This is an optimization exercise on Yosys and OpenROAD, whose aim is small area, a short achievable clock period and few clock cycles, not a production implementation. In this exercise RTL edits were held to simulation tests only and were not proved equivalent to the original. Some runs may be left out. An edit can pass the tests and still lose a function that they never use.

===== flow/design.v =====
module first_reg (
    input  logic         i_clk,
    input  logic         i_rst,
    input  logic         StallD,
    input  logic         FlushD,
    input  logic [31:0]  instr,        
    input  logic [31:0]  pc,           
    input  logic [31:0]  pc_four,      
    output logic [31:0]  instr_D,       
    output logic [31:0]  pc_D,          
    output logic [31:0]  pc_four_D      
);
    always @(posedge i_clk or negedge i_rst) begin
        if (!i_rst) begin
            instr_D    <= 32'd0;
            pc_D       <= 32'd0;
            pc_four_D  <= 32'd0;
        end
        else if (StallD) begin
            instr_D    <= instr_D;
            pc_D       <= pc_D;
            pc_four_D  <= pc_four_D;
        end
        else if (FlushD) begin
            instr_D    <= 32'd0;
            pc_D       <= 32'd0;
            pc_four_D  <= 32'd0;
        end
        else begin
            instr_D    <= instr;
            pc_D       <= pc;
            pc_four_D  <= pc_four;
        end
    end
endmodule
module second_reg	 (
  input  logic         i_clk        ,
  input  logic         i_rst        ,
  input  logic [31:0]  pc_D         ,   
  input  logic [31:0]  pc_four_D    ,   
  input  logic [31:0]  ImmExtD      ,   
  input  logic [31:0]  rs1_data_D   ,   
  input  logic [31:0]  rs2_data_D   ,   
  input  logic [ 4:0]  rd_addr_D    ,   
  input  logic [ 4:0]  rs1_addr_D   ,   
  input  logic [ 4:0]  rs2_addr_D   ,   
  input  logic [ 2:0]  funct3_D     ,   
  input  logic [ 3:0]  alu_op_D     ,   
  input  logic [ 1:0]  wb_sel_D     ,   
  input  logic         mem_wren_D   ,   
  input  logic 		  br_sel       ,
  input  logic [ 6:0]  OP_D         ,
  input  logic         rd_wren_D    ,   
  input  logic         br_unsigned_D,   
  input  logic         op_a_sel_D   ,   
  input  logic         op_b_sel_D   ,   
  input  logic         slti_sel_D   ,   
  input  logic         FlushE       ,   
  output logic [31:0]  pc_E         ,
  output logic [31:0]  pc_four_E    ,
  output logic [31:0]  ImmExtE      ,
  output logic [31:0]  rs1_data_E   ,
  output logic [31:0]  rs2_data_E   ,
  output logic [ 4:0]  rd_addr_E    ,
  output logic [ 4:0]  rs1_addr_E   ,
  output logic [ 4:0]  rs2_addr_E   ,
  output logic [ 2:0]  funct3_E     ,
  output logic [ 3:0]  alu_op_E     ,
  output logic [ 1:0]  wb_sel_E     ,
  output logic         mem_wren_E   ,
  output logic         rd_wren_E    ,
  output logic 		  br_sel_E     ,
  output logic [ 6:0]  OP_E         ,
  output logic         br_unsigned_E,
  output logic         op_a_sel_E   ,
  output logic         op_b_sel_E   ,
  output logic         slti_sel_E
);
  always @(posedge i_clk or negedge i_rst) begin
    if (!i_rst) begin
      pc_E           <= 32'b0;
      pc_four_E      <= 32'b0;
      ImmExtE        <= 32'b0;
      rs1_data_E     <= 32'b0;
      rs2_data_E     <= 32'b0;
      rd_addr_E      <= 5'b0;
      rs1_addr_E     <= 5'b0;
      rs2_addr_E     <= 5'b0;
      funct3_E       <= 3'b0;
      alu_op_E       <= 4'b0;
      wb_sel_E       <= 2'b0;
      mem_wren_E     <= 1'b0;
      rd_wren_E      <= 1'b0;
      br_unsigned_E  <= 1'b0;
      op_a_sel_E     <= 1'b0;
      op_b_sel_E     <= 1'b0;
      br_sel_E       <= 1'b0;
		OP_E           <= 7'b0;
      slti_sel_E     <= 1'b0;
    end else if (FlushE) begin
      pc_E           <= 32'b0;
      pc_four_E      <= 32'b0;
      ImmExtE        <= 32'b0;
      rs1_data_E     <= 32'b0;
      rs2_data_E     <= 32'b0;
      rd_addr_E      <= 5'b0;
      rs1_addr_E     <= 5'b0;
      rs2_addr_E     <= 5'b0;
      funct3_E       <= 3'b0;
      alu_op_E       <= 4'b0;
      wb_sel_E       <= 2'b0;
      mem_wren_E     <= 1'b0;
      rd_wren_E      <= 1'b0;
      br_unsigned_E  <= 1'b0;
      op_a_sel_E     <= 1'b0;
      op_b_sel_E     <= 1'b0;
      br_sel_E       <= 1'b0;
		OP_E           <= 7'b0;
      slti_sel_E     <= 1'b0;
    end else begin
      pc_E           <= pc_D;
      pc_four_E      <= pc_four_D;
      ImmExtE        <= ImmExtD;
      rs1_data_E     <= rs1_data_D;
      rs2_data_E     <= rs2_data_D;
      rd_addr_E      <= rd_addr_D;
      rs1_addr_E     <= rs1_addr_D;
      rs2_addr_E     <= rs2_addr_D;
      funct3_E       <= funct3_D;
      alu_op_E       <= alu_op_D;
      wb_sel_E       <= wb_sel_D;
      mem_wren_E     <= mem_wren_D;
      rd_wren_E      <= rd_wren_D;
      br_unsigned_E  <= br_unsigned_D;
      op_a_sel_E     <= op_a_sel_D;
      br_sel_E       <= br_sel;
		OP_E           <= OP_D;
      op_b_sel_E     <= op_b_sel_D;
      slti_sel_E     <= slti_sel_D;
    end
  end
endmodule
module third_reg (
  input  logic         i_clk     ,
  input  logic         i_rst     ,
  input  logic [31:0]  alu_data_E,   
  input  logic [31:0]  pc_four_E ,   
  input  logic [ 2:0]  funct3_E  ,   
  input  logic         mem_wren_E,   
  input  logic [ 1:0]  wb_sel_E  ,   
  input  logic         rd_wren_E ,   
  input  logic [ 4:0]  rd_addr_E ,   
  input  logic [31:0]  ld_data_E ,   
  output logic [31:0]  alu_data_M,   
  output logic [31:0]  pc_four_M ,   
  output logic [ 2:0]  funct3_M  ,   
  output logic [ 4:0]  rd_addr_M ,   
  output logic         mem_wren_M,   
  output logic [ 1:0]  wb_sel_M  ,   
  output logic         rd_wren_M ,   
  output logic [31:0]  ld_data_M     
);
  always_ff @(posedge i_clk or negedge i_rst) begin
    if (!i_rst) begin
      alu_data_M      <= 32'b0;
      pc_four_M       <= 32'b0;
      funct3_M        <= 3'b0;
      mem_wren_M      <= 1'b0;
      wb_sel_M        <= 2'b0;
      rd_wren_M       <= 1'b0;
      rd_addr_M       <= 5'b0;
      ld_data_M       <= 32'b0;
    end else begin
      alu_data_M      <= alu_data_E;
      pc_four_M       <= pc_four_E;
      funct3_M        <= funct3_E;
      mem_wren_M      <= mem_wren_E;
      wb_sel_M        <= wb_sel_E;
      rd_wren_M       <= rd_wren_E;
      rd_addr_M       <= rd_addr_E;
      ld_data_M       <= ld_data_E;
    end
  end
endmodule
module fourth_reg	 (
  input  logic [31:0]  alu_data_M ,   
  input  logic [31:0]  read_data_M,   
  input  logic [31:0]  pc_four_M  ,   
  input  logic [ 4:0]  rd_addr_M  ,   
  input  logic	        i_rst      ,   
  input  logic	        i_clk      ,   
  input  logic [ 1:0]  wb_sel_M   ,   
  input  logic	        rd_wren_M  ,   
  output logic [31:0]  alu_data_W ,   
  output logic [31:0]  read_data_W,   
  output logic [31:0]  pc_four_W  ,   
  output logic [ 4:0]  rd_addr_W  ,   
  output logic [ 1:0]  wb_sel_W   ,   
  output logic 		  rd_wren_W      
);
  always_ff @(posedge i_clk or negedge i_rst) begin
    if (!i_rst) begin
      alu_data_W  <= 32'd0;
      read_data_W <= 32'd0;
      pc_four_W   <= 32'd0;
      rd_addr_W   <=  5'd0;
      wb_sel_W    <=  2'd0;
      rd_wren_W   <=  1'b0;
    end else begin
      alu_data_W  <= alu_data_M ;
      read_data_W <= read_data_M;
      pc_four_W   <= pc_four_M  ;
      rd_addr_W   <= rd_addr_M  ;
      wb_sel_W    <= wb_sel_M   ;
      rd_wren_W   <= rd_wren_M  ;
    end
  end
endmodule
module Address_Generator (
  input  logic         i_rst  ,
  input  logic         i_clk  ,
  input  logic         br_sel ,
  input  logic         StallF ,   
  input  logic [31:0]  pc_four,
  input  logic [31:0]  pc_bru ,
  output logic [31:0]  pc
);
  logic [31:0] nxt_pc;
  always_comb begin
    nxt_pc = br_sel ? pc_bru : pc_four;
  end
  always_ff @(posedge i_clk or negedge i_rst) begin
    if (!i_rst) begin
      pc <= 32'd0;  
    end else if(StallF) begin
      pc <= pc;   
    end else begin
      pc <= nxt_pc;
    end
  end
endmodule
module PCPlus4(
	input  logic [31:0]  pc,
	output logic [31:0]  pc_four
);
  always_comb begin
	 pc_four = pc + 4;
  end
endmodule
module ImmGen (
	input  logic [24:0]   imm    ,
	input  logic [ 2:0]   ImmSel ,
	output logic [31:0]   ImmExtD
);
  always_comb begin
    casex(ImmSel)
      3'b000:  ImmExtD = {{20{imm[24]}}, imm[24:13]};                             
		3'b001:  ImmExtD = {{20{imm[24]}}, imm[24:18], imm[4:0]};                   
		3'b010:  ImmExtD = {{20{imm[24]}}, imm[0],  imm[23:18], imm[4:1], 1'b0};    
		3'b011:  ImmExtD = {{12{imm[24]}}, imm[12:5],  imm[13], imm[23:14], 1'b0};  
		3'b100:  ImmExtD = {imm[24:5], 12'b000000000000 };                          
		default: ImmExtD = 32'd0;                                                   
    endcase
  end
endmodule
module decoder (
  input  logic [31:0]  instr_D ,
  output logic [ 4:0]  rs1_addr,
  output logic [ 4:0]  rs2_addr,
  output logic [ 4:0]  rd_addr ,
  output logic [ 6:0]  OP      ,
  output logic [ 2:0]  funct3  ,
  output logic         funct7  ,
  output logic         OPb5    ,
  output logic [24:0]  imm     ,
  output logic [ 6:0]  funct77
);
  always_comb begin
    rs1_addr = instr_D[19:15];
	 rs2_addr = instr_D[24:20];
	 rd_addr  = instr_D[11:7];
	 OP       = instr_D[6:0];
	 OPb5	 	 = instr_D[5];
	 funct3   = instr_D[14:12];
	 funct7   = instr_D[30];
	 imm      = instr_D[31:7];
	 funct77  = instr_D[31:25];
  end
endmodule
module Controller (
  input  logic [31:0]  instr_D    ,
  input  logic [ 6:0]  OP         ,
  input  logic [ 6:0]  funct77    ,
  input  logic [ 2:0]  funct3     ,
  input  logic         funct7     ,
  input	logic			  OPb5       ,
  output logic         mem_wren   ,
  output logic         rd_wren    ,
  output logic 		  op_a_sel   ,
  output logic 		  op_b_sel   ,
  output logic 		  br_sel     ,
  output logic	 		  br_unsigned,
  output logic 		  slti_sel   ,
  output logic 		  insn_vld   ,
  output logic [ 3:0]  alu_op     ,
  output logic [ 1:0]  wb_sel     ,
  output logic [ 2:0]  ImmSel     ,
  input  logic  i_clk,
  input  logic  i_rst,
  output logic [10:0]  cnt,
  output logic [10:0]  cnt_instr
);
  logic [1:0] alu_control;
  logic 		  br_sel_tmp;
  always_comb begin
    if (instr_D == 32'b0) begin
      insn_vld = 0;   
    end else begin
      case (OP)
        7'b0000011: insn_vld = 1;  
		  7'b0100011: insn_vld = 1;  
		  7'b0110011: insn_vld = 1;  
	     7'b1100011: insn_vld = 1;  
		  7'b0010011: insn_vld = 1;  
		  7'b1101111: insn_vld = 1;  
		  7'b1100111: insn_vld = 1;  
		  7'b0110111: insn_vld = 1;  
        7'b0010111: insn_vld = 1;  
        default: insn_vld = 0;   
      endcase
    end
  end
  assign cnt = 11'd0;
  assign cnt_instr = 11'd0;
  always_comb begin
    br_unsigned = 0;
    slti_sel = 0;
    if (OP == 7'b1100011) begin
      case(funct3)
	     3'b000:   br_unsigned =  0;  
		  3'b001:   br_unsigned =  0;  
		  3'b100:   br_unsigned =  0;   
		  3'b101:   br_unsigned =  0;   
		  3'b110:   br_unsigned =  1;   
		  3'b111:   br_unsigned =  1;  
		  default : br_unsigned =  0;
	   endcase
    end else if (OP == 7'b0110011) begin
		case(funct3)
		  3'b010:   br_unsigned =  0;  
		  3'b011:   br_unsigned =  1;  
		  default: br_unsigned = 0;
		endcase
    end else if (OP == 7'b0010011) begin
		case(funct3)
		  3'b010: begin
		    slti_sel = 1;
			 br_unsigned = 0;	 
		  end
		  3'b011: begin
		    slti_sel = 1;
		    br_unsigned = 1;	 
		  end
		  default: begin
		    slti_sel = 0;
		    br_unsigned = 0;
		  end
      endcase
    end else begin
      br_unsigned = 0;
    end
  end	
  always_comb begin
    casex (OP)
	   7'b0000011: begin         
		  mem_wren = 1'b0;
		  rd_wren = 1'b1;
		  op_a_sel = 1'b0;
		  op_b_sel = 1'b1;
		  br_sel = 1'b0;
		  wb_sel = 2'b01;
		  alu_control= 2'b00;
		  ImmSel    = 3'b000;
      end 
      7'b0100011: begin   
		  mem_wren = 1'b1;
		  rd_wren = 1'b0;
		  op_a_sel = 1'b0;
		  op_b_sel = 1'b1;
		  br_sel = 1'b0;
		  wb_sel = 2'b00;
		  alu_control= 2'b00;
		  ImmSel    = 3'b001;
      end
		7'b0110011: begin   
		  mem_wren = 1'b0;
		  rd_wren = 1'b1;
		  op_a_sel = 1'b0;
		  op_b_sel = 1'b0;
		  br_sel = 1'b0;
		  wb_sel = 2'b00;
		  alu_control= 2'b10;
		  ImmSel    = 3'b000;
      end
      7'b1100011: begin   
		  mem_wren = 1'b0;
		  rd_wren = 1'b0;
		  op_a_sel = 1'b1;
		  op_b_sel = 1'b1;
		  br_sel = 1'b0;
		  wb_sel = 2'b00;
		  alu_control= 2'b00;  
		  ImmSel    = 3'b010;
      end
      7'b0010011: begin   
		  mem_wren = 1'b0;
		  rd_wren = 1'b1;
		  op_a_sel = 1'b0;
		  op_b_sel = 1'b1;
		  br_sel = 1'b0;
		  wb_sel = 2'b00;
		  alu_control= 2'b10;
		  ImmSel    = 3'b000;
      end
      7'b1101111: begin  
		  mem_wren = 1'b0;
		  rd_wren = 1'b1;
		  op_a_sel = 1'b1;
		  op_b_sel = 1'b1;
		  br_sel = 1'b1;
		  wb_sel = 2'b11;
		  alu_control= 2'b11;
		  ImmSel    = 3'b011;
	   end
      7'b1100111: begin  
		  mem_wren = 1'b0;	
		  rd_wren = 1'b1;
		  op_a_sel = 1'b0;
		  op_b_sel = 1'b1;
		  br_sel = 1'b1;
		  wb_sel = 2'b11;
		  alu_control= 2'b11;
		  ImmSel    = 3'b000;
      end
      7'b0110111: begin  
		  mem_wren = 1'b0;
		  rd_wren = 1'b1;
		  op_a_sel = 1'b0;
		  op_b_sel = 1'b1;
		  br_sel = 1'b0;
		  wb_sel = 2'b00;
		  alu_control= 2'b01;
		  ImmSel = 3'b100;
      end
      7'b0010111: begin  
		  mem_wren = 1'b0;
		  rd_wren = 1'b1;
		  op_a_sel = 1'b1;
		  op_b_sel = 1'b1;
		  br_sel = 1'b0;
		  wb_sel = 2'b00;
		  alu_control= 2'b00;
		  ImmSel = 3'b100;
      end 
      default: begin
		  mem_wren = 1'b0;
		  rd_wren = 1'b0;
		  op_a_sel = 1'b0;
		  op_b_sel = 1'b0;
		  br_sel = 1'b0;
		  wb_sel = 2'b00;
		  alu_control= 2'b00;
		  ImmSel    = 3'b000;
		end 
    endcase
  end
  logic RtypeSub;
  assign RtypeSub = funct7 & OPb5;  
  always @ (*) begin
    case(alu_control)
      2'b00: alu_op = 4'b0000;  
		2'b01: alu_op = 4'b1100;  
		2'b11: alu_op = 4'b0000;  
	   default: begin
		  case(funct3)  
		    3'b000: 
			   if (RtypeSub)
				  alu_op = 4'b0001;  
				else
				  alu_op = 4'b0000;  
	       3'b001: alu_op = 4'b0100;  
			 3'b010: alu_op = 4'b0101;  
			 3'b011: alu_op = 4'b1000;  
			 3'b100: alu_op = 4'b1010;  
			 3'b101: 
			   if (~funct7)
				  alu_op = 4'b1011;	 
				else
				  alu_op = 4'b0111;   
			 3'b110: alu_op = 4'b0011;  
			 3'b111: alu_op = 4'b0010;  
			 default: alu_op = 4'b0000;  
			endcase
      end		
    endcase
	end
endmodule
module regfile (
  input  logic [ 4:0]  i_rs1_addr,
  input  logic [ 4:0]  i_rs2_addr,
  input  logic [ 4:0]  i_rd_addr ,
  input  logic [31:0]  i_rd_data ,
  input  logic         i_clk     ,
  input  logic         i_rd_wren ,
  input  logic         i_rst     ,
  output logic [31:0]  o_rs1_data,
  output logic [31:0]  o_rs2_data,
  output logic [31:0]  checkx1   ,   
  output logic [31:0]  checkx2   ,
  output logic [31:0]  checkx3   ,
  output logic [31:0]  checkx4   ,
  output logic [31:0]  checkx5   ,
  output logic [31:0]  checkx6   ,
  output logic [31:0]  checkx7
);
  logic [31:0] Registers[31:0];
  integer j;
  always_comb begin
    o_rs1_data = Registers[i_rs1_addr];
    o_rs2_data = Registers[i_rs2_addr];
    checkx1 = Registers[1];
    checkx2 = Registers[2];
    checkx3 = Registers[3];
    checkx4 = Registers[4];
    checkx5 = Registers[5];
    checkx6 = Registers[6];
	 checkx7 = Registers[7];
  end
  always_ff @(negedge i_clk or negedge i_rst) begin
    if (!i_rst) begin
      for(j = 0; j < 32;j = j + 1) begin
        Registers[j] <= 32'd0;
      end
    end else if (i_rd_wren && (|i_rd_addr)) begin     
      Registers[i_rd_addr] <= i_rd_data;
    end
  end
endmodule
module alu(
  input  logic [31:0]  i_operand_a, i_operand_b,   
  input  logic			  op_a_sel, op_b_sel      ,	
  input  logic [31:0]  pc                      ,
  input	logic	[31:0]  ImmExtE                 ,
  input  logic [ 3:0]  i_alu_op                ,   
  input	logic			  br_less                 ,
  input  logic         br_equal                ,
  input  logic         br_sel                  ,
  input  logic [ 6:0]  OP                      ,
  input  logic [ 2:0]  funct3                  ,
  output logic [31:0]  operand_a, operand_b    ,
  output logic         o_br_sel_final          ,
  output logic         is_branch               ,   
  output logic         is_jump                 ,   
  output logic [31:0]  o_alu_data  			         
);
  logic [31:0]   o_alu_data_temp;
  logic [31:0]   shift_temp;	
  assign operand_a = (op_a_sel)? pc : i_operand_a;
  assign operand_b = (op_b_sel)? ImmExtE : i_operand_b;
  always_comb begin
    is_branch = 1'b0;
	 is_jump = 1'b0;
	 o_br_sel_final = 1'b0;
    if (OP == 7'b1100011) begin  
	   is_branch = 1'b1;
		is_jump = 1'b0;
      case(funct3)
	     3'b000:   o_br_sel_final = (br_equal)? 1'b1 : 1'b0;  
		  3'b001:   o_br_sel_final = (~br_equal)? 1'b1 : 1'b0;  
		  3'b100:   o_br_sel_final = (br_less)? 1'b1 : 1'b0;   
		  3'b101:   o_br_sel_final = (!br_less | br_equal)? 1'b1 : 1'b0;   
		  3'b110:   o_br_sel_final = (br_less)? 1'b1 : 1'b0;   
		  3'b111:   o_br_sel_final = (!br_less | br_equal)? 1'b1 : 1'b0;  
		  default : o_br_sel_final =  1'b0;
      endcase
	 end else if ((OP == 7'b1101111) | (OP == 7'b1100111)) begin  
	   is_branch = 1'b0;
		is_jump = 1'b1;
	   o_br_sel_final = br_sel;
	 end else begin
	   is_branch = 1'b0;
		is_jump = 1'b0;
	   o_br_sel_final = br_sel;
	 end
  end
  always_comb begin
    shift_temp = operand_a;  
      case(i_alu_op)
        4'b0000: o_alu_data_temp =   operand_a + operand_b;   
        4'b0001: o_alu_data_temp =   operand_a + ~operand_b + 1;   
        4'b0010: o_alu_data_temp =   operand_a & operand_b;	   
        4'b0011: o_alu_data_temp =   operand_a | operand_b;    
		  4'b0100: begin    
		    if (operand_b[0]) shift_temp = {shift_temp[30:0], 1'b0};
          if (operand_b[1]) shift_temp = {shift_temp[29:0], 2'b00};
          if (operand_b[2]) shift_temp = {shift_temp[27:0], 4'b0000};
          if (operand_b[3]) shift_temp = {shift_temp[23:0], 8'b00000000};
          if (operand_b[4]) shift_temp = {shift_temp[15:0], 16'b0000000000000000};
          o_alu_data_temp = shift_temp;
        end 
        4'b0101: o_alu_data_temp =	(br_less) ? 32'd1 : 32'd0 ;  
		  4'b0111: begin
		    if (operand_b[0]) shift_temp = {shift_temp[31], shift_temp[31:1]};
          if (operand_b[1]) shift_temp = {{2{shift_temp[31]}}, shift_temp[31:2]};
          if (operand_b[2]) shift_temp = {{4{shift_temp[31]}}, shift_temp[31:4]};
          if (operand_b[3]) shift_temp = {{8{shift_temp[31]}}, shift_temp[31:8]};
          if (operand_b[4]) shift_temp = {{16{shift_temp[31]}}, shift_temp[31:16]};
          o_alu_data_temp = shift_temp;
		  end
        4'b1000: o_alu_data_temp =   (br_less) ? 32'd1 : 32'd0;  
        4'b1010: o_alu_data_temp =   operand_a ^ operand_b;  
        4'b1011: begin
		    if (operand_b[0]) shift_temp = {1'b0, shift_temp[31:1]};
          if (operand_b[1]) shift_temp = {2'b00, shift_temp[31:2]};
          if (operand_b[2]) shift_temp = {4'b0000, shift_temp[31:4]};
          if (operand_b[3]) shift_temp = {8'b00000000, shift_temp[31:8]};
          if (operand_b[4]) shift_temp = {16'b0000000000000000, shift_temp[31:16]};
          o_alu_data_temp = shift_temp;
		  end
		  4'b1100: o_alu_data_temp = operand_b;  
        default:  o_alu_data_temp = 32'b0;
		endcase
	end
	always_comb begin
	  o_alu_data = o_alu_data_temp;
	end
endmodule 
module brc(
  input  logic [31:0]  i_rs1_data,       
  input  logic [31:0]  i_rs2_data,       
  input  logic         i_br_un   ,       
  input  logic [31:0]  ImmExtE   ,
  input  logic			  i_slti_sel,
  output logic         o_br_less ,       
  output logic         o_br_equal        
);
  logic [31:0] eq_bits;              
  logic [32:0] sub_result;           
  logic [31:0] i_rs2_data_tmp;
  assign i_rs2_data_tmp = (i_slti_sel)? ImmExtE : i_rs2_data;
  assign eq_bits = ~(i_rs1_data ^ i_rs2_data_tmp);
  assign o_br_equal = &eq_bits;
  always_comb begin
    sub_result = {1'b0, i_rs1_data} + {1'b0, ~i_rs2_data_tmp} + 1;
    if (i_br_un) begin
      o_br_less = !sub_result[32];  
    end else begin
      o_br_less = (i_rs1_data[31] ^ i_rs2_data_tmp[31]) ? i_rs1_data[31] : sub_result[31];
    end
  end
endmodule
module branch_prediction (
  input  logic         i_clk           ,
  input  logic         i_rst           ,
  input  logic [31:0]  i_PC_F          ,   
  output logic         o_prediction    ,   
  output logic [31:0]  o_PCTarget_F    ,   
  input  logic [ 1:0]  i_index_D       ,
  input  logic [31:0]  i_PC_D          ,
  input  logic [31:0]  i_instr_D       ,
  input  logic [ 1:0]  i_index_E       ,   
  input  logic [27:0]  i_tag_E         ,   
  input  logic [31:0]  i_PCTarget_E    ,   
  input  logic         i_branch_E      ,   
  input  logic         i_branch_taken_E,   
  input  logic         i_jump_E        ,   
  input  logic [31:0]  i_pc_four_E     ,
  output logic         o_mispredict
);
  localparam INDEX_BITS = 2;           
  localparam TAG_BITS = 28;            
  localparam logic [1:0] STRONG_NOT_TAKEN = 2'b00;
  localparam logic [1:0] WEAK_NOT_TAKEN   = 2'b01;
  localparam logic [1:0] WEAK_TAKEN       = 2'b10;
  localparam logic [1:0] STRONG_TAKEN     = 2'b11;
  logic [TAG_BITS-1:0] BTB_tag    [0:(1 << INDEX_BITS)-1];   
  logic [31:0]         BTB_target [0:(1 << INDEX_BITS)-1];   
  logic [1:0]          BTB_state  [0:(1 << INDEX_BITS)-1];   
  logic [INDEX_BITS-1:0] index;
  logic [TAG_BITS-1:0] tag, i_tag_D;
  logic is_branch_D;
  assign index = i_PC_F[3:2];                  
  assign tag = i_PC_F[31:4];                   
  assign is_branch_D = (i_instr_D[6:0] == 7'b1100011);
  assign i_tag_D = i_PC_D[31:4]; 
  integer i;
  assign o_mispredict = ((i_tag_E == BTB_tag[i_index_E]) && i_branch_taken_E != BTB_state[i_index_E][1]) | i_jump_E ;
  always_comb begin
    o_prediction = 1'b0;                   
	 o_PCTarget_F = 32'h00000000;            
	   if (o_mispredict) begin
		  o_prediction = 1'b1;
		if (i_branch_taken_E)
		  o_PCTarget_F = i_PCTarget_E;
		else 
		  o_PCTarget_F = i_pc_four_E;
	   end else if ((BTB_tag[index] == tag)) begin
		  case (BTB_state[index])
		    STRONG_NOT_TAKEN, WEAK_NOT_TAKEN: o_prediction = 1'b0;
			 WEAK_TAKEN, STRONG_TAKEN: o_prediction = 1'b1;
		  endcase
		  if (o_prediction)
		    o_PCTarget_F = BTB_target[index];
		end
  end
  logic [1:0] state_num;
  always_ff @(posedge i_clk or negedge i_rst) begin
    if (!i_rst) begin
	   for (i = 0; i < (1 << INDEX_BITS); i = i + 1) begin
		  BTB_tag[i] <= {TAG_BITS{1'b0}};
		  BTB_target[i] <= 32'h00000000;
		  BTB_state[i] <= STRONG_NOT_TAKEN;
      end
	 end else if (is_branch_D) begin
	   if (BTB_tag[i_index_D] != i_tag_D) begin
	     BTB_tag[i_index_D] <= i_PC_D[31:4];  
	     BTB_state[i_index_D] <= STRONG_NOT_TAKEN;
		end  
	 end else if (i_branch_E) begin
	   state_num = BTB_state[i_index_E];
		case (state_num)
		  STRONG_NOT_TAKEN: begin
		    if (i_branch_taken_E) begin
			   state_num = state_num + 2'b01;
			 end else begin
				state_num = STRONG_NOT_TAKEN;
			 end
		  end
		  WEAK_NOT_TAKEN: begin
		    if (i_branch_taken_E) begin
		      state_num = state_num + 2'b01;
			 end else begin
				state_num = state_num - 2'b01;
			 end
		  end
		  WEAK_TAKEN: begin
		    if (i_branch_taken_E) begin
			   state_num = state_num + 2'b01;
			 end else begin
			   state_num = state_num - 2'b01;
			 end
		  end
		  STRONG_TAKEN: begin
		    if (i_branch_taken_E) begin
			   state_num = STRONG_TAKEN;
			 end else begin
			   state_num = state_num - 2'b01;
			 end
		  end
		  default: begin
		    state_num = STRONG_NOT_TAKEN;
			end
		 endcase
		 BTB_state[i_index_E] <= state_num;
		 if (i_branch_taken_E) begin
		   BTB_target[i_index_E] <= i_PCTarget_E;
		 end
	  end
  end
endmodule
module hazard (
  input  logic        i_rst      ,
  input  logic [4:0]  rs1_addr_E ,   
  input  logic [4:0]  rs2_addr_E ,   
  input  logic [4:0]  rd_addr_M  ,   
  input  logic [4:0]  rd_addr_W  ,   
  input  logic [4:0]  rs1_addr_D ,   
  input  logic [4:0]  rs2_addr_D ,   
  input  logic [4:0]  rd_addr_E  ,   
  input  logic [1:0]  wb_sel_E   ,   
  input  logic        rd_wren_M  ,   
  input  logic        rd_wren_W  ,   
  input  logic        br_sel     ,   
  input  logic        mispredict ,   
  output logic        StallF     ,   
  output logic        StallD     ,   
  output logic        FlushE     ,   
  output logic        FlushD     ,   
  output logic [1:0]  forward_A_E,   
  output logic [1:0]  forward_B_E    
);
  logic lw_stall;
   assign forward_A_E = (i_rst == 1'b0) ? 2'b00 : 
                         ((rd_wren_M == 1'b1) && (rd_addr_M != 5'h00) && (rd_addr_M == rs1_addr_E)) ? 2'b10 :
                         ((rd_wren_W == 1'b1) && (rd_addr_W != 5'h00) && (rd_addr_W == rs1_addr_E)) ? 2'b01 : 
                         2'b00;
  assign forward_B_E = (i_rst == 1'b0) ? 2'b00 : 
                         ((rd_wren_M == 1'b1) && (rd_addr_M != 5'h00) && (rd_addr_M == rs2_addr_E)) ? 2'b10 :
                         ((rd_wren_W == 1'b1) && (rd_addr_W != 5'h00) && (rd_addr_W == rs2_addr_E)) ? 2'b01 : 
                         2'b00;
  always_comb begin
      lw_stall = ((wb_sel_E == 2'b01) & ((rs1_addr_D == rd_addr_E) | (rs2_addr_D == rd_addr_E)));
      StallF  = lw_stall;
      StallD  = lw_stall;
      FlushE  = lw_stall | mispredict;
      FlushD  = mispredict;
  end
endmodule
module mux_1(
  input  logic [31:0] 	pc_four  ,
  input 	logic	[31:0] 	alu_data ,
  input 	logic	[31:0] 	ld_data_2,
  input 	logic	[ 1:0] 	wb_sel   ,
  output logic [31:0] 	wb_data
);
  always_comb begin
    case (wb_sel)
      2'b00: 	wb_data 	= alu_data;
	   2'b01: 	wb_data 	= ld_data_2;
		default: wb_data 	= pc_four;
	 endcase
  end
endmodule	
module mux5 #
(
  parameter WIDTH = 32
)
(
  input  logic [WIDTH-1:0] rs1_data_E ,   
  input  logic [WIDTH-1:0] wb_data_W  ,   
  input  logic [WIDTH-1:0] alu_data_M ,   
  input  logic [1:0]       forward_A_E,   
  output logic [WIDTH-1:0] src_A_E        
);
  assign src_A_E = forward_A_E[1] ? alu_data_M : 
                   (forward_A_E[0] ? wb_data_W : rs1_data_E);
endmodule
module mux4 #
(
  parameter WIDTH = 32
) 
(
  input  logic [WIDTH-1:0] rs2_data_E,    
  input  logic [WIDTH-1:0] wb_data_W,     
  input  logic [WIDTH-1:0] alu_data_M,    
  input  logic [1:0]       forward_B_E,   
  output logic [WIDTH-1:0] write_data_E   
);
  assign write_data_E = forward_B_E[1] ? alu_data_M : 
                          (forward_B_E[0] ? wb_data_W : rs2_data_E);
endmodule
module lsu (
  input  logic           i_clk      ,   
  input  logic           i_rst      ,   
  input  logic [31:0]    i_st_data  ,   
  input  logic [31:0]    i_lsu_addr ,   
  input  logic           i_lsu_wren ,   
  input  logic [2:0]     funct3     ,
  output logic [31:0]    o_ld_data  ,   
  input  logic [31:0]    i_mem_rdata,   
  output logic [31:0]    o_mem_addr ,   
  output logic           o_mem_we   ,   
  output logic [31:0]    o_mem_wdata    
);
  logic [31:0] sram_ld_data;
  logic [31:0] sram_st_data;
  logic [1:0]  byte_offset;
  localparam [31:0] SDRAM_START      = 32'h2000, SDRAM_END     = 32'h3FFF;
  localparam F3_B   = 3'b000;   
  localparam F3_H   = 3'b001;   
  localparam F3_W   = 3'b010;   
  localparam F3_BU  = 3'b100;   
  localparam F3_HU  = 3'b101;   
  assign byte_offset = i_lsu_addr[1:0];
  assign sram_ld_data = i_mem_rdata;
  assign o_mem_addr   = i_lsu_addr;
  assign o_mem_we     = i_lsu_wren && (i_lsu_addr >= SDRAM_START && i_lsu_addr <= SDRAM_END);
  assign o_mem_wdata  = sram_st_data;
  logic [31:0] ld_data;
  always_comb begin 
    case(i_lsu_addr[1:0]) 
      2'b00: ld_data = sram_ld_data;
      2'b01: ld_data = {8'b0, sram_ld_data[31:8]};
      2'b10: ld_data = {16'b0, sram_ld_data[31:16]};
      2'b11: ld_data = {24'b0, sram_ld_data[31:24]};
    endcase
  end
  always_comb begin
    o_ld_data = 32'b0;
      if (!i_lsu_wren) begin
		  if (i_lsu_addr >= SDRAM_START && i_lsu_addr <= SDRAM_END) begin
		    o_ld_data = ld_data;
			 case (funct3)
			   F3_W: begin  
				o_ld_data = ld_data;
			 end
			 F3_H: begin  
				if (byte_offset != 2'b11)
				  o_ld_data = {{16{ld_data[15]}},ld_data[15:0]};
				else
				  o_ld_data = 32'b0;  
			 end
			 F3_B: begin  
			   o_ld_data = {{24{ld_data[7]}},ld_data[7:0]};
			 end
			 F3_BU: begin  
			   o_ld_data = {24'b0,ld_data[7:0]};
			 end
			 F3_HU: begin  
			   if (byte_offset != 2'b11)
				  o_ld_data = {16'b0,ld_data[15:0]};
				else
				  o_ld_data = 32'b0;  
			 end
			 default : o_ld_data = 32'b0;  
		  endcase	
		  end else begin
		    o_ld_data = 32'b0;
		  end
	  end
  end
	 always_comb begin
		sram_st_data = sram_ld_data;
		if (i_lsu_addr >= SDRAM_START && i_lsu_addr <= SDRAM_END) begin
			case (byte_offset)
				2'b00: begin
					case (funct3)
						F3_W: begin  
							sram_st_data = i_st_data;
						end
						F3_H: begin  
							sram_st_data [15:0] = i_st_data [15:0];
						end
						F3_B: begin  
							sram_st_data [7:0] = i_st_data [7:0];
						end
						default: ; 
					endcase
				end
				2'b01: begin
					case (funct3)
						F3_W: begin  
							sram_st_data [31:8] = i_st_data [23:0];
						end
						F3_H: begin  
							sram_st_data [23:8] = i_st_data [15:0];
						end
						F3_B: begin  
							sram_st_data [15:8] = i_st_data [7:0];
						end
						default: ; 
					endcase
				end
				2'b10: begin
					case (funct3)
						F3_W: begin  
							sram_st_data [31:16] = i_st_data [15:0];
						end
						F3_H: begin  
							sram_st_data [31:16] = i_st_data [15:0];
						end
						F3_B: begin  
							sram_st_data [23:16] = i_st_data [7:0];
						end
						default: ; 
					endcase
				end
				2'b11: begin
					case (funct3)
						F3_W: begin  
							sram_st_data [31:24] = i_st_data [7:0];
						end
						F3_H: begin  
							sram_st_data [31:24] = i_st_data [7:0];
						end
						F3_B: begin  
							sram_st_data [31:24] = i_st_data [7:0];
						end
						default: ; 
					endcase
				end
			endcase
		end
	 end
endmodule
module riscv_pipeline(
	input  logic         i_clk,
	input  logic         i_rst,
	output logic [31:0]  o_imem_addr,
	input  logic [31:0]  i_imem_rdata,
	output logic [31:0]  o_dmem_addr,
	input  logic [31:0]  i_dmem_rdata,
	output logic         o_dmem_we,
	output logic [31:0]  o_dmem_wdata
);
	logic [10:0] cnt, cnt_instr;
	logic [ 3:0]  alu_op_E;
	logic         br_sel_final, br_unsigned_E, br_less;
	logic [ 4:0]  rd_addr_W;
	logic [ 1:0]  forward_A_E;
	logic [ 1:0]  forward_B_E;
	logic [31:0]  instr;
	logic [31:0]  pc;
	logic         prediction, mispredict, is_jump, flush_E, flush_D;
	logic [31:0]  PCTargetF;
	logic         stall_F;
	logic [ 1:0]  wb_sel_E, wb_sel;
	logic [ 4:0]  rs1_addr_E, rs2_addr_E;
	logic [31:0]  alu_data_E;
	logic [31:0]  checkx3;
	logic [31:0]  checkx1;  
   logic [31:0]  checkx2;
   logic [31:0]  checkx4;
   logic [31:0]  checkx5;  
	logic [31:0]  src_A_E, operand_a, rs1_data, rs2_data;
	logic [31:0]  write_data_E, operand_b;
	logic [31:0] pc_four, instr_D, pc_D, pc_four_D,instr_debug;
    logic [31:0] rs1_data_E , rs2_data_E, ImmExtD, ImmExtE, alu_data_W;
    logic [31:0] alu_data_M, pc_E, pc_M, pc_four_E, pc_four_M, pc_four_W;
    logic [31:0] wb_data, wb_data_W, ld_data_E, ld_data_M, read_data_M,read_data_W;
    logic [4:0]  rs1_addr, rs2_addr, rd_addr, rd_addr_E, rd_addr_M;
    logic [6:0]  OP, OP_E, funct77;
    logic [2:0]  funct3, ImmSel, funct3_E, funct3_M;
    logic [24:0] imm;
    logic        funct7, OPb5, br_equal, mem_wren, rd_wren;
    logic        op_a_sel, op_a_selD, op_a_selE, op_b_selE, op_b_selD, br_sel, br_sel_E, br_unsigned, slti_sel,slti_sel_E, insn_vld;
    logic [3:0]  alu_op;
    logic [1:0]   wb_sel_M, wb_sel_W;
    logic        mem_wren_E, mem_wren_M, rd_wren_E, rd_wren_M, rd_wren_W;
    logic        stall_D;
	 logic        is_branch;  
	 branch_prediction br_predict(
	   .i_clk           (i_clk       ),
		.i_rst           (i_rst       ),
		.i_PC_F          (pc          ),
		.o_PCTarget_F    (PCTargetF   ),
		.i_index_D       (pc_D[3:2]   ),
		.i_PC_D          (pc_D        ),
		.i_instr_D       (instr_D     ),
		.i_index_E       (pc_E[3:2]   ),
      .i_tag_E         (pc_E[31:4]  ),		
		.i_PCTarget_E    (alu_data_E  ),  
		.i_branch_E      (is_branch   ),    
		.i_branch_taken_E(br_sel_final),  
		.i_jump_E        (is_jump     ),        
		.o_prediction 	  (prediction  ),
		.i_pc_four_E     (pc_four_E   ),
		.o_mispredict    (mispredict  )
	 );
	 Address_Generator addr_gen (
        .i_rst(i_rst),
        .i_clk(i_clk),
        .br_sel(prediction),     
        .pc_four(pc_four),
        .pc_bru(PCTargetF),      
		  .StallF(stall_F),
        .pc(pc)
    );
    PCPlus4 pc_plus4 (
        .pc(pc),
        .pc_four(pc_four)
    );
    assign o_imem_addr = pc;
    assign instr = i_imem_rdata;
    assign instr_debug = instr;
    first_reg first_reg1 (
        .i_clk(i_clk),
        .i_rst(i_rst),
        .StallD(stall_D),     
        .FlushD(flush_D),     
        .instr(instr),
        .pc(pc),
        .pc_four(pc_four),
        .instr_D(instr_D),
        .pc_D(pc_D),
        .pc_four_D(pc_four_D)
    );
    decoder dec (
        .instr_D(instr_D),
        .rs1_addr(rs1_addr),
        .rs2_addr(rs2_addr),
        .rd_addr(rd_addr),
        .OP(OP),
        .funct3(funct3),
        .funct7(funct7),
        .OPb5(OPb5),
        .imm(imm),
        .funct77(funct77)
    );
    ImmGen imm_gen (
        .imm(imm),
        .ImmSel(ImmSel),
        .ImmExtD(ImmExtD)
    );
    regfile rf (
        .i_rs1_addr(rs1_addr),
        .i_rs2_addr(rs2_addr),
        .i_rd_addr(rd_addr_W),
        .i_rd_data(wb_data),
        .i_clk(i_clk),
        .i_rd_wren(rd_wren_W),
        .i_rst(i_rst),
        .o_rs1_data(rs1_data),
        .o_rs2_data(rs2_data),
		  .checkx1(checkx1),
		  .checkx2(checkx2),
		  .checkx3(checkx3),
		  .checkx4(checkx4),
		  .checkx5(checkx5)
    );
    Controller ctrl (
        .instr_D(instr_D),
        .OP(OP),
        .funct77(funct77),
        .funct3(funct3),
        .funct7(funct7),
        .OPb5(OPb5),
        .mem_wren(mem_wren),
        .rd_wren(rd_wren),
        .op_a_sel(op_a_selD),
        .op_b_sel(op_b_selD),
        .br_sel(br_sel),
        .br_unsigned(br_unsigned),
        .slti_sel(slti_sel),
        .insn_vld(insn_vld),
        .alu_op(alu_op),
        .wb_sel(wb_sel),
        .ImmSel(ImmSel),
		  .i_clk(i_clk),
		  .i_rst (i_rst),
		  .cnt(cnt),
		  .cnt_instr (cnt_instr)
    );
    second_reg second_reg2 (
        .i_clk(i_clk),
        .i_rst(i_rst),
		  .OP_D (OP),
        .pc_D(pc_D),
        .pc_four_D(pc_four_D),
        .ImmExtD(ImmExtD),
        .rs1_data_D(rs1_data),
        .rs2_data_D(rs2_data),
        .rd_addr_D(rd_addr),
        .rs1_addr_D(rs1_addr),
        .rs2_addr_D(rs2_addr),
        .funct3_D(funct3),
        .alu_op_D(alu_op),
        .wb_sel_D(wb_sel),
        .mem_wren_D(mem_wren),
        .rd_wren_D(rd_wren),
		  .br_sel(br_sel),
        .br_unsigned_D(br_unsigned),
        .op_a_sel_D(op_a_selD),
        .op_b_sel_D(op_b_selD),
        .slti_sel_D(slti_sel),
        .FlushE(flush_E),
        .pc_E(pc_E),
        .pc_four_E(pc_four_E),
        .ImmExtE(ImmExtE),
        .rs1_data_E(rs1_data_E),
        .rs2_data_E(rs2_data_E),
        .rd_addr_E(rd_addr_E),
        .rs1_addr_E(rs1_addr_E),
        .rs2_addr_E(rs2_addr_E),
        .funct3_E(funct3_E),
        .alu_op_E(alu_op_E),
        .wb_sel_E(wb_sel_E),
        .mem_wren_E(mem_wren_E),
        .rd_wren_E(rd_wren_E),
        .br_unsigned_E(br_unsigned_E),
		  .br_sel_E(br_sel_E),
		  .OP_E (OP_E),
        .op_a_sel_E(op_a_selE),
        .op_b_sel_E(op_b_selE),
        .slti_sel_E(slti_sel_E)
    );
    mux5 mux_a (
        .rs1_data_E(rs1_data_E),
        .wb_data_W(wb_data),
        .alu_data_M(alu_data_M),
        .forward_A_E(forward_A_E),
        .src_A_E(src_A_E)
    );
    mux4 mux_b (
        .rs2_data_E(rs2_data_E),
        .wb_data_W(wb_data),
        .alu_data_M(alu_data_M),
        .forward_B_E(forward_B_E),
        .write_data_E(write_data_E)
    );
    brc branch_comp (
        .i_rs1_data(src_A_E),
        .i_rs2_data(write_data_E),
        .i_br_un(br_unsigned_E),
        .ImmExtE(ImmExtE),
        .i_slti_sel(slti_sel_E),
        .o_br_less(br_less),
        .o_br_equal(br_equal)
    );
    alu alu_unit (
        .i_operand_a(src_A_E),
        .i_operand_b(write_data_E),
        .op_a_sel(op_a_selE),
        .op_b_sel(op_b_selE),
        .pc(pc_E),
        .ImmExtE(ImmExtE),
        .i_alu_op(alu_op_E),
        .br_less(br_less),
		  .br_equal (br_equal),
		  .br_sel (br_sel_E),
		  .OP (OP_E),
		  .funct3 (funct3_E),
		  .operand_a (operand_a),
		  .operand_b (operand_b),
        .o_br_sel_final (br_sel_final),
		  .is_branch (is_branch),   
		  .is_jump (is_jump),       
		  .o_alu_data(alu_data_E)
    );
    hazard hazard_unit (
		  .i_rst(i_rst),
        .rs1_addr_E(rs1_addr_E),
        .rs2_addr_E(rs2_addr_E),
        .rd_addr_M(rd_addr_M),
        .rd_addr_W(rd_addr_W),
        .rs1_addr_D(rs1_addr),
        .rs2_addr_D(rs2_addr),
        .rd_addr_E(rd_addr_E),
        .wb_sel_E(wb_sel_E),
        .rd_wren_M(rd_wren_M),
        .rd_wren_W(rd_wren_W),
        .br_sel(br_sel_final),
		  .mispredict(mispredict),  
        .StallF(stall_F),
        .StallD(stall_D),
        .FlushE(flush_E),
        .FlushD(flush_D),
        .forward_A_E(forward_A_E),
        .forward_B_E(forward_B_E)
    );
    third_reg third_reg1 (
        .i_clk(i_clk),
        .i_rst(i_rst),
        .alu_data_E(alu_data_E),
		  .rd_addr_E(rd_addr_E),
        .pc_four_E(pc_four_E),
        .funct3_E(funct3_E),
        .mem_wren_E(mem_wren_E),
        .wb_sel_E(wb_sel_E),
        .rd_wren_E(rd_wren_E),
        .rd_addr_M(rd_addr_M),
        .alu_data_M(alu_data_M),
        .pc_four_M(pc_four_M),
        .funct3_M(funct3_M),
		  .ld_data_E(write_data_E),
		  .ld_data_M(ld_data_M),
        .mem_wren_M(mem_wren_M),
        .wb_sel_M(wb_sel_M),
        .rd_wren_M(rd_wren_M)
    );
    lsu load_store_unit (
        .i_clk(i_clk),
        .i_rst(i_rst),
        .i_st_data(ld_data_M),   
        .i_lsu_addr(alu_data_M),    
        .i_lsu_wren(mem_wren_M),    
        .funct3(funct3_M),          
        .o_ld_data(read_data_M),    
		  .i_mem_rdata(i_dmem_rdata),
		  .o_mem_addr(o_dmem_addr),
		  .o_mem_we(o_dmem_we),
		  .o_mem_wdata(o_dmem_wdata)
    );
    fourth_reg fourth_reg1 (
        .alu_data_M(alu_data_M),
        .read_data_M(read_data_M),
        .pc_four_M(pc_four_M),
        .rd_addr_M(rd_addr_M),
        .i_rst(i_rst),
        .i_clk(i_clk),
        .wb_sel_M(wb_sel_M),
        .rd_wren_M(rd_wren_M),
        .alu_data_W(alu_data_W),
        .read_data_W(read_data_W),
        .pc_four_W(pc_four_W),
        .rd_addr_W(rd_addr_W),
        .wb_sel_W(wb_sel_W),
        .rd_wren_W(rd_wren_W)
    );
	  mux_1 wb_mux (
        .pc_four(pc_four_W),           
        .alu_data(alu_data_W),         
        .ld_data_2(read_data_W),       
        .wb_sel(wb_sel_W),             
        .wb_data(wb_data)              
    );
endmodule

===== flow/run.sh =====
#!/bin/bash
# synth_recipe.tcl (not shown) runs the flow's synth.tcl, then flattens the netlist and writes it again
# the make line also repeats each setting of config.mk as NAME=value (left out here)
make -C /OpenROAD-flow-scripts/flow DESIGN_CONFIG=/design/flow/config.mk WORK_HOME=/design/flow/orfs CLKGATE_MAP_FILE= SYNTH_SCRIPT=/design/flow/synth_recipe.tcl finish

===== flow/config.mk =====
export PLATFORM = sky130hd
export DESIGN_NAME = riscv_pipeline
export DESIGN_NICKNAME = riscv_pipeline
export VERILOG_FILES = /design/flow/design.v
export SDC_FILE = /design/flow/constraint.sdc
export NUM_CORES = 8
export LEC_CHECK = 0
export CAP_MARGIN = 20
export CORE_MARGIN = 2
export CORE_UTILIZATION = 40
export PLACE_DENSITY = 0.6
export SLEW_MARGIN = 20

===== flow/constraint.sdc =====
create_clock -name core_clock -period 10.0 [get_ports {i_clk}]
set_input_delay 2.0000 -clock core_clock [delete_from_list [all_inputs] [get_ports {i_clk}]]
set_output_delay 2.0000 -clock core_clock [all_outputs]
set_load 0.01 [all_outputs]

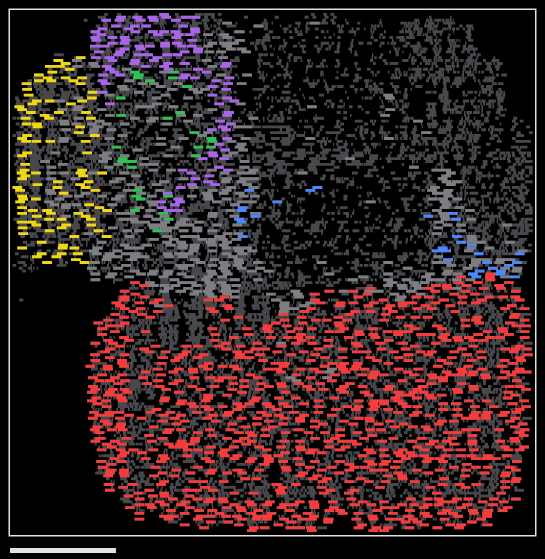
*Register map, names as in the netlist, run 1*
The bar under the picture is 100 µm long.
| colour | netlist name | placed flops |
|---|---|---|
| blue | fourth_reg1.alu_data_W | 32 |
| yellow | br_predict.BTB_tag | 112 |
| purple | br_predict.BTB_target | 128 |
| red | rf.Registers | 1,024 |
| green | second_reg2.pc_four_E | 30 |

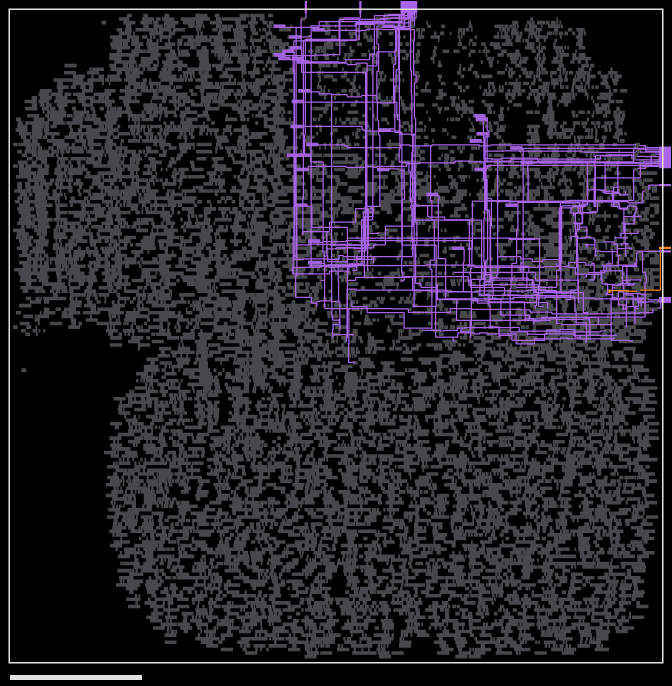
*Wires at chosen ports, followed through buffers, run 1*
The bar under the picture is 100 µm long.
| colour | port | bits | direction | end cells | buffers | wire |
|---|---|---|---|---|---|---|
| purple | o_dmem_addr | 32 | output | 32 | 38 | 13,700 µm |
| orange | o_dmem_we | 1 | output | 1 | 1 | 69.4 µm |

==> summary.txt, run 1 <==
# Taps=between 3,000 and 4,000; via count=93,800; Die ar.=245,000 µm²; main combinational cell family by area after synthesis=compound AO/OA/AOI/OAI gates; setup_tns=0 ps; Crit. path cell count=32; CP Max Fanout=65; most frequent cells in the layout=nand2_1 (1,528), o21ai_0 (1,286), dfrtn_1 (1,024); clk tree area frac=0.0639; Die Y-Extent=approximately 500 µm; IO Count=around 160; Fin. Hold Viols=0; area grow syn2layout=13.9%; NumNets Final=just over 10,000; Max-Cap Viols=0; status=no timing/DRC/antenna violations; Cell Area, Synth=96,500 µm²; worst r2r dst=second_reg2.slti_sel_E; first-pass GRT wire length=between 700,000 and 800,000 µm; WL met3=79,100 µm; Worst Hold Path Cells=0; worst min path class=flop to flop; multi-input gate share of total cell area=0.437
Testbench counts for the RTL of run 1, summed over its fixed seeds: cycles 40,750.
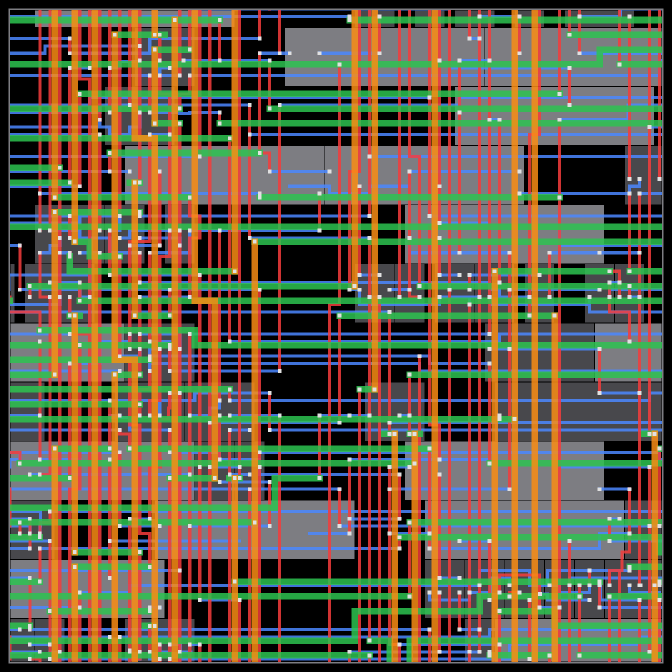
*Zoomed window, run 1*
Window x 233 to 263, y 134 to 164 µm. Cells in grey, sequential cells in the stronger grey; small squares are vias.
| colour | layer |
|---|---|
| red | met2 |
| blue | met1 |
| green | met3 |
| orange | met4 |
sequential cells in the window: 13
netlist names of flops here include: rf.Registers (13)
cells with their middle in the window: 47
most frequent: dfrtn_1 (13), nand2_1 (9), o21ai_0 (9)

==> run 1: per-stage QoR <==
step / cell area [µm²] / setup WS (ps) / cells
after floorplan: 96500 / 2200 / 10100
after global placement: 103000 / 552 / 12900
after detailed placement: 103000 / 554 / 12900
after CTS: 110000 / 1380 / 13300
after global routing: 110000 / 745 / 13300
final: 110000 / 1140 / 13300
==> run 1: cells in the mapped netlist (all sizes together), types with 33 or more instances <==
cell	n	area, µm²
a211oi	55	418
a21o	48	360
a21oi	373	1870
a221oi	350	3070
a222oi	64	641
a22o	332	2910
a22oi	367	2760
a31oi	48	307
and2	117	732
and3	33	206
buf	138	678
clkbuf	803	3010
dfrtn	1024	25600
dfrtp	781	19500
ha	135	1690
inv	193	727
mux2	245	2760
mux2i	211	2110
mux4	135	3040
nand2	1552	5830
nand2b	42	263
nand3	156	781
nand4	184	1160
nor2	479	1800
nor3	103	515
o211ai	88	679
o21a	35	263
o21ai	1297	6490
o22ai	37	231
o31ai	60	450
o32ai	74	648
or3	34	218
xnor2	118	1030
xor2	42	368
--- run 2 (changed files replaced; the others as in run 1) ---
==> flow/design.v <==
module riscv_pipeline(
	input  logic         i_clk,
	input  logic         i_rst,
	output logic [31:0]  o_imem_addr,
	input  logic [31:0]  i_imem_rdata,
	output logic [31:0]  o_dmem_addr,
	input  logic [31:0]  i_dmem_rdata,
	output logic         o_dmem_we,
	output logic [31:0]  o_dmem_wdata
);
	logic [31:2] pc;
	logic        x_kill;    
	logic        x_wen;     
	logic        x_ld;      
	logic        x_st;      
	logic        x_br;      
	logic        x_jalr;    
	logic        x_link;    
	logic        x_alu;     
	logic        x_pred;    
	logic        x_sra;     
	logic        x_inv;     
	logic        x_fa, x_fb, x_fc;    
	logic [4:0]  x_rd;
	logic [2:0]  x_f3;
	logic [31:0] x_a, x_b, x_c;
	logic        m_wen, m_ld, m_st, m_sub, m_win;
	logic [4:0]  m_rd;
	logic [2:0]  m_f3;
	logic [31:0] m_res;     
	logic [31:0] m_c;       
	logic        s_pend;
	logic [12:2] s_addr;
	logic [31:0] rf [1:31];
	logic [31:1] rf_v;
	logic [31:0] ld_w, ld_r, m_result;
	assign ld_w = i_dmem_rdata >> {m_res[1:0], 3'b000};
	always_comb begin
		case (m_f3[1:0])
			2'b00:   ld_r = {{24{~m_f3[2] & ld_w[7]}}, ld_w[7:0]};
			2'b01:   ld_r = {{16{~m_f3[2] & ld_w[15]}}, ld_w[15:0]};
			default: ld_r = ld_w;
		endcase
	end
	assign m_result = m_ld ? ld_r : m_res;
	logic [3:0] mask;
	logic [31:0] merged;
	always_comb begin
		case (m_f3[1:0])
			2'b00:   mask = 4'b0001 << m_res[1:0];
			default: mask = m_res[1] ? 4'b1100 : 4'b0011;
		endcase
		for (int k = 0; k < 4; k++)
			merged[8*k +: 8] = mask[k] ? m_c[8*k +: 8] : i_dmem_rdata[8*k +: 8];
	end
	assign o_dmem_addr  = s_pend ? {19'd1, s_addr, 2'b00} : m_res;
	assign o_dmem_we    = s_pend | (m_st & ~m_sub & m_win);
	assign o_dmem_wdata = m_c;
	logic xv_wen, xv_ld, xv_st, xv_br, xv_jalr;
	assign xv_wen  = x_wen  & ~x_kill;
	assign xv_ld   = x_ld   & ~x_kill;
	assign xv_st   = x_st   & ~x_kill;
	assign xv_br   = x_br   & ~x_kill;
	assign xv_jalr = x_jalr & ~x_kill;
	logic [31:0] a, bf, b, cf;
	assign a  = x_fa ? m_res : x_a;
	assign bf = x_fb ? m_res : x_b;
	assign b  = bf ^ {32{x_inv}};
	assign cf = x_fc ? m_res : x_c;
	logic [32:0] sum;
	assign sum = {1'b0, a} + {1'b0, b} + {32'b0, x_inv};
	logic        c13, win0, win1;
	logic [31:13] ah, bh, kx0, kx1, g0, g1;
	assign c13 = ({1'b0, a[12:0]} + {1'b0, b[12:0]} + {13'b0, x_inv}) >> 13;
	assign ah  = a[31:13];
	assign bh  = b[31:13];
	always_comb begin
		for (int i = 13; i < 32; i++) begin
			kx0[i] = ah[i] ^ bh[i] ^ (i == 13);
			kx1[i] = ah[i] ^ bh[i] ^ (i == 13);
			if (i == 13) begin
				g0[i] = 1'b0;
				g1[i] = 1'b1;
			end else begin
				g0[i] = (ah[i-1] & bh[i-1]) | ((ah[i-1] | bh[i-1]) & ~(i-1 == 13));
				g1[i] = g0[i];
			end
		end
	end
	assign win0 = (kx0 == g0);
	assign win1 = (kx1 == g1);
	logic eq, lt_u, lt_s;
	assign eq   = (a == bf);
	assign lt_u = ~sum[32];
	assign lt_s = (a[31] ^ bf[31]) ? a[31] : sum[31];
	logic [31:0] sh_in, sh_r, sh_out;
	logic        left;
	assign left = ~x_f3[2];
	always_comb begin
		for (int i = 0; i < 32; i++) sh_in[i] = left ? a[31 - i] : a[i];
	end
	logic [63:0] sh_x;
	assign sh_x = {{32{x_sra & a[31]}}, sh_in} >> bf[4:0];
	assign sh_r = sh_x[31:0];
	always_comb begin
		for (int i = 0; i < 32; i++) sh_out[i] = left ? sh_r[31 - i] : sh_r[i];
	end
	logic [31:0] alu_r, res_x;
	always_comb begin
		case (x_f3)
			3'b000:  alu_r = sum[31:0];
			3'b010:  alu_r = {31'b0, lt_s};
			3'b011:  alu_r = {31'b0, lt_u};
			3'b100:  alu_r = a ^ bf;
			3'b110:  alu_r = a | bf;
			3'b111:  alu_r = a & bf;
			default: alu_r = sh_out;    
		endcase
	end
	assign res_x = x_link ? x_c : x_alu ? alu_r : sum[31:0];
	logic [31:0] c_rep;
	always_comb begin
		case (x_f3[1:0])
			2'b00:   c_rep = {4{cf[7:0]}};
			2'b01:   c_rep = {2{cf[15:0]}};
			default: c_rep = cf;
		endcase
	end
	logic taken, redirect;
	logic [31:2] target;
	always_comb begin
		case (x_f3[2:1])
			2'b00:   taken = eq ^ x_f3[0];
			2'b10:   taken = lt_s ^ x_f3[0];
			2'b11:   taken = lt_u ^ x_f3[0];
			default: taken = 1'b0;
		endcase
	end
	assign redirect = (xv_br & (taken ^ x_pred)) | xv_jalr;
	assign target   = x_jalr ? sum[31:2] : x_c[31:2];
	logic [31:0] ins;
	assign ins = i_imem_rdata;
	assign o_imem_addr = {pc, 2'b00};
	logic [4:0] rs1, rs2, rd;
	logic [2:0] f3;
	assign rs1 = ins[19:15];
	assign rs2 = ins[24:20];
	assign rd  = ins[11:7];
	assign f3  = ins[14:12];
	logic d_lui, d_auipc, d_jal, d_jalr, d_br, d_ld, d_st, d_opi, d_op;
	logic q;
	assign q       = ins[1] & ins[0];
	assign d_lui   = q & (ins[6:2] == 5'b01101);
	assign d_auipc = q & (ins[6:2] == 5'b00101);
	assign d_jal   = q & (ins[6:2] == 5'b11011);
	assign d_jalr  = q & (ins[6:2] == 5'b11001);
	assign d_br    = q & (ins[6:2] == 5'b11000);
	assign d_ld    = q & (ins[6:2] == 5'b00000);
	assign d_st    = q & (ins[6:2] == 5'b01000);
	assign d_opi   = q & (ins[6:2] == 5'b00100);
	assign d_op    = q & (ins[6:2] == 5'b01100);
	logic use1, use2;
	assign use1 = d_jalr | d_br | d_ld | d_st | d_opi | d_op;
	assign use2 = d_br | d_st | d_op;
	logic [31:0] imm_i, imm_s, imm_b, imm_u, imm_j;
	assign imm_i = {{20{ins[31]}}, ins[31:20]};
	assign imm_s = {{20{ins[31]}}, ins[31:25], ins[11:7]};
	assign imm_b = {{19{ins[31]}}, ins[31], ins[7], ins[30:25], ins[11:8], 1'b0};
	assign imm_u = {ins[31:12], 12'b0};
	assign imm_j = {{11{ins[31]}}, ins[31], ins[19:12], ins[20], ins[30:21], 1'b0};
	logic [31:0] rv1, rv2;
	always_comb begin
		rv1 = 32'b0;
		rv2 = 32'b0;
		for (int r = 1; r < 32; r++) begin
			if (rs1 == r[4:0] && rf_v[r]) rv1 = rf[r];
			if (rs2 == r[4:0] && rf_v[r]) rv2 = rf[r];
		end
		if (m_wen && m_rd == rs1) rv1 = m_result;
		if (m_wen && m_rd == rs2) rv2 = m_result;
	end
	logic fa, fb, fc;
	assign fa = use1 & xv_wen & (x_rd == rs1);
	assign fb = (d_op | d_br) & xv_wen & (x_rd == rs2);
	assign fc = d_st & xv_wen & (x_rd == rs2);
	logic stall;
	assign stall = (xv_ld & xv_wen & ((use1 & (x_rd == rs1)) | (use2 & (x_rd == rs2))))
	             | ((d_ld | d_st) & xv_st & (x_f3[1:0] != 2'b10));
	logic inv;
	assign inv = (d_op & ((f3 == 3'b000 & ins[30]) | f3 == 3'b010 | f3 == 3'b011))
	           | (d_opi & (f3 == 3'b010 | f3 == 3'b011))
	           | d_br;
	logic [31:0] a_d, b_d, c_d;
	assign a_d = (d_auipc | d_jal) ? {pc, 2'b00} : d_lui ? 32'b0 : rv1;
	always_comb begin
		if (d_op | d_br)          b_d = rv2;
		else if (d_st)            b_d = imm_s;
		else if (d_lui | d_auipc) b_d = imm_u;
		else if (d_jal)           b_d = imm_j;
		else                      b_d = imm_i;
	end
	logic [31:2] pc4, pc_b;
	logic        pred;
	assign pc4   = pc + 30'd1;
	assign pred  = d_br & (ins[31] | f3 == 3'b001);
	assign pc_b  = pc + imm_b[31:2];
	always_comb begin
		if (d_st)              c_d = rv2;
		else if (d_br & ~pred) c_d = {pc_b, 2'b00};
		else                   c_d = {pc4, 2'b00};
	end
	logic br_nop;
	assign br_nop = (imm_b == 32'd4);
	logic issue;
	assign issue = ~stall;
	logic [31:2] pc_next;
	always_comb begin
		if (redirect)           pc_next = target;
		else if (stall)         pc_next = pc;
		else if (pred)          pc_next = pc_b;
		else                    pc_next = pc4;
	end
	always_ff @(posedge i_clk or negedge i_rst) begin
		if (!i_rst) begin
			pc     <= '0;
			x_kill <= 1'b0;
			x_wen  <= 1'b0;
			x_ld   <= 1'b0;
			x_st   <= 1'b0;
			x_br   <= 1'b0;
			x_jalr <= 1'b0;
			m_wen  <= 1'b0;
			m_st   <= 1'b0;
			s_pend <= 1'b0;
		end else begin
			pc     <= pc_next;
			x_kill <= redirect;
			x_wen  <= issue & (d_lui | d_auipc | d_jal | d_jalr | d_ld | d_opi | d_op) & (rd != 5'd0);
			x_ld   <= issue & d_ld;
			x_st   <= issue & d_st;
			x_br   <= issue & d_br & ~br_nop;
			x_jalr <= issue & (d_jal | d_jalr);
			m_wen  <= xv_wen;
			m_st   <= xv_st;
			s_pend <= m_st & m_sub & m_win;
		end
	end
	always_ff @(posedge i_clk) begin
		x_link <= d_jal | d_jalr;
		x_alu  <= d_op | d_opi;
		x_pred <= pred;
		x_sra  <= ins[30];
		x_inv  <= inv;
		x_fa   <= fa;
		x_fb   <= fb;
		x_fc   <= fc;
		x_rd   <= rd;
		x_f3   <= f3;
		x_a    <= a_d;
		x_b    <= b_d;
		x_c    <= c_d;
		m_ld   <= x_ld;
		m_sub  <= x_f3[1:0] != 2'b10;
		m_win  <= c13 ? win1 : win0;
		m_rd   <= x_rd;
		m_f3   <= x_f3;
		m_res  <= res_x;
		m_c    <= (m_st & m_sub & m_win) ? merged : c_rep;
		s_addr <= m_res[12:2];
	end
	always_ff @(posedge i_clk or negedge i_rst) begin
		if (!i_rst) rf_v <= '0;
		else if (m_wen) rf_v[m_rd] <= 1'b1;
	end
	always_ff @(posedge i_clk) begin
		if (m_wen) rf[m_rd] <= m_result;
	end
endmodule
==> flow/config.mk <==
export PLATFORM = sky130hd
export DESIGN_NAME = riscv_pipeline
export DESIGN_NICKNAME = riscv_pipeline
export VERILOG_FILES = /design/flow/design.v
export SDC_FILE = /design/flow/constraint.sdc
export NUM_CORES = 8
export LEC_CHECK = 0
export CAP_MARGIN = 30
export CORE_MARGIN = 2
export CORE_UTILIZATION = 55
export CTS_BUF_LIST = sky130_fd_sc_hd__clkbuf_16
export CTS_CLUSTER_DIAMETER = 80
export CTS_CLUSTER_SIZE = 25
export PLACE_DENSITY = 0.65
export SETUP_SLACK_MARGIN = 5
export SLEW_MARGIN = 30
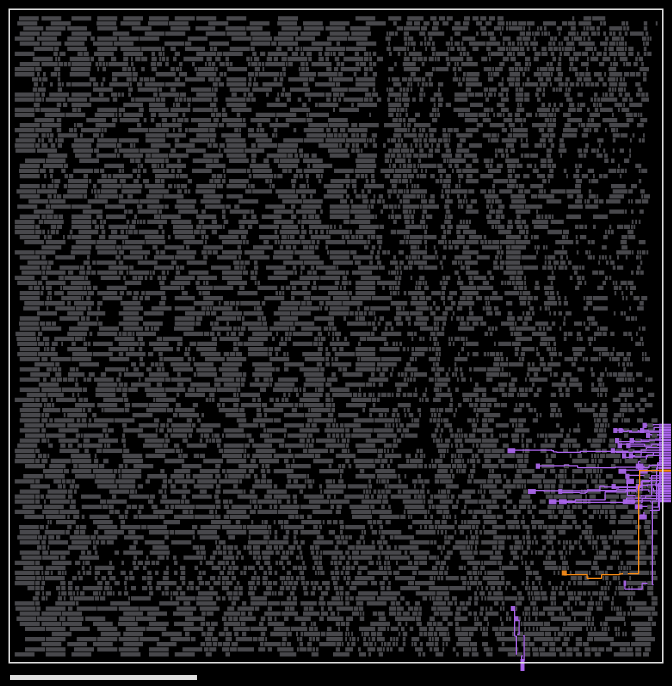
*Wires at chosen ports, followed through buffers, run 2*
The bar under the picture is 100 µm long.
| colour | port | bits | direction | end cells | buffers | wire |
|---|---|---|---|---|---|---|
| purple | o_dmem_addr | 32 | output | 32 | 32 | 936 µm |
| orange | o_dmem_we | 1 | output | 1 | 1 | 109 µm |

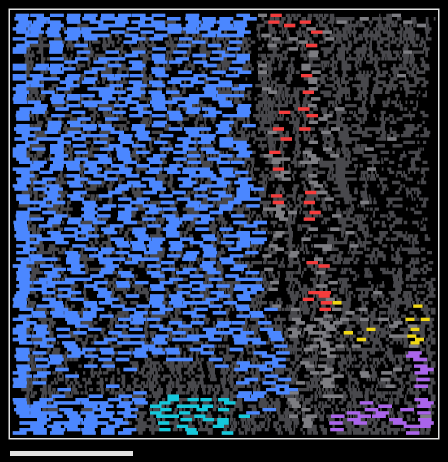
*Register map, names as in the netlist, run 2*
The bar under the picture is 100 µm long.
| colour | netlist name | placed flops |
|---|---|---|
| blue | rf | 992 |
| yellow | s_addr | 11 |
| cyan | rf_v | 31 |
| purple | m_c | 32 |
| red | pc | 30 |
not coloured: 164

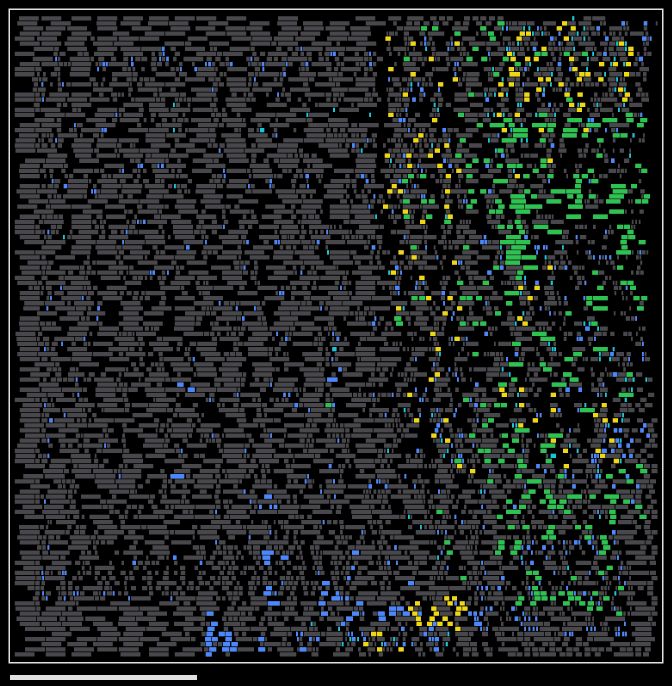
*Logic cells by family, run 2*
The bar under the picture is 100 µm long.
| colour | family | cells | most used |
|---|---|---|---|
| green | multiplexers | 300 | mux2i_1 |
| blue | NOR gates | 556 | nor2_1 |
| yellow | XOR/XNOR gates | 154 | xnor2_1 |
| cyan | inverters | 144 | inv_1 |

==> summary.txt, run 2 <==
status=no timing/DRC/antenna violations; Synth top area share=0.471 (+0.205); most frequent cells in the layout=edfxtp_1 (1,024), nand2_1 (342), nor2_1 (340); top cells by area, synth=edfxtp_1 (47%), dfxtp_1 (5.1%), a22oi_1 (3.9%), mux2i_1 (3.0%), ha_1 (3.0%); via count=59,300 (-37%); worst min path class=flop to flop; Tmin final=5200 ps; setup_tns=0 ps (unchanged); Post-synth top cells=edfxtp_1 (1,024), clkbuf_1 (384), nor2_1 (367); Ys Warns=1; area leader, netlist=edfxtp_1; main combinational cell family by area after synthesis=compound AO/OA/AOI/OAI gates; worst slack, placed=3130 ps (+2570 ps); setup ws final=4800 ps (+3660 ps); area grow syn2layout=11.0%; IO Count=163 (unchanged); # Taps=1,536 (-52%); Max-Cap Viols=0 (unchanged); hpwl dp=207,000 µm; Fin. Hold Viols=0 (unchanged); mux cell area share after synthesis=0.0561; count leader, synth=edfxtp_1; DP Cell Count=7,195 (-44%); Cell Area, Synth=65,300 µm² (-32%); Die ar.=121,000 µm² (-50%); multi-input gate share of total cell area=0.389 (-0.0479); WL met3=50,000 µm (-37%); fmax=around 0.19 GHz; NumNets Final=6,003 (-41%); Die Y-Extent=349 µm (-30%); cell area after layout=72,500 µm² (-34%); Max-slew headroom=0.208; CP Max Fanout=15 (-77%)
Testbench counts for the RTL of run 2, summed over its fixed seeds: cycles 35,767.
==> run 2: worst reg2reg max path, cell delays in order, from the launching register on <==
cell,delay [ps]
dfxtp_1,760
mux2i_4,170
xnor2_1,180
ha_1,300
fa_1,510
a21oi_1,150
o21ai_0,140
a21oi_2,310
o311ai_1,160
a21o_2,310
a311oi_1,310
a211oi_1,80
buf_4,220
or3_1,390
and3_4,170
o221ai_4,260
buf_12,200
mux2_1,330
==> run 2: routing by layer <==
| layer | track usage | up-vias |
|---|---|---|
| met5 | 0.00720 | - |
| met4 | 0.444 | 24 |
| met3 | 0.206 | 1983 |
| met2 | 0.756 | 6052 |
| met1 | 0.596 | 28500 |
| li1 | - | 22800 |
==> run 2: path summary, 6_finish.rpt <==
kind	from	endpoint	slack, ps	depth (start not counted)
setup / recovery	i_imem_rdata[22]	x_b[25]	4800	11
hold / removal	x_ld	m_ld	380	0
setup reg to reg	m_res[13]	pc[2]	4950	17
hold reg to reg	x_ld	m_ld	380	0
max in group asynchronous	i_rst	pc[17]	7720	2
min in group asynchronous	i_rst	s_pend	1240	1
==> inputs of run 3 (changes only) <==
--- a/flow/design.v
+++ b/flow/design.v
@@ -168,17 +168,20 @@
 	assign imm_b = {{19{ins[31]}}, ins[31], ins[7], ins[30:25], ins[11:8], 1'b0};
 	assign imm_u = {ins[31:12], 12'b0};
 	assign imm_j = {{11{ins[31]}}, ins[31], ins[19:12], ins[20], ins[30:21], 1'b0};
-	logic [31:0] rv1, rv2;
-	always_comb begin
-		rv1 = 32'b0;
-		rv2 = 32'b0;
+	logic [991:0] rf_all;
+	logic [30:0]  sel1, sel2;
+	logic [31:0]  rd1, rd2, rv1, rv2;
+	always_comb begin
 		for (int r = 1; r < 32; r++) begin
-			if (rs1 == r[4:0] && rf_v[r]) rv1 = rf[r];
-			if (rs2 == r[4:0] && rf_v[r]) rv2 = rf[r];
+			rf_all[32*(r-1) +: 32] = rf[r];
+			sel1[r-1] = (rs1 == r[4:0]) & rf_v[r];
+			sel2[r-1] = (rs2 == r[4:0]) & rf_v[r];
 		end
-		if (m_wen && m_rd == rs1) rv1 = m_result;
-		if (m_wen && m_rd == rs2) rv2 = m_result;
-	end
+	end
+	rf_read read1 (.d(rf_all), .s(sel1), .q(rd1));
+	rf_read read2 (.d(rf_all), .s(sel2), .q(rd2));
+	assign rv1 = (m_wen && m_rd == rs1) ? m_result : rd1;
+	assign rv2 = (m_wen && m_rd == rs2) ? m_result : rd2;
 	logic fa, fb, fc;
 	assign fa = use1 & xv_wen & (x_rd == rs1);
 	assign fb = (d_op | d_br) & xv_wen & (x_rd == rs2);
@@ -201,9 +204,17 @@
 	end
 	logic [31:2] pc4, pc_b;
 	logic        pred;
-	assign pc4   = pc + 30'd1;
+	logic [31:13] pc_hi_inc, pc_hi_dec;
+	logic [11:0]  lo_b;
+	assign pc_hi_inc = pc[31:13] + 19'd1;
+	assign pc_hi_dec = pc[31:13] - 19'd1;
+	assign pc4[12:2] = pc[12:2] + 11'd1;
+	assign pc4[31:13] = (&pc[12:2]) ? pc_hi_inc : pc[31:13];
 	assign pred  = d_br & (ins[31] | f3 == 3'b001);
-	assign pc_b  = pc + imm_b[31:2];
+	assign lo_b  = {1'b0, pc[12:2]} + {1'b0, imm_b[12:2]};
+	assign pc_b[12:2]  = lo_b[10:0];
+	assign pc_b[31:13] = ins[31] ? (lo_b[11] ? pc[31:13] : pc_hi_dec)
+	                             : (lo_b[11] ? pc_hi_inc : pc[31:13]);
 	always_comb begin
 		if (d_st)              c_d = rv2;
 		else if (d_br & ~pred) c_d = {pc_b, 2'b00};
@@ -276,3 +287,13 @@
 		if (m_wen) rf[m_rd] <= m_result;
 	end
 endmodule
+module rf_read(
+	input  logic [991:0] d,
+	input  logic [30:0]  s,
+	output logic [31:0]  q
+);
+	always_comb begin
+		q = 32'b0;
+		for (int r = 0; r < 31; r++) q = q | (d[32*r +: 32] & {32{s[r]}});
+	end
+endmodule
==> flow/flow/run.sh (new file) <==
#!/bin/bash
set -euo pipefail
bash standard.sh \
	"BUFFER_PORTS_ARGS=-buffer_cell sky130_fd_sc_hd__buf_2" \
	"SETUP_SLACK_MARGIN=6.0" \
	finish > standard.log 2>&1
==> flow/standard.sh (new file) <==
#!/bin/bash
# synth_recipe.tcl (not shown) runs the flow's synth.tcl, then flattens the netlist and writes it again
# the make line also repeats each setting of config.mk as NAME=value (left out here)
make -C /OpenROAD-flow-scripts/flow DESIGN_CONFIG=/design/flow/config.mk WORK_HOME=/design/flow/orfs CLKGATE_MAP_FILE= SYNTH_SCRIPT=/design/flow/synth_recipe.tcl "${@:-finish}"
--- a/flow/config.mk
+++ b/flow/config.mk
@@ -12,5 +12,4 @@
 export CTS_CLUSTER_DIAMETER = 80
 export CTS_CLUSTER_SIZE = 25
 export PLACE_DENSITY = 0.65
-export SETUP_SLACK_MARGIN = 5
 export SLEW_MARGIN = 30
removed: flow/run.sh
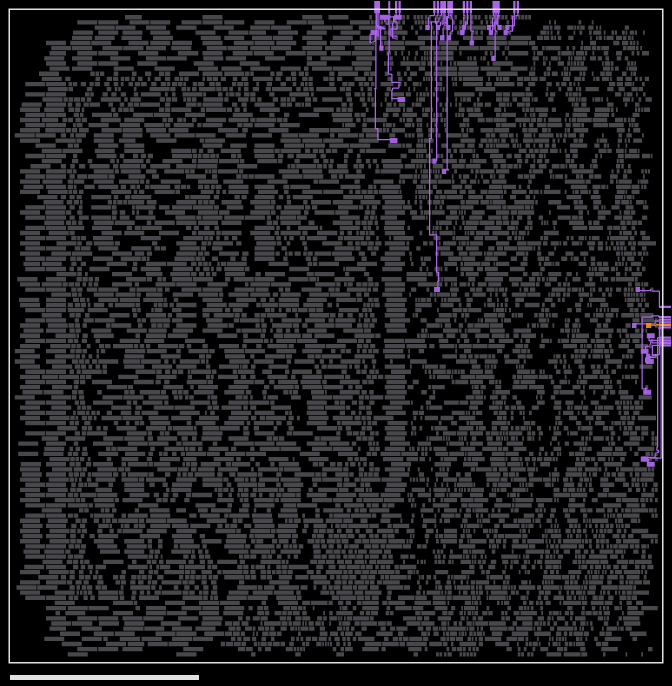
*Wires at chosen ports, followed through buffers, run 3*
The bar under the picture is 100 µm long.
| colour | port | bits | direction | end cells | buffers | wire |
|---|---|---|---|---|---|---|
| orange | o_dmem_we | 1 | output | 1 | 1 | 6.10 µm |
| purple | o_dmem_addr | 32 | output | 32 | 32 | 1,070 µm |

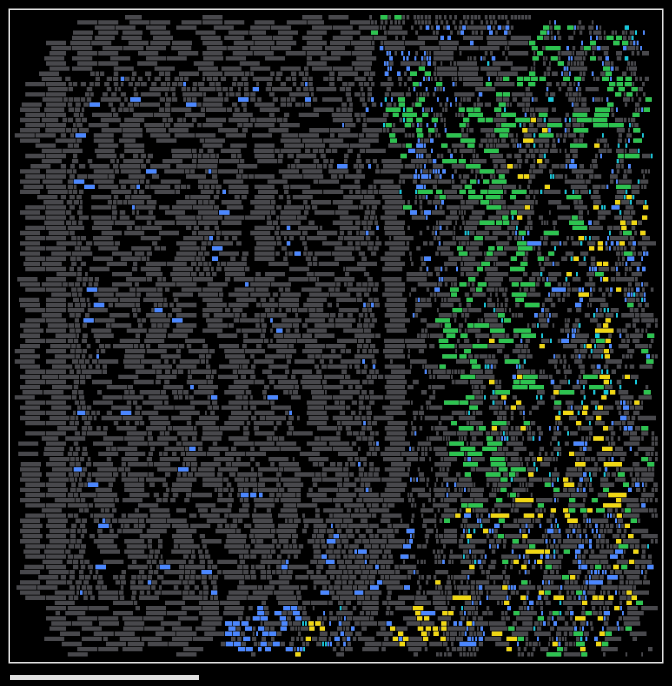
*Logic cells by family, run 3*
The bar under the picture is 100 µm long.
| colour | family | cells | most used |
|---|---|---|---|
| yellow | XOR/XNOR gates | 155 | xnor2_1 |
| green | multiplexers | 298 | mux2i_1 |
| blue | NOR gates | 522 | nor2_1 |
| cyan | inverters | 133 | inv_1 |

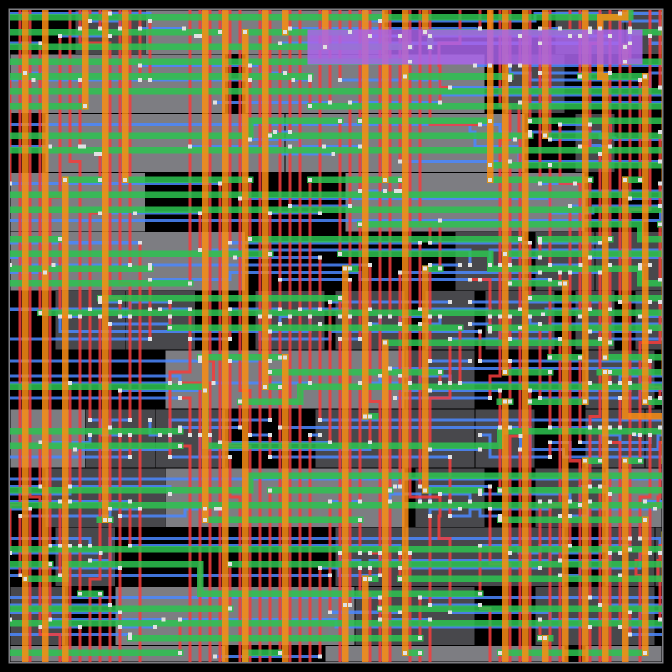
*Zoomed window, run 3*
Window x 158 to 188, y 89 to 119 µm. Cells in grey, sequential cells in the stronger grey; small squares are vias.
| colour | layer |
|---|---|
| orange | met4 |
| green | met3 |
| blue | met1 |
| red | met2 |
| purple | met5 |
cells with their middle in the window: 44
netlist names of flops here include: rf (11)
most frequent: edfxtp_1 (11), a22o_1 (9), a221oi_1 (7)
sequential cells in the window: 11

==> summary.txt, run 3 <==
worst setup path startpoint=x_fb; mux cell area share after synthesis=0.0551 (-0.00100); Blocking Checks=capacitance limit, slew limit; multi-input gate share of total cell area=0.391 (+0.00240); port bufs=160; worst slack, placed=4310 ps (+1190 ps); setup ws final=5610 ps (+811 ps); Synth top area share=0.480 (+0.00915); Die ar.=119,000 µm² (-1.9%); DP Cell Count=6,881 (-4.4%); worst min path class=flop to flop; Critical Path Sink=pc[14]; count leader, synth=edfxtp_1; worst r2r dst=pc[14]; Most flops, register=rf; final instance count without filler cells=7,233; setup_tns=0 ps (unchanged); most frequent cells in the layout=edfxtp_1 (1,024), a22oi_1 (388), nand2_1 (297); Ys Warns=2 (+1); Post-DRT Antenna Nets=0; reg2reg start=x_fb; main combinational cell family by area after synthesis=compound AO/OA/AOI/OAI gates; status=failed layout checks; Cell Area, Synth=64,000 µm² (-1.9%); Die Y-Extent=345 µm (-0.95%); top cells by area, synth=edfxtp_1 (48%), dfxtp_1 (5.2%), a22oi_1 (4.6%), a221oi_1 (3.6%), a22o_1 (3.6%); Slew Viols, Final=3; area grow syn2layout=16.2%; hpwl dp=198,000 µm (-4.7%); fmax=0.228 GHz (+18%); DP Area=66,700 µm²; Worst Hold Path Cells=0 (unchanged); total gr overflow=0; hold path start=x_rd[1]; IO Count=163 (unchanged); WP data arrival=4960 ps; first-pass GRT wire length=about 450,000 µm; NumNets Final=5,845 (-2.6%); Max-Cap Viols=1 (+1); sequential-to-total area share from yosys stat=0.559; post-CTS sizing=435; R2R cell count=19 (+2); largest net degree at the start of global routing=69; Fin. Hold Viols=0 (unchanged); Worst Hold Path EP=m_rd[1]; area leader, netlist=edfxtp_1; CP Max Fanout=8 (-7); cell area after layout=74,400 µm² (+2.6%); gp weighted congestion=approximately 1.1; FF-to-FF setup slack=5610 ps (+660 ps); via count=60,700 (+2.4%); # Taps=1,524 (-0.78%); Max-slew headroom=-0.248 (-0.456); Post-synth top cells=edfxtp_1 (1,024), clkbuf_1 (396), a22oi_1 (391); total CTS buffers=70; async set-or-reset flop fraction in the synthesized netlist=0.0556; Tmin final=4390 ps (-811 ps)
Testbench counts for the RTL of run 3, summed over its fixed seeds: cycles 35,767.
## run 3: cell count changes after synthesis, sizes merged, moves of 33 or more
cell | before | now
a22o | 128 | 265
a21oi | 305 | 234
o21ai | 291 | 246
a31oi | 66 | 32
nor2 | 368 | 304
a221oi | 157 | 265
nand2 | 345 | 302
a22oi | 337 | 391
a222oi | 104 | 71
o22ai | 164 | 21
nor3 | 80 | 113
## run 3: layer usage
layer,vias to the layer above,track usage,wire length (µm)
li1,22100,-,-
met1,28600,0.612,102000
met2,7235,0.762,134000
met3,2716,0.288,59900
met4,48,0.495,44500
met5,-,0.0296,742
## run 3: critical path: stages, from the launching register on
cell      delay (ps)
dfxtp_4          440
buf_12           120
buf_16           150
buf_12           130
mux2i_4          250
buf_12           140
nand2_1           60
nand2_2          120
a21oi_2           60
fa_2             380
nand2b_4         160
a21oi_4          360
buf_6            160
nor2_1            40
o21ai_2          200
a41oi_2          140
nor2b_1          180
xnor2_2          250
mux2i_2          690
mux2i_1          170
==> inputs of run 4 (changes only) <==
--- a/flow/design.v
+++ b/flow/design.v
@@ -13,11 +13,10 @@
 	logic        x_wen;     
 	logic        x_ld;      
 	logic        x_st;      
-	logic        x_br;      
+	logic [5:0]  x_rc;      
 	logic        x_jalr;    
 	logic        x_link;    
 	logic        x_alu;     
-	logic        x_pred;    
 	logic        x_sra;     
 	logic        x_inv;     
 	logic        x_fa, x_fb, x_fc;    
@@ -56,16 +55,17 @@
 	assign o_dmem_addr  = s_pend ? {19'd1, s_addr, 2'b00} : m_res;
 	assign o_dmem_we    = s_pend | (m_st & ~m_sub & m_win);
 	assign o_dmem_wdata = m_c;
-	logic xv_wen, xv_ld, xv_st, xv_br, xv_jalr;
+	logic xv_wen, xv_ld, xv_st, xv_jalr;
+	logic [5:0] xv_rc;
 	assign xv_wen  = x_wen  & ~x_kill;
 	assign xv_ld   = x_ld   & ~x_kill;
 	assign xv_st   = x_st   & ~x_kill;
-	assign xv_br   = x_br   & ~x_kill;
+	assign xv_rc   = x_rc   & {6{~x_kill}};
 	assign xv_jalr = x_jalr & ~x_kill;
 	logic [31:0] a, bf, b, cf;
 	assign a  = x_fa ? m_res : x_a;
 	assign bf = x_fb ? m_res : x_b;
-	assign b  = bf ^ {32{x_inv}};
+	assign b  = x_fb ? (m_res ^ {32{x_inv}}) : (x_b ^ {32{x_inv}});
 	assign cf = x_fc ? m_res : x_c;
 	logic [32:0] sum;
 	assign sum = {1'b0, a} + {1'b0, b} + {32'b0, x_inv};
@@ -91,8 +91,8 @@
 	assign win1 = (kx1 == g1);
 	logic eq, lt_u, lt_s;
 	assign eq   = (a == bf);
-	assign lt_u = ~sum[32];
-	assign lt_s = (a[31] ^ bf[31]) ? a[31] : sum[31];
+	assign lt_u = (a < bf);
+	assign lt_s = (a[31] ^ bf[31]) ? a[31] : lt_u;
 	logic [31:0] sh_in, sh_r, sh_out;
 	logic        left;
 	assign left = ~x_f3[2];
@@ -126,17 +126,10 @@
 			default: c_rep = cf;
 		endcase
 	end
-	logic taken, redirect;
+	logic redirect;
 	logic [31:2] target;
-	always_comb begin
-		case (x_f3[2:1])
-			2'b00:   taken = eq ^ x_f3[0];
-			2'b10:   taken = lt_s ^ x_f3[0];
-			2'b11:   taken = lt_u ^ x_f3[0];
-			default: taken = 1'b0;
-		endcase
-	end
-	assign redirect = (xv_br & (taken ^ x_pred)) | xv_jalr;
+	assign redirect = (xv_rc[0] & eq) | (xv_rc[1] & ~eq) | (xv_rc[2] & lt_s) | (xv_rc[3] & ~lt_s)
+	                | (xv_rc[4] & lt_u) | (xv_rc[5] & ~lt_u) | xv_jalr;
 	assign target   = x_jalr ? sum[31:2] : x_c[31:2];
 	logic [31:0] ins;
 	assign ins = i_imem_rdata;
@@ -190,9 +183,7 @@
 	assign stall = (xv_ld & xv_wen & ((use1 & (x_rd == rs1)) | (use2 & (x_rd == rs2))))
 	             | ((d_ld | d_st) & xv_st & (x_f3[1:0] != 2'b10));
 	logic inv;
-	assign inv = (d_op & ((f3 == 3'b000 & ins[30]) | f3 == 3'b010 | f3 == 3'b011))
-	           | (d_opi & (f3 == 3'b010 | f3 == 3'b011))
-	           | d_br;
+	assign inv = d_op & (f3 == 3'b000) & ins[30];
 	logic [31:0] a_d, b_d, c_d;
 	assign a_d = (d_auipc | d_jal) ? {pc, 2'b00} : d_lui ? 32'b0 : rv1;
 	always_comb begin
@@ -222,6 +213,16 @@
 	end
 	logic br_nop;
 	assign br_nop = (imm_b == 32'd4);
+	logic [5:0] rc;
+	always_comb begin
+		rc = 6'b0;
+		case (f3[2:1])
+			2'b00:   rc[{2'd0, f3[0] ^ pred}] = 1'b1;
+			2'b10:   rc[{2'd1, f3[0] ^ pred}] = 1'b1;
+			2'b11:   rc[{2'd2, f3[0] ^ pred}] = 1'b1;
+			default: ;
+		endcase
+	end
 	logic issue;
 	assign issue = ~stall;
 	logic [31:2] pc_next;
@@ -238,7 +239,7 @@
 			x_wen  <= 1'b0;
 			x_ld   <= 1'b0;
 			x_st   <= 1'b0;
-			x_br   <= 1'b0;
+			x_rc   <= 6'b0;
 			x_jalr <= 1'b0;
 			m_wen  <= 1'b0;
 			m_st   <= 1'b0;
@@ -249,7 +250,7 @@
 			x_wen  <= issue & (d_lui | d_auipc | d_jal | d_jalr | d_ld | d_opi | d_op) & (rd != 5'd0);
 			x_ld   <= issue & d_ld;
 			x_st   <= issue & d_st;
-			x_br   <= issue & d_br & ~br_nop;
+			x_rc   <= {6{issue & d_br & ~br_nop}} & rc;
 			x_jalr <= issue & (d_jal | d_jalr);
 			m_wen  <= xv_wen;
 			m_st   <= xv_st;
@@ -259,7 +260,6 @@
 	always_ff @(posedge i_clk) begin
 		x_link <= d_jal | d_jalr;
 		x_alu  <= d_op | d_opi;
-		x_pred <= pred;
 		x_sra  <= ins[30];
 		x_inv  <= inv;
 		x_fa   <= fa;
--- a/flow/config.mk
+++ b/flow/config.mk
@@ -7,9 +7,9 @@
 export LEC_CHECK = 0
 export CAP_MARGIN = 30
 export CORE_MARGIN = 2
-export CORE_UTILIZATION = 55
+export CORE_UTILIZATION = 50
 export CTS_BUF_LIST = sky130_fd_sc_hd__clkbuf_16
 export CTS_CLUSTER_DIAMETER = 80
 export CTS_CLUSTER_SIZE = 25
-export PLACE_DENSITY = 0.65
+export PLACE_DENSITY = 0.6
 export SLEW_MARGIN = 30
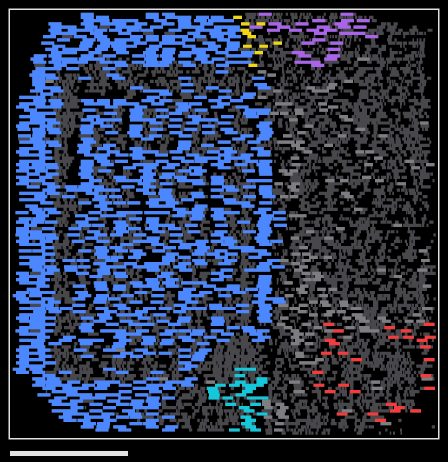
*Register map, names as in the netlist, run 4*
The bar under the picture is 100 µm long.
| colour | netlist name | placed flops |
|---|---|---|
| yellow | s_addr | 11 |
| blue | rf | 992 |
| red | pc | 30 |
| purple | m_c | 32 |
| cyan | rf_v | 31 |
not coloured: 168

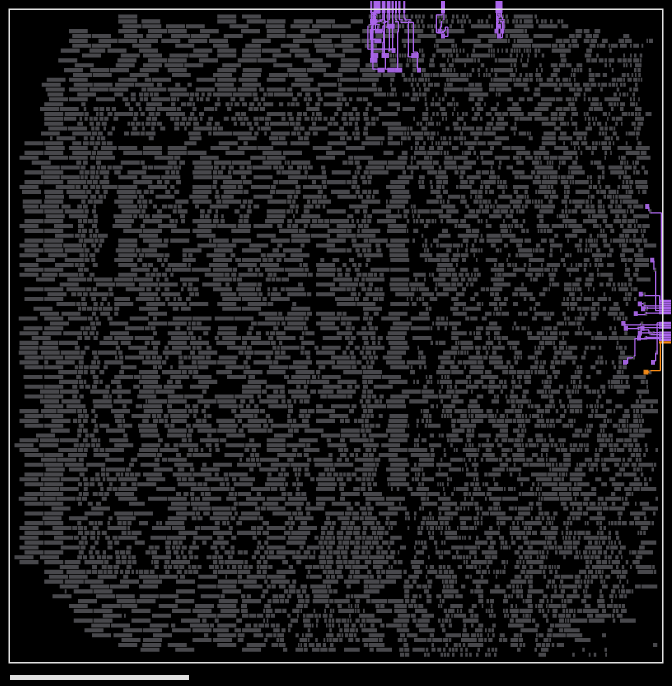
*Wires at chosen ports, followed through buffers, run 4*
The bar under the picture is 100 µm long.
| colour | port | bits | direction | end cells | buffers | wire |
|---|---|---|---|---|---|---|
| orange | o_dmem_we | 1 | output | 1 | 1 | 24.1 µm |
| purple | o_dmem_addr | 32 | output | 32 | 32 | 768 µm |

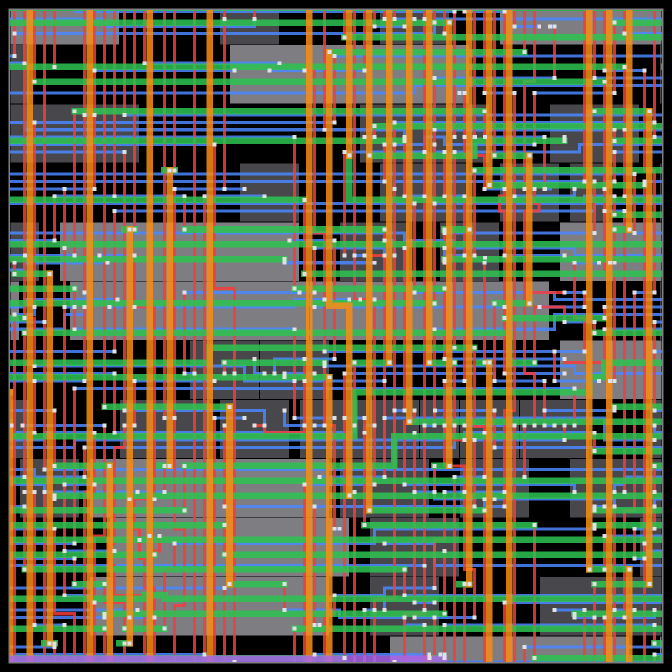
*Zoomed window, run 4*
Window x 167 to 197, y 94 to 124 µm. Cells in grey, sequential cells in the stronger grey; small squares are vias.
| colour | layer |
|---|---|
| blue | met1 |
| green | met3 |
| purple | met5 |
| orange | met4 |
| red | met2 |
cells with their middle in the window: 36
most frequent: edfxtp_1 (8), buf_6 (6)
sequential cells in the window: 8
netlist names of flops here include: rf (8)

==> summary.txt, run 4 <==
Worst Hold Path Cells=0 (unchanged); R2R cell count=16 (-3); CP Max Fanout=21 (+13); Worst Hold Path EP=m_rd[2]; NumNets Final=5,822 (-0.39%); Post-DRT Antenna Nets=0 (unchanged); slowest CP cell=a221oi_1; Die Y-Extent=364 µm (+5.5%); post-CTS sizing=305 (-30%); Die ar.=133,000 µm² (+11%); port bufs=160 (unchanged); hold path start=x_rd[2]; setup_tns=0 ps (unchanged); total CTS buffers=74 (+5.7%); setup ws final=5800 ps (+190 ps); count leader, synth=edfxtp_1; status=no timing/DRC/antenna violations; top cells by area, synth=edfxtp_1 (47%), dfxtp_1 (5.1%), a221oi_1 (4.1%), a22o_1 (4.0%), a22oi_1 (3.9%); largest net degree at the start of global routing=67 (-2.9%); worst min path class=flop to flop; critical-path cell list=buf_2 > and2_4 > and4_2 > buf_4 > buf_12 > a22o_1 > a221oi_1 > nand4_1 > nor3_4 > nand2_1 > o21ai_2 > a21oi_1; final instance count without filler cells=7,393 (+2.2%); Tmin final=4200 ps (-190 ps); sequential-to-total area share from yosys stat=0.554 (-0.00510); cell family with most CP delay=simple AND/OR/NAND/NOR gates; first-pass GRT wire length=458,000 µm (+1.4%); Critical Path Max Stage Delay=330 ps (-360 ps); via count=59,800 (-1.4%); hpwl dp=214,000 µm (+8.1%); async set-or-reset flop fraction in the synthesized netlist=0.0593 (+0.00378); most frequent cells in the layout=edfxtp_1 (1,024), a22oi_1 (339), a22o_1 (295); reg2reg start=x_fb; area grow syn2layout=14.8%
Testbench counts for the RTL of run 4, summed over its fixed seeds: cycles 35,767.
==> run 4: layer usage <==
layer | GRT usage | vias up | part of all wire
met5 | 0.0305 | - | 0.0017
met4 | 0.437 | 34 | 0.12
met3 | 0.237 | 2427 | 0.16
met2 | 0.717 | 6794 | 0.40
met1 | 0.576 | 28500 | 0.32
li1 | - | 22000 | -
==> run 4: final cells by class <==
cell class | instances | area, µm² | share of cell area
tap | 1742 | 2180 | 0.0293
inverter | 140 | 534 | 0.00718
sequential | 1264 | 36000 | 0.484
antenna | 23 | 57.6 | 0.000774
timing repair buffer | 481 | 4150 | 0.0558
clock buffer | 75 | 1880 | 0.0252
clock inverter | 45 | 470 | 0.00632
multi-input combinational | 3623 | 29200 | 0.392
==> run 4: cell families (layout without fill, tap and decap cells) <==
logic type | after synthesis | in the layout | share of synthesized area
AOI/OAI and AO/OA | 1765 | 1765 | 0.203
xor gates and xnor gates | 155 | 155 | 0.0209
adders and majority gates | 172 | 172 | 0.0336
buffers and inverters | 619 | 741 | 0.0375
DFF | 1264 | 1264 | 0.554
muxes | 326 | 326 | 0.0598
other | 1 | 25 | 0.0000579
and+or+nand+nor | 1199 | 1203 | 0.0905

[re-timing with driven ports]
No port has a modelled driver above. Below, the same layouts with a new extraction and two added sets of constraints. Step 1: set_driving_cell puts a clkbuf_16 on i_clk and a buf_2 on each other input, an assumption about the parent block. Step 2, shift: input delay + t, output delay - t, t = (earliest + latest rising clock arrival at the registers) / 2. This alone moves slack from input paths to output paths. Slacks: ideal ports / drivers / drivers and shift; pairs: ideal ports / drivers.
run	t (ns)	setup WS [ns]	worst setup path at the end	worst register clock-pin slew, ns	pins driven straight from the clock port
run 2	0.764	4.803 / 4.855 / 4.091	input to register	0.11 / 0.11	1
run 3	0.796	5.614 / 5.614 / 5.039	input to register	0.11 / 0.11	1
run 4	0.830	5.805 / 5.808 / 4.988	input to register	0.11 / 0.11	1
The setup slack of run 4, which loses most, moves by +0.003 ns with the drivers and by -0.817 ns with both steps.
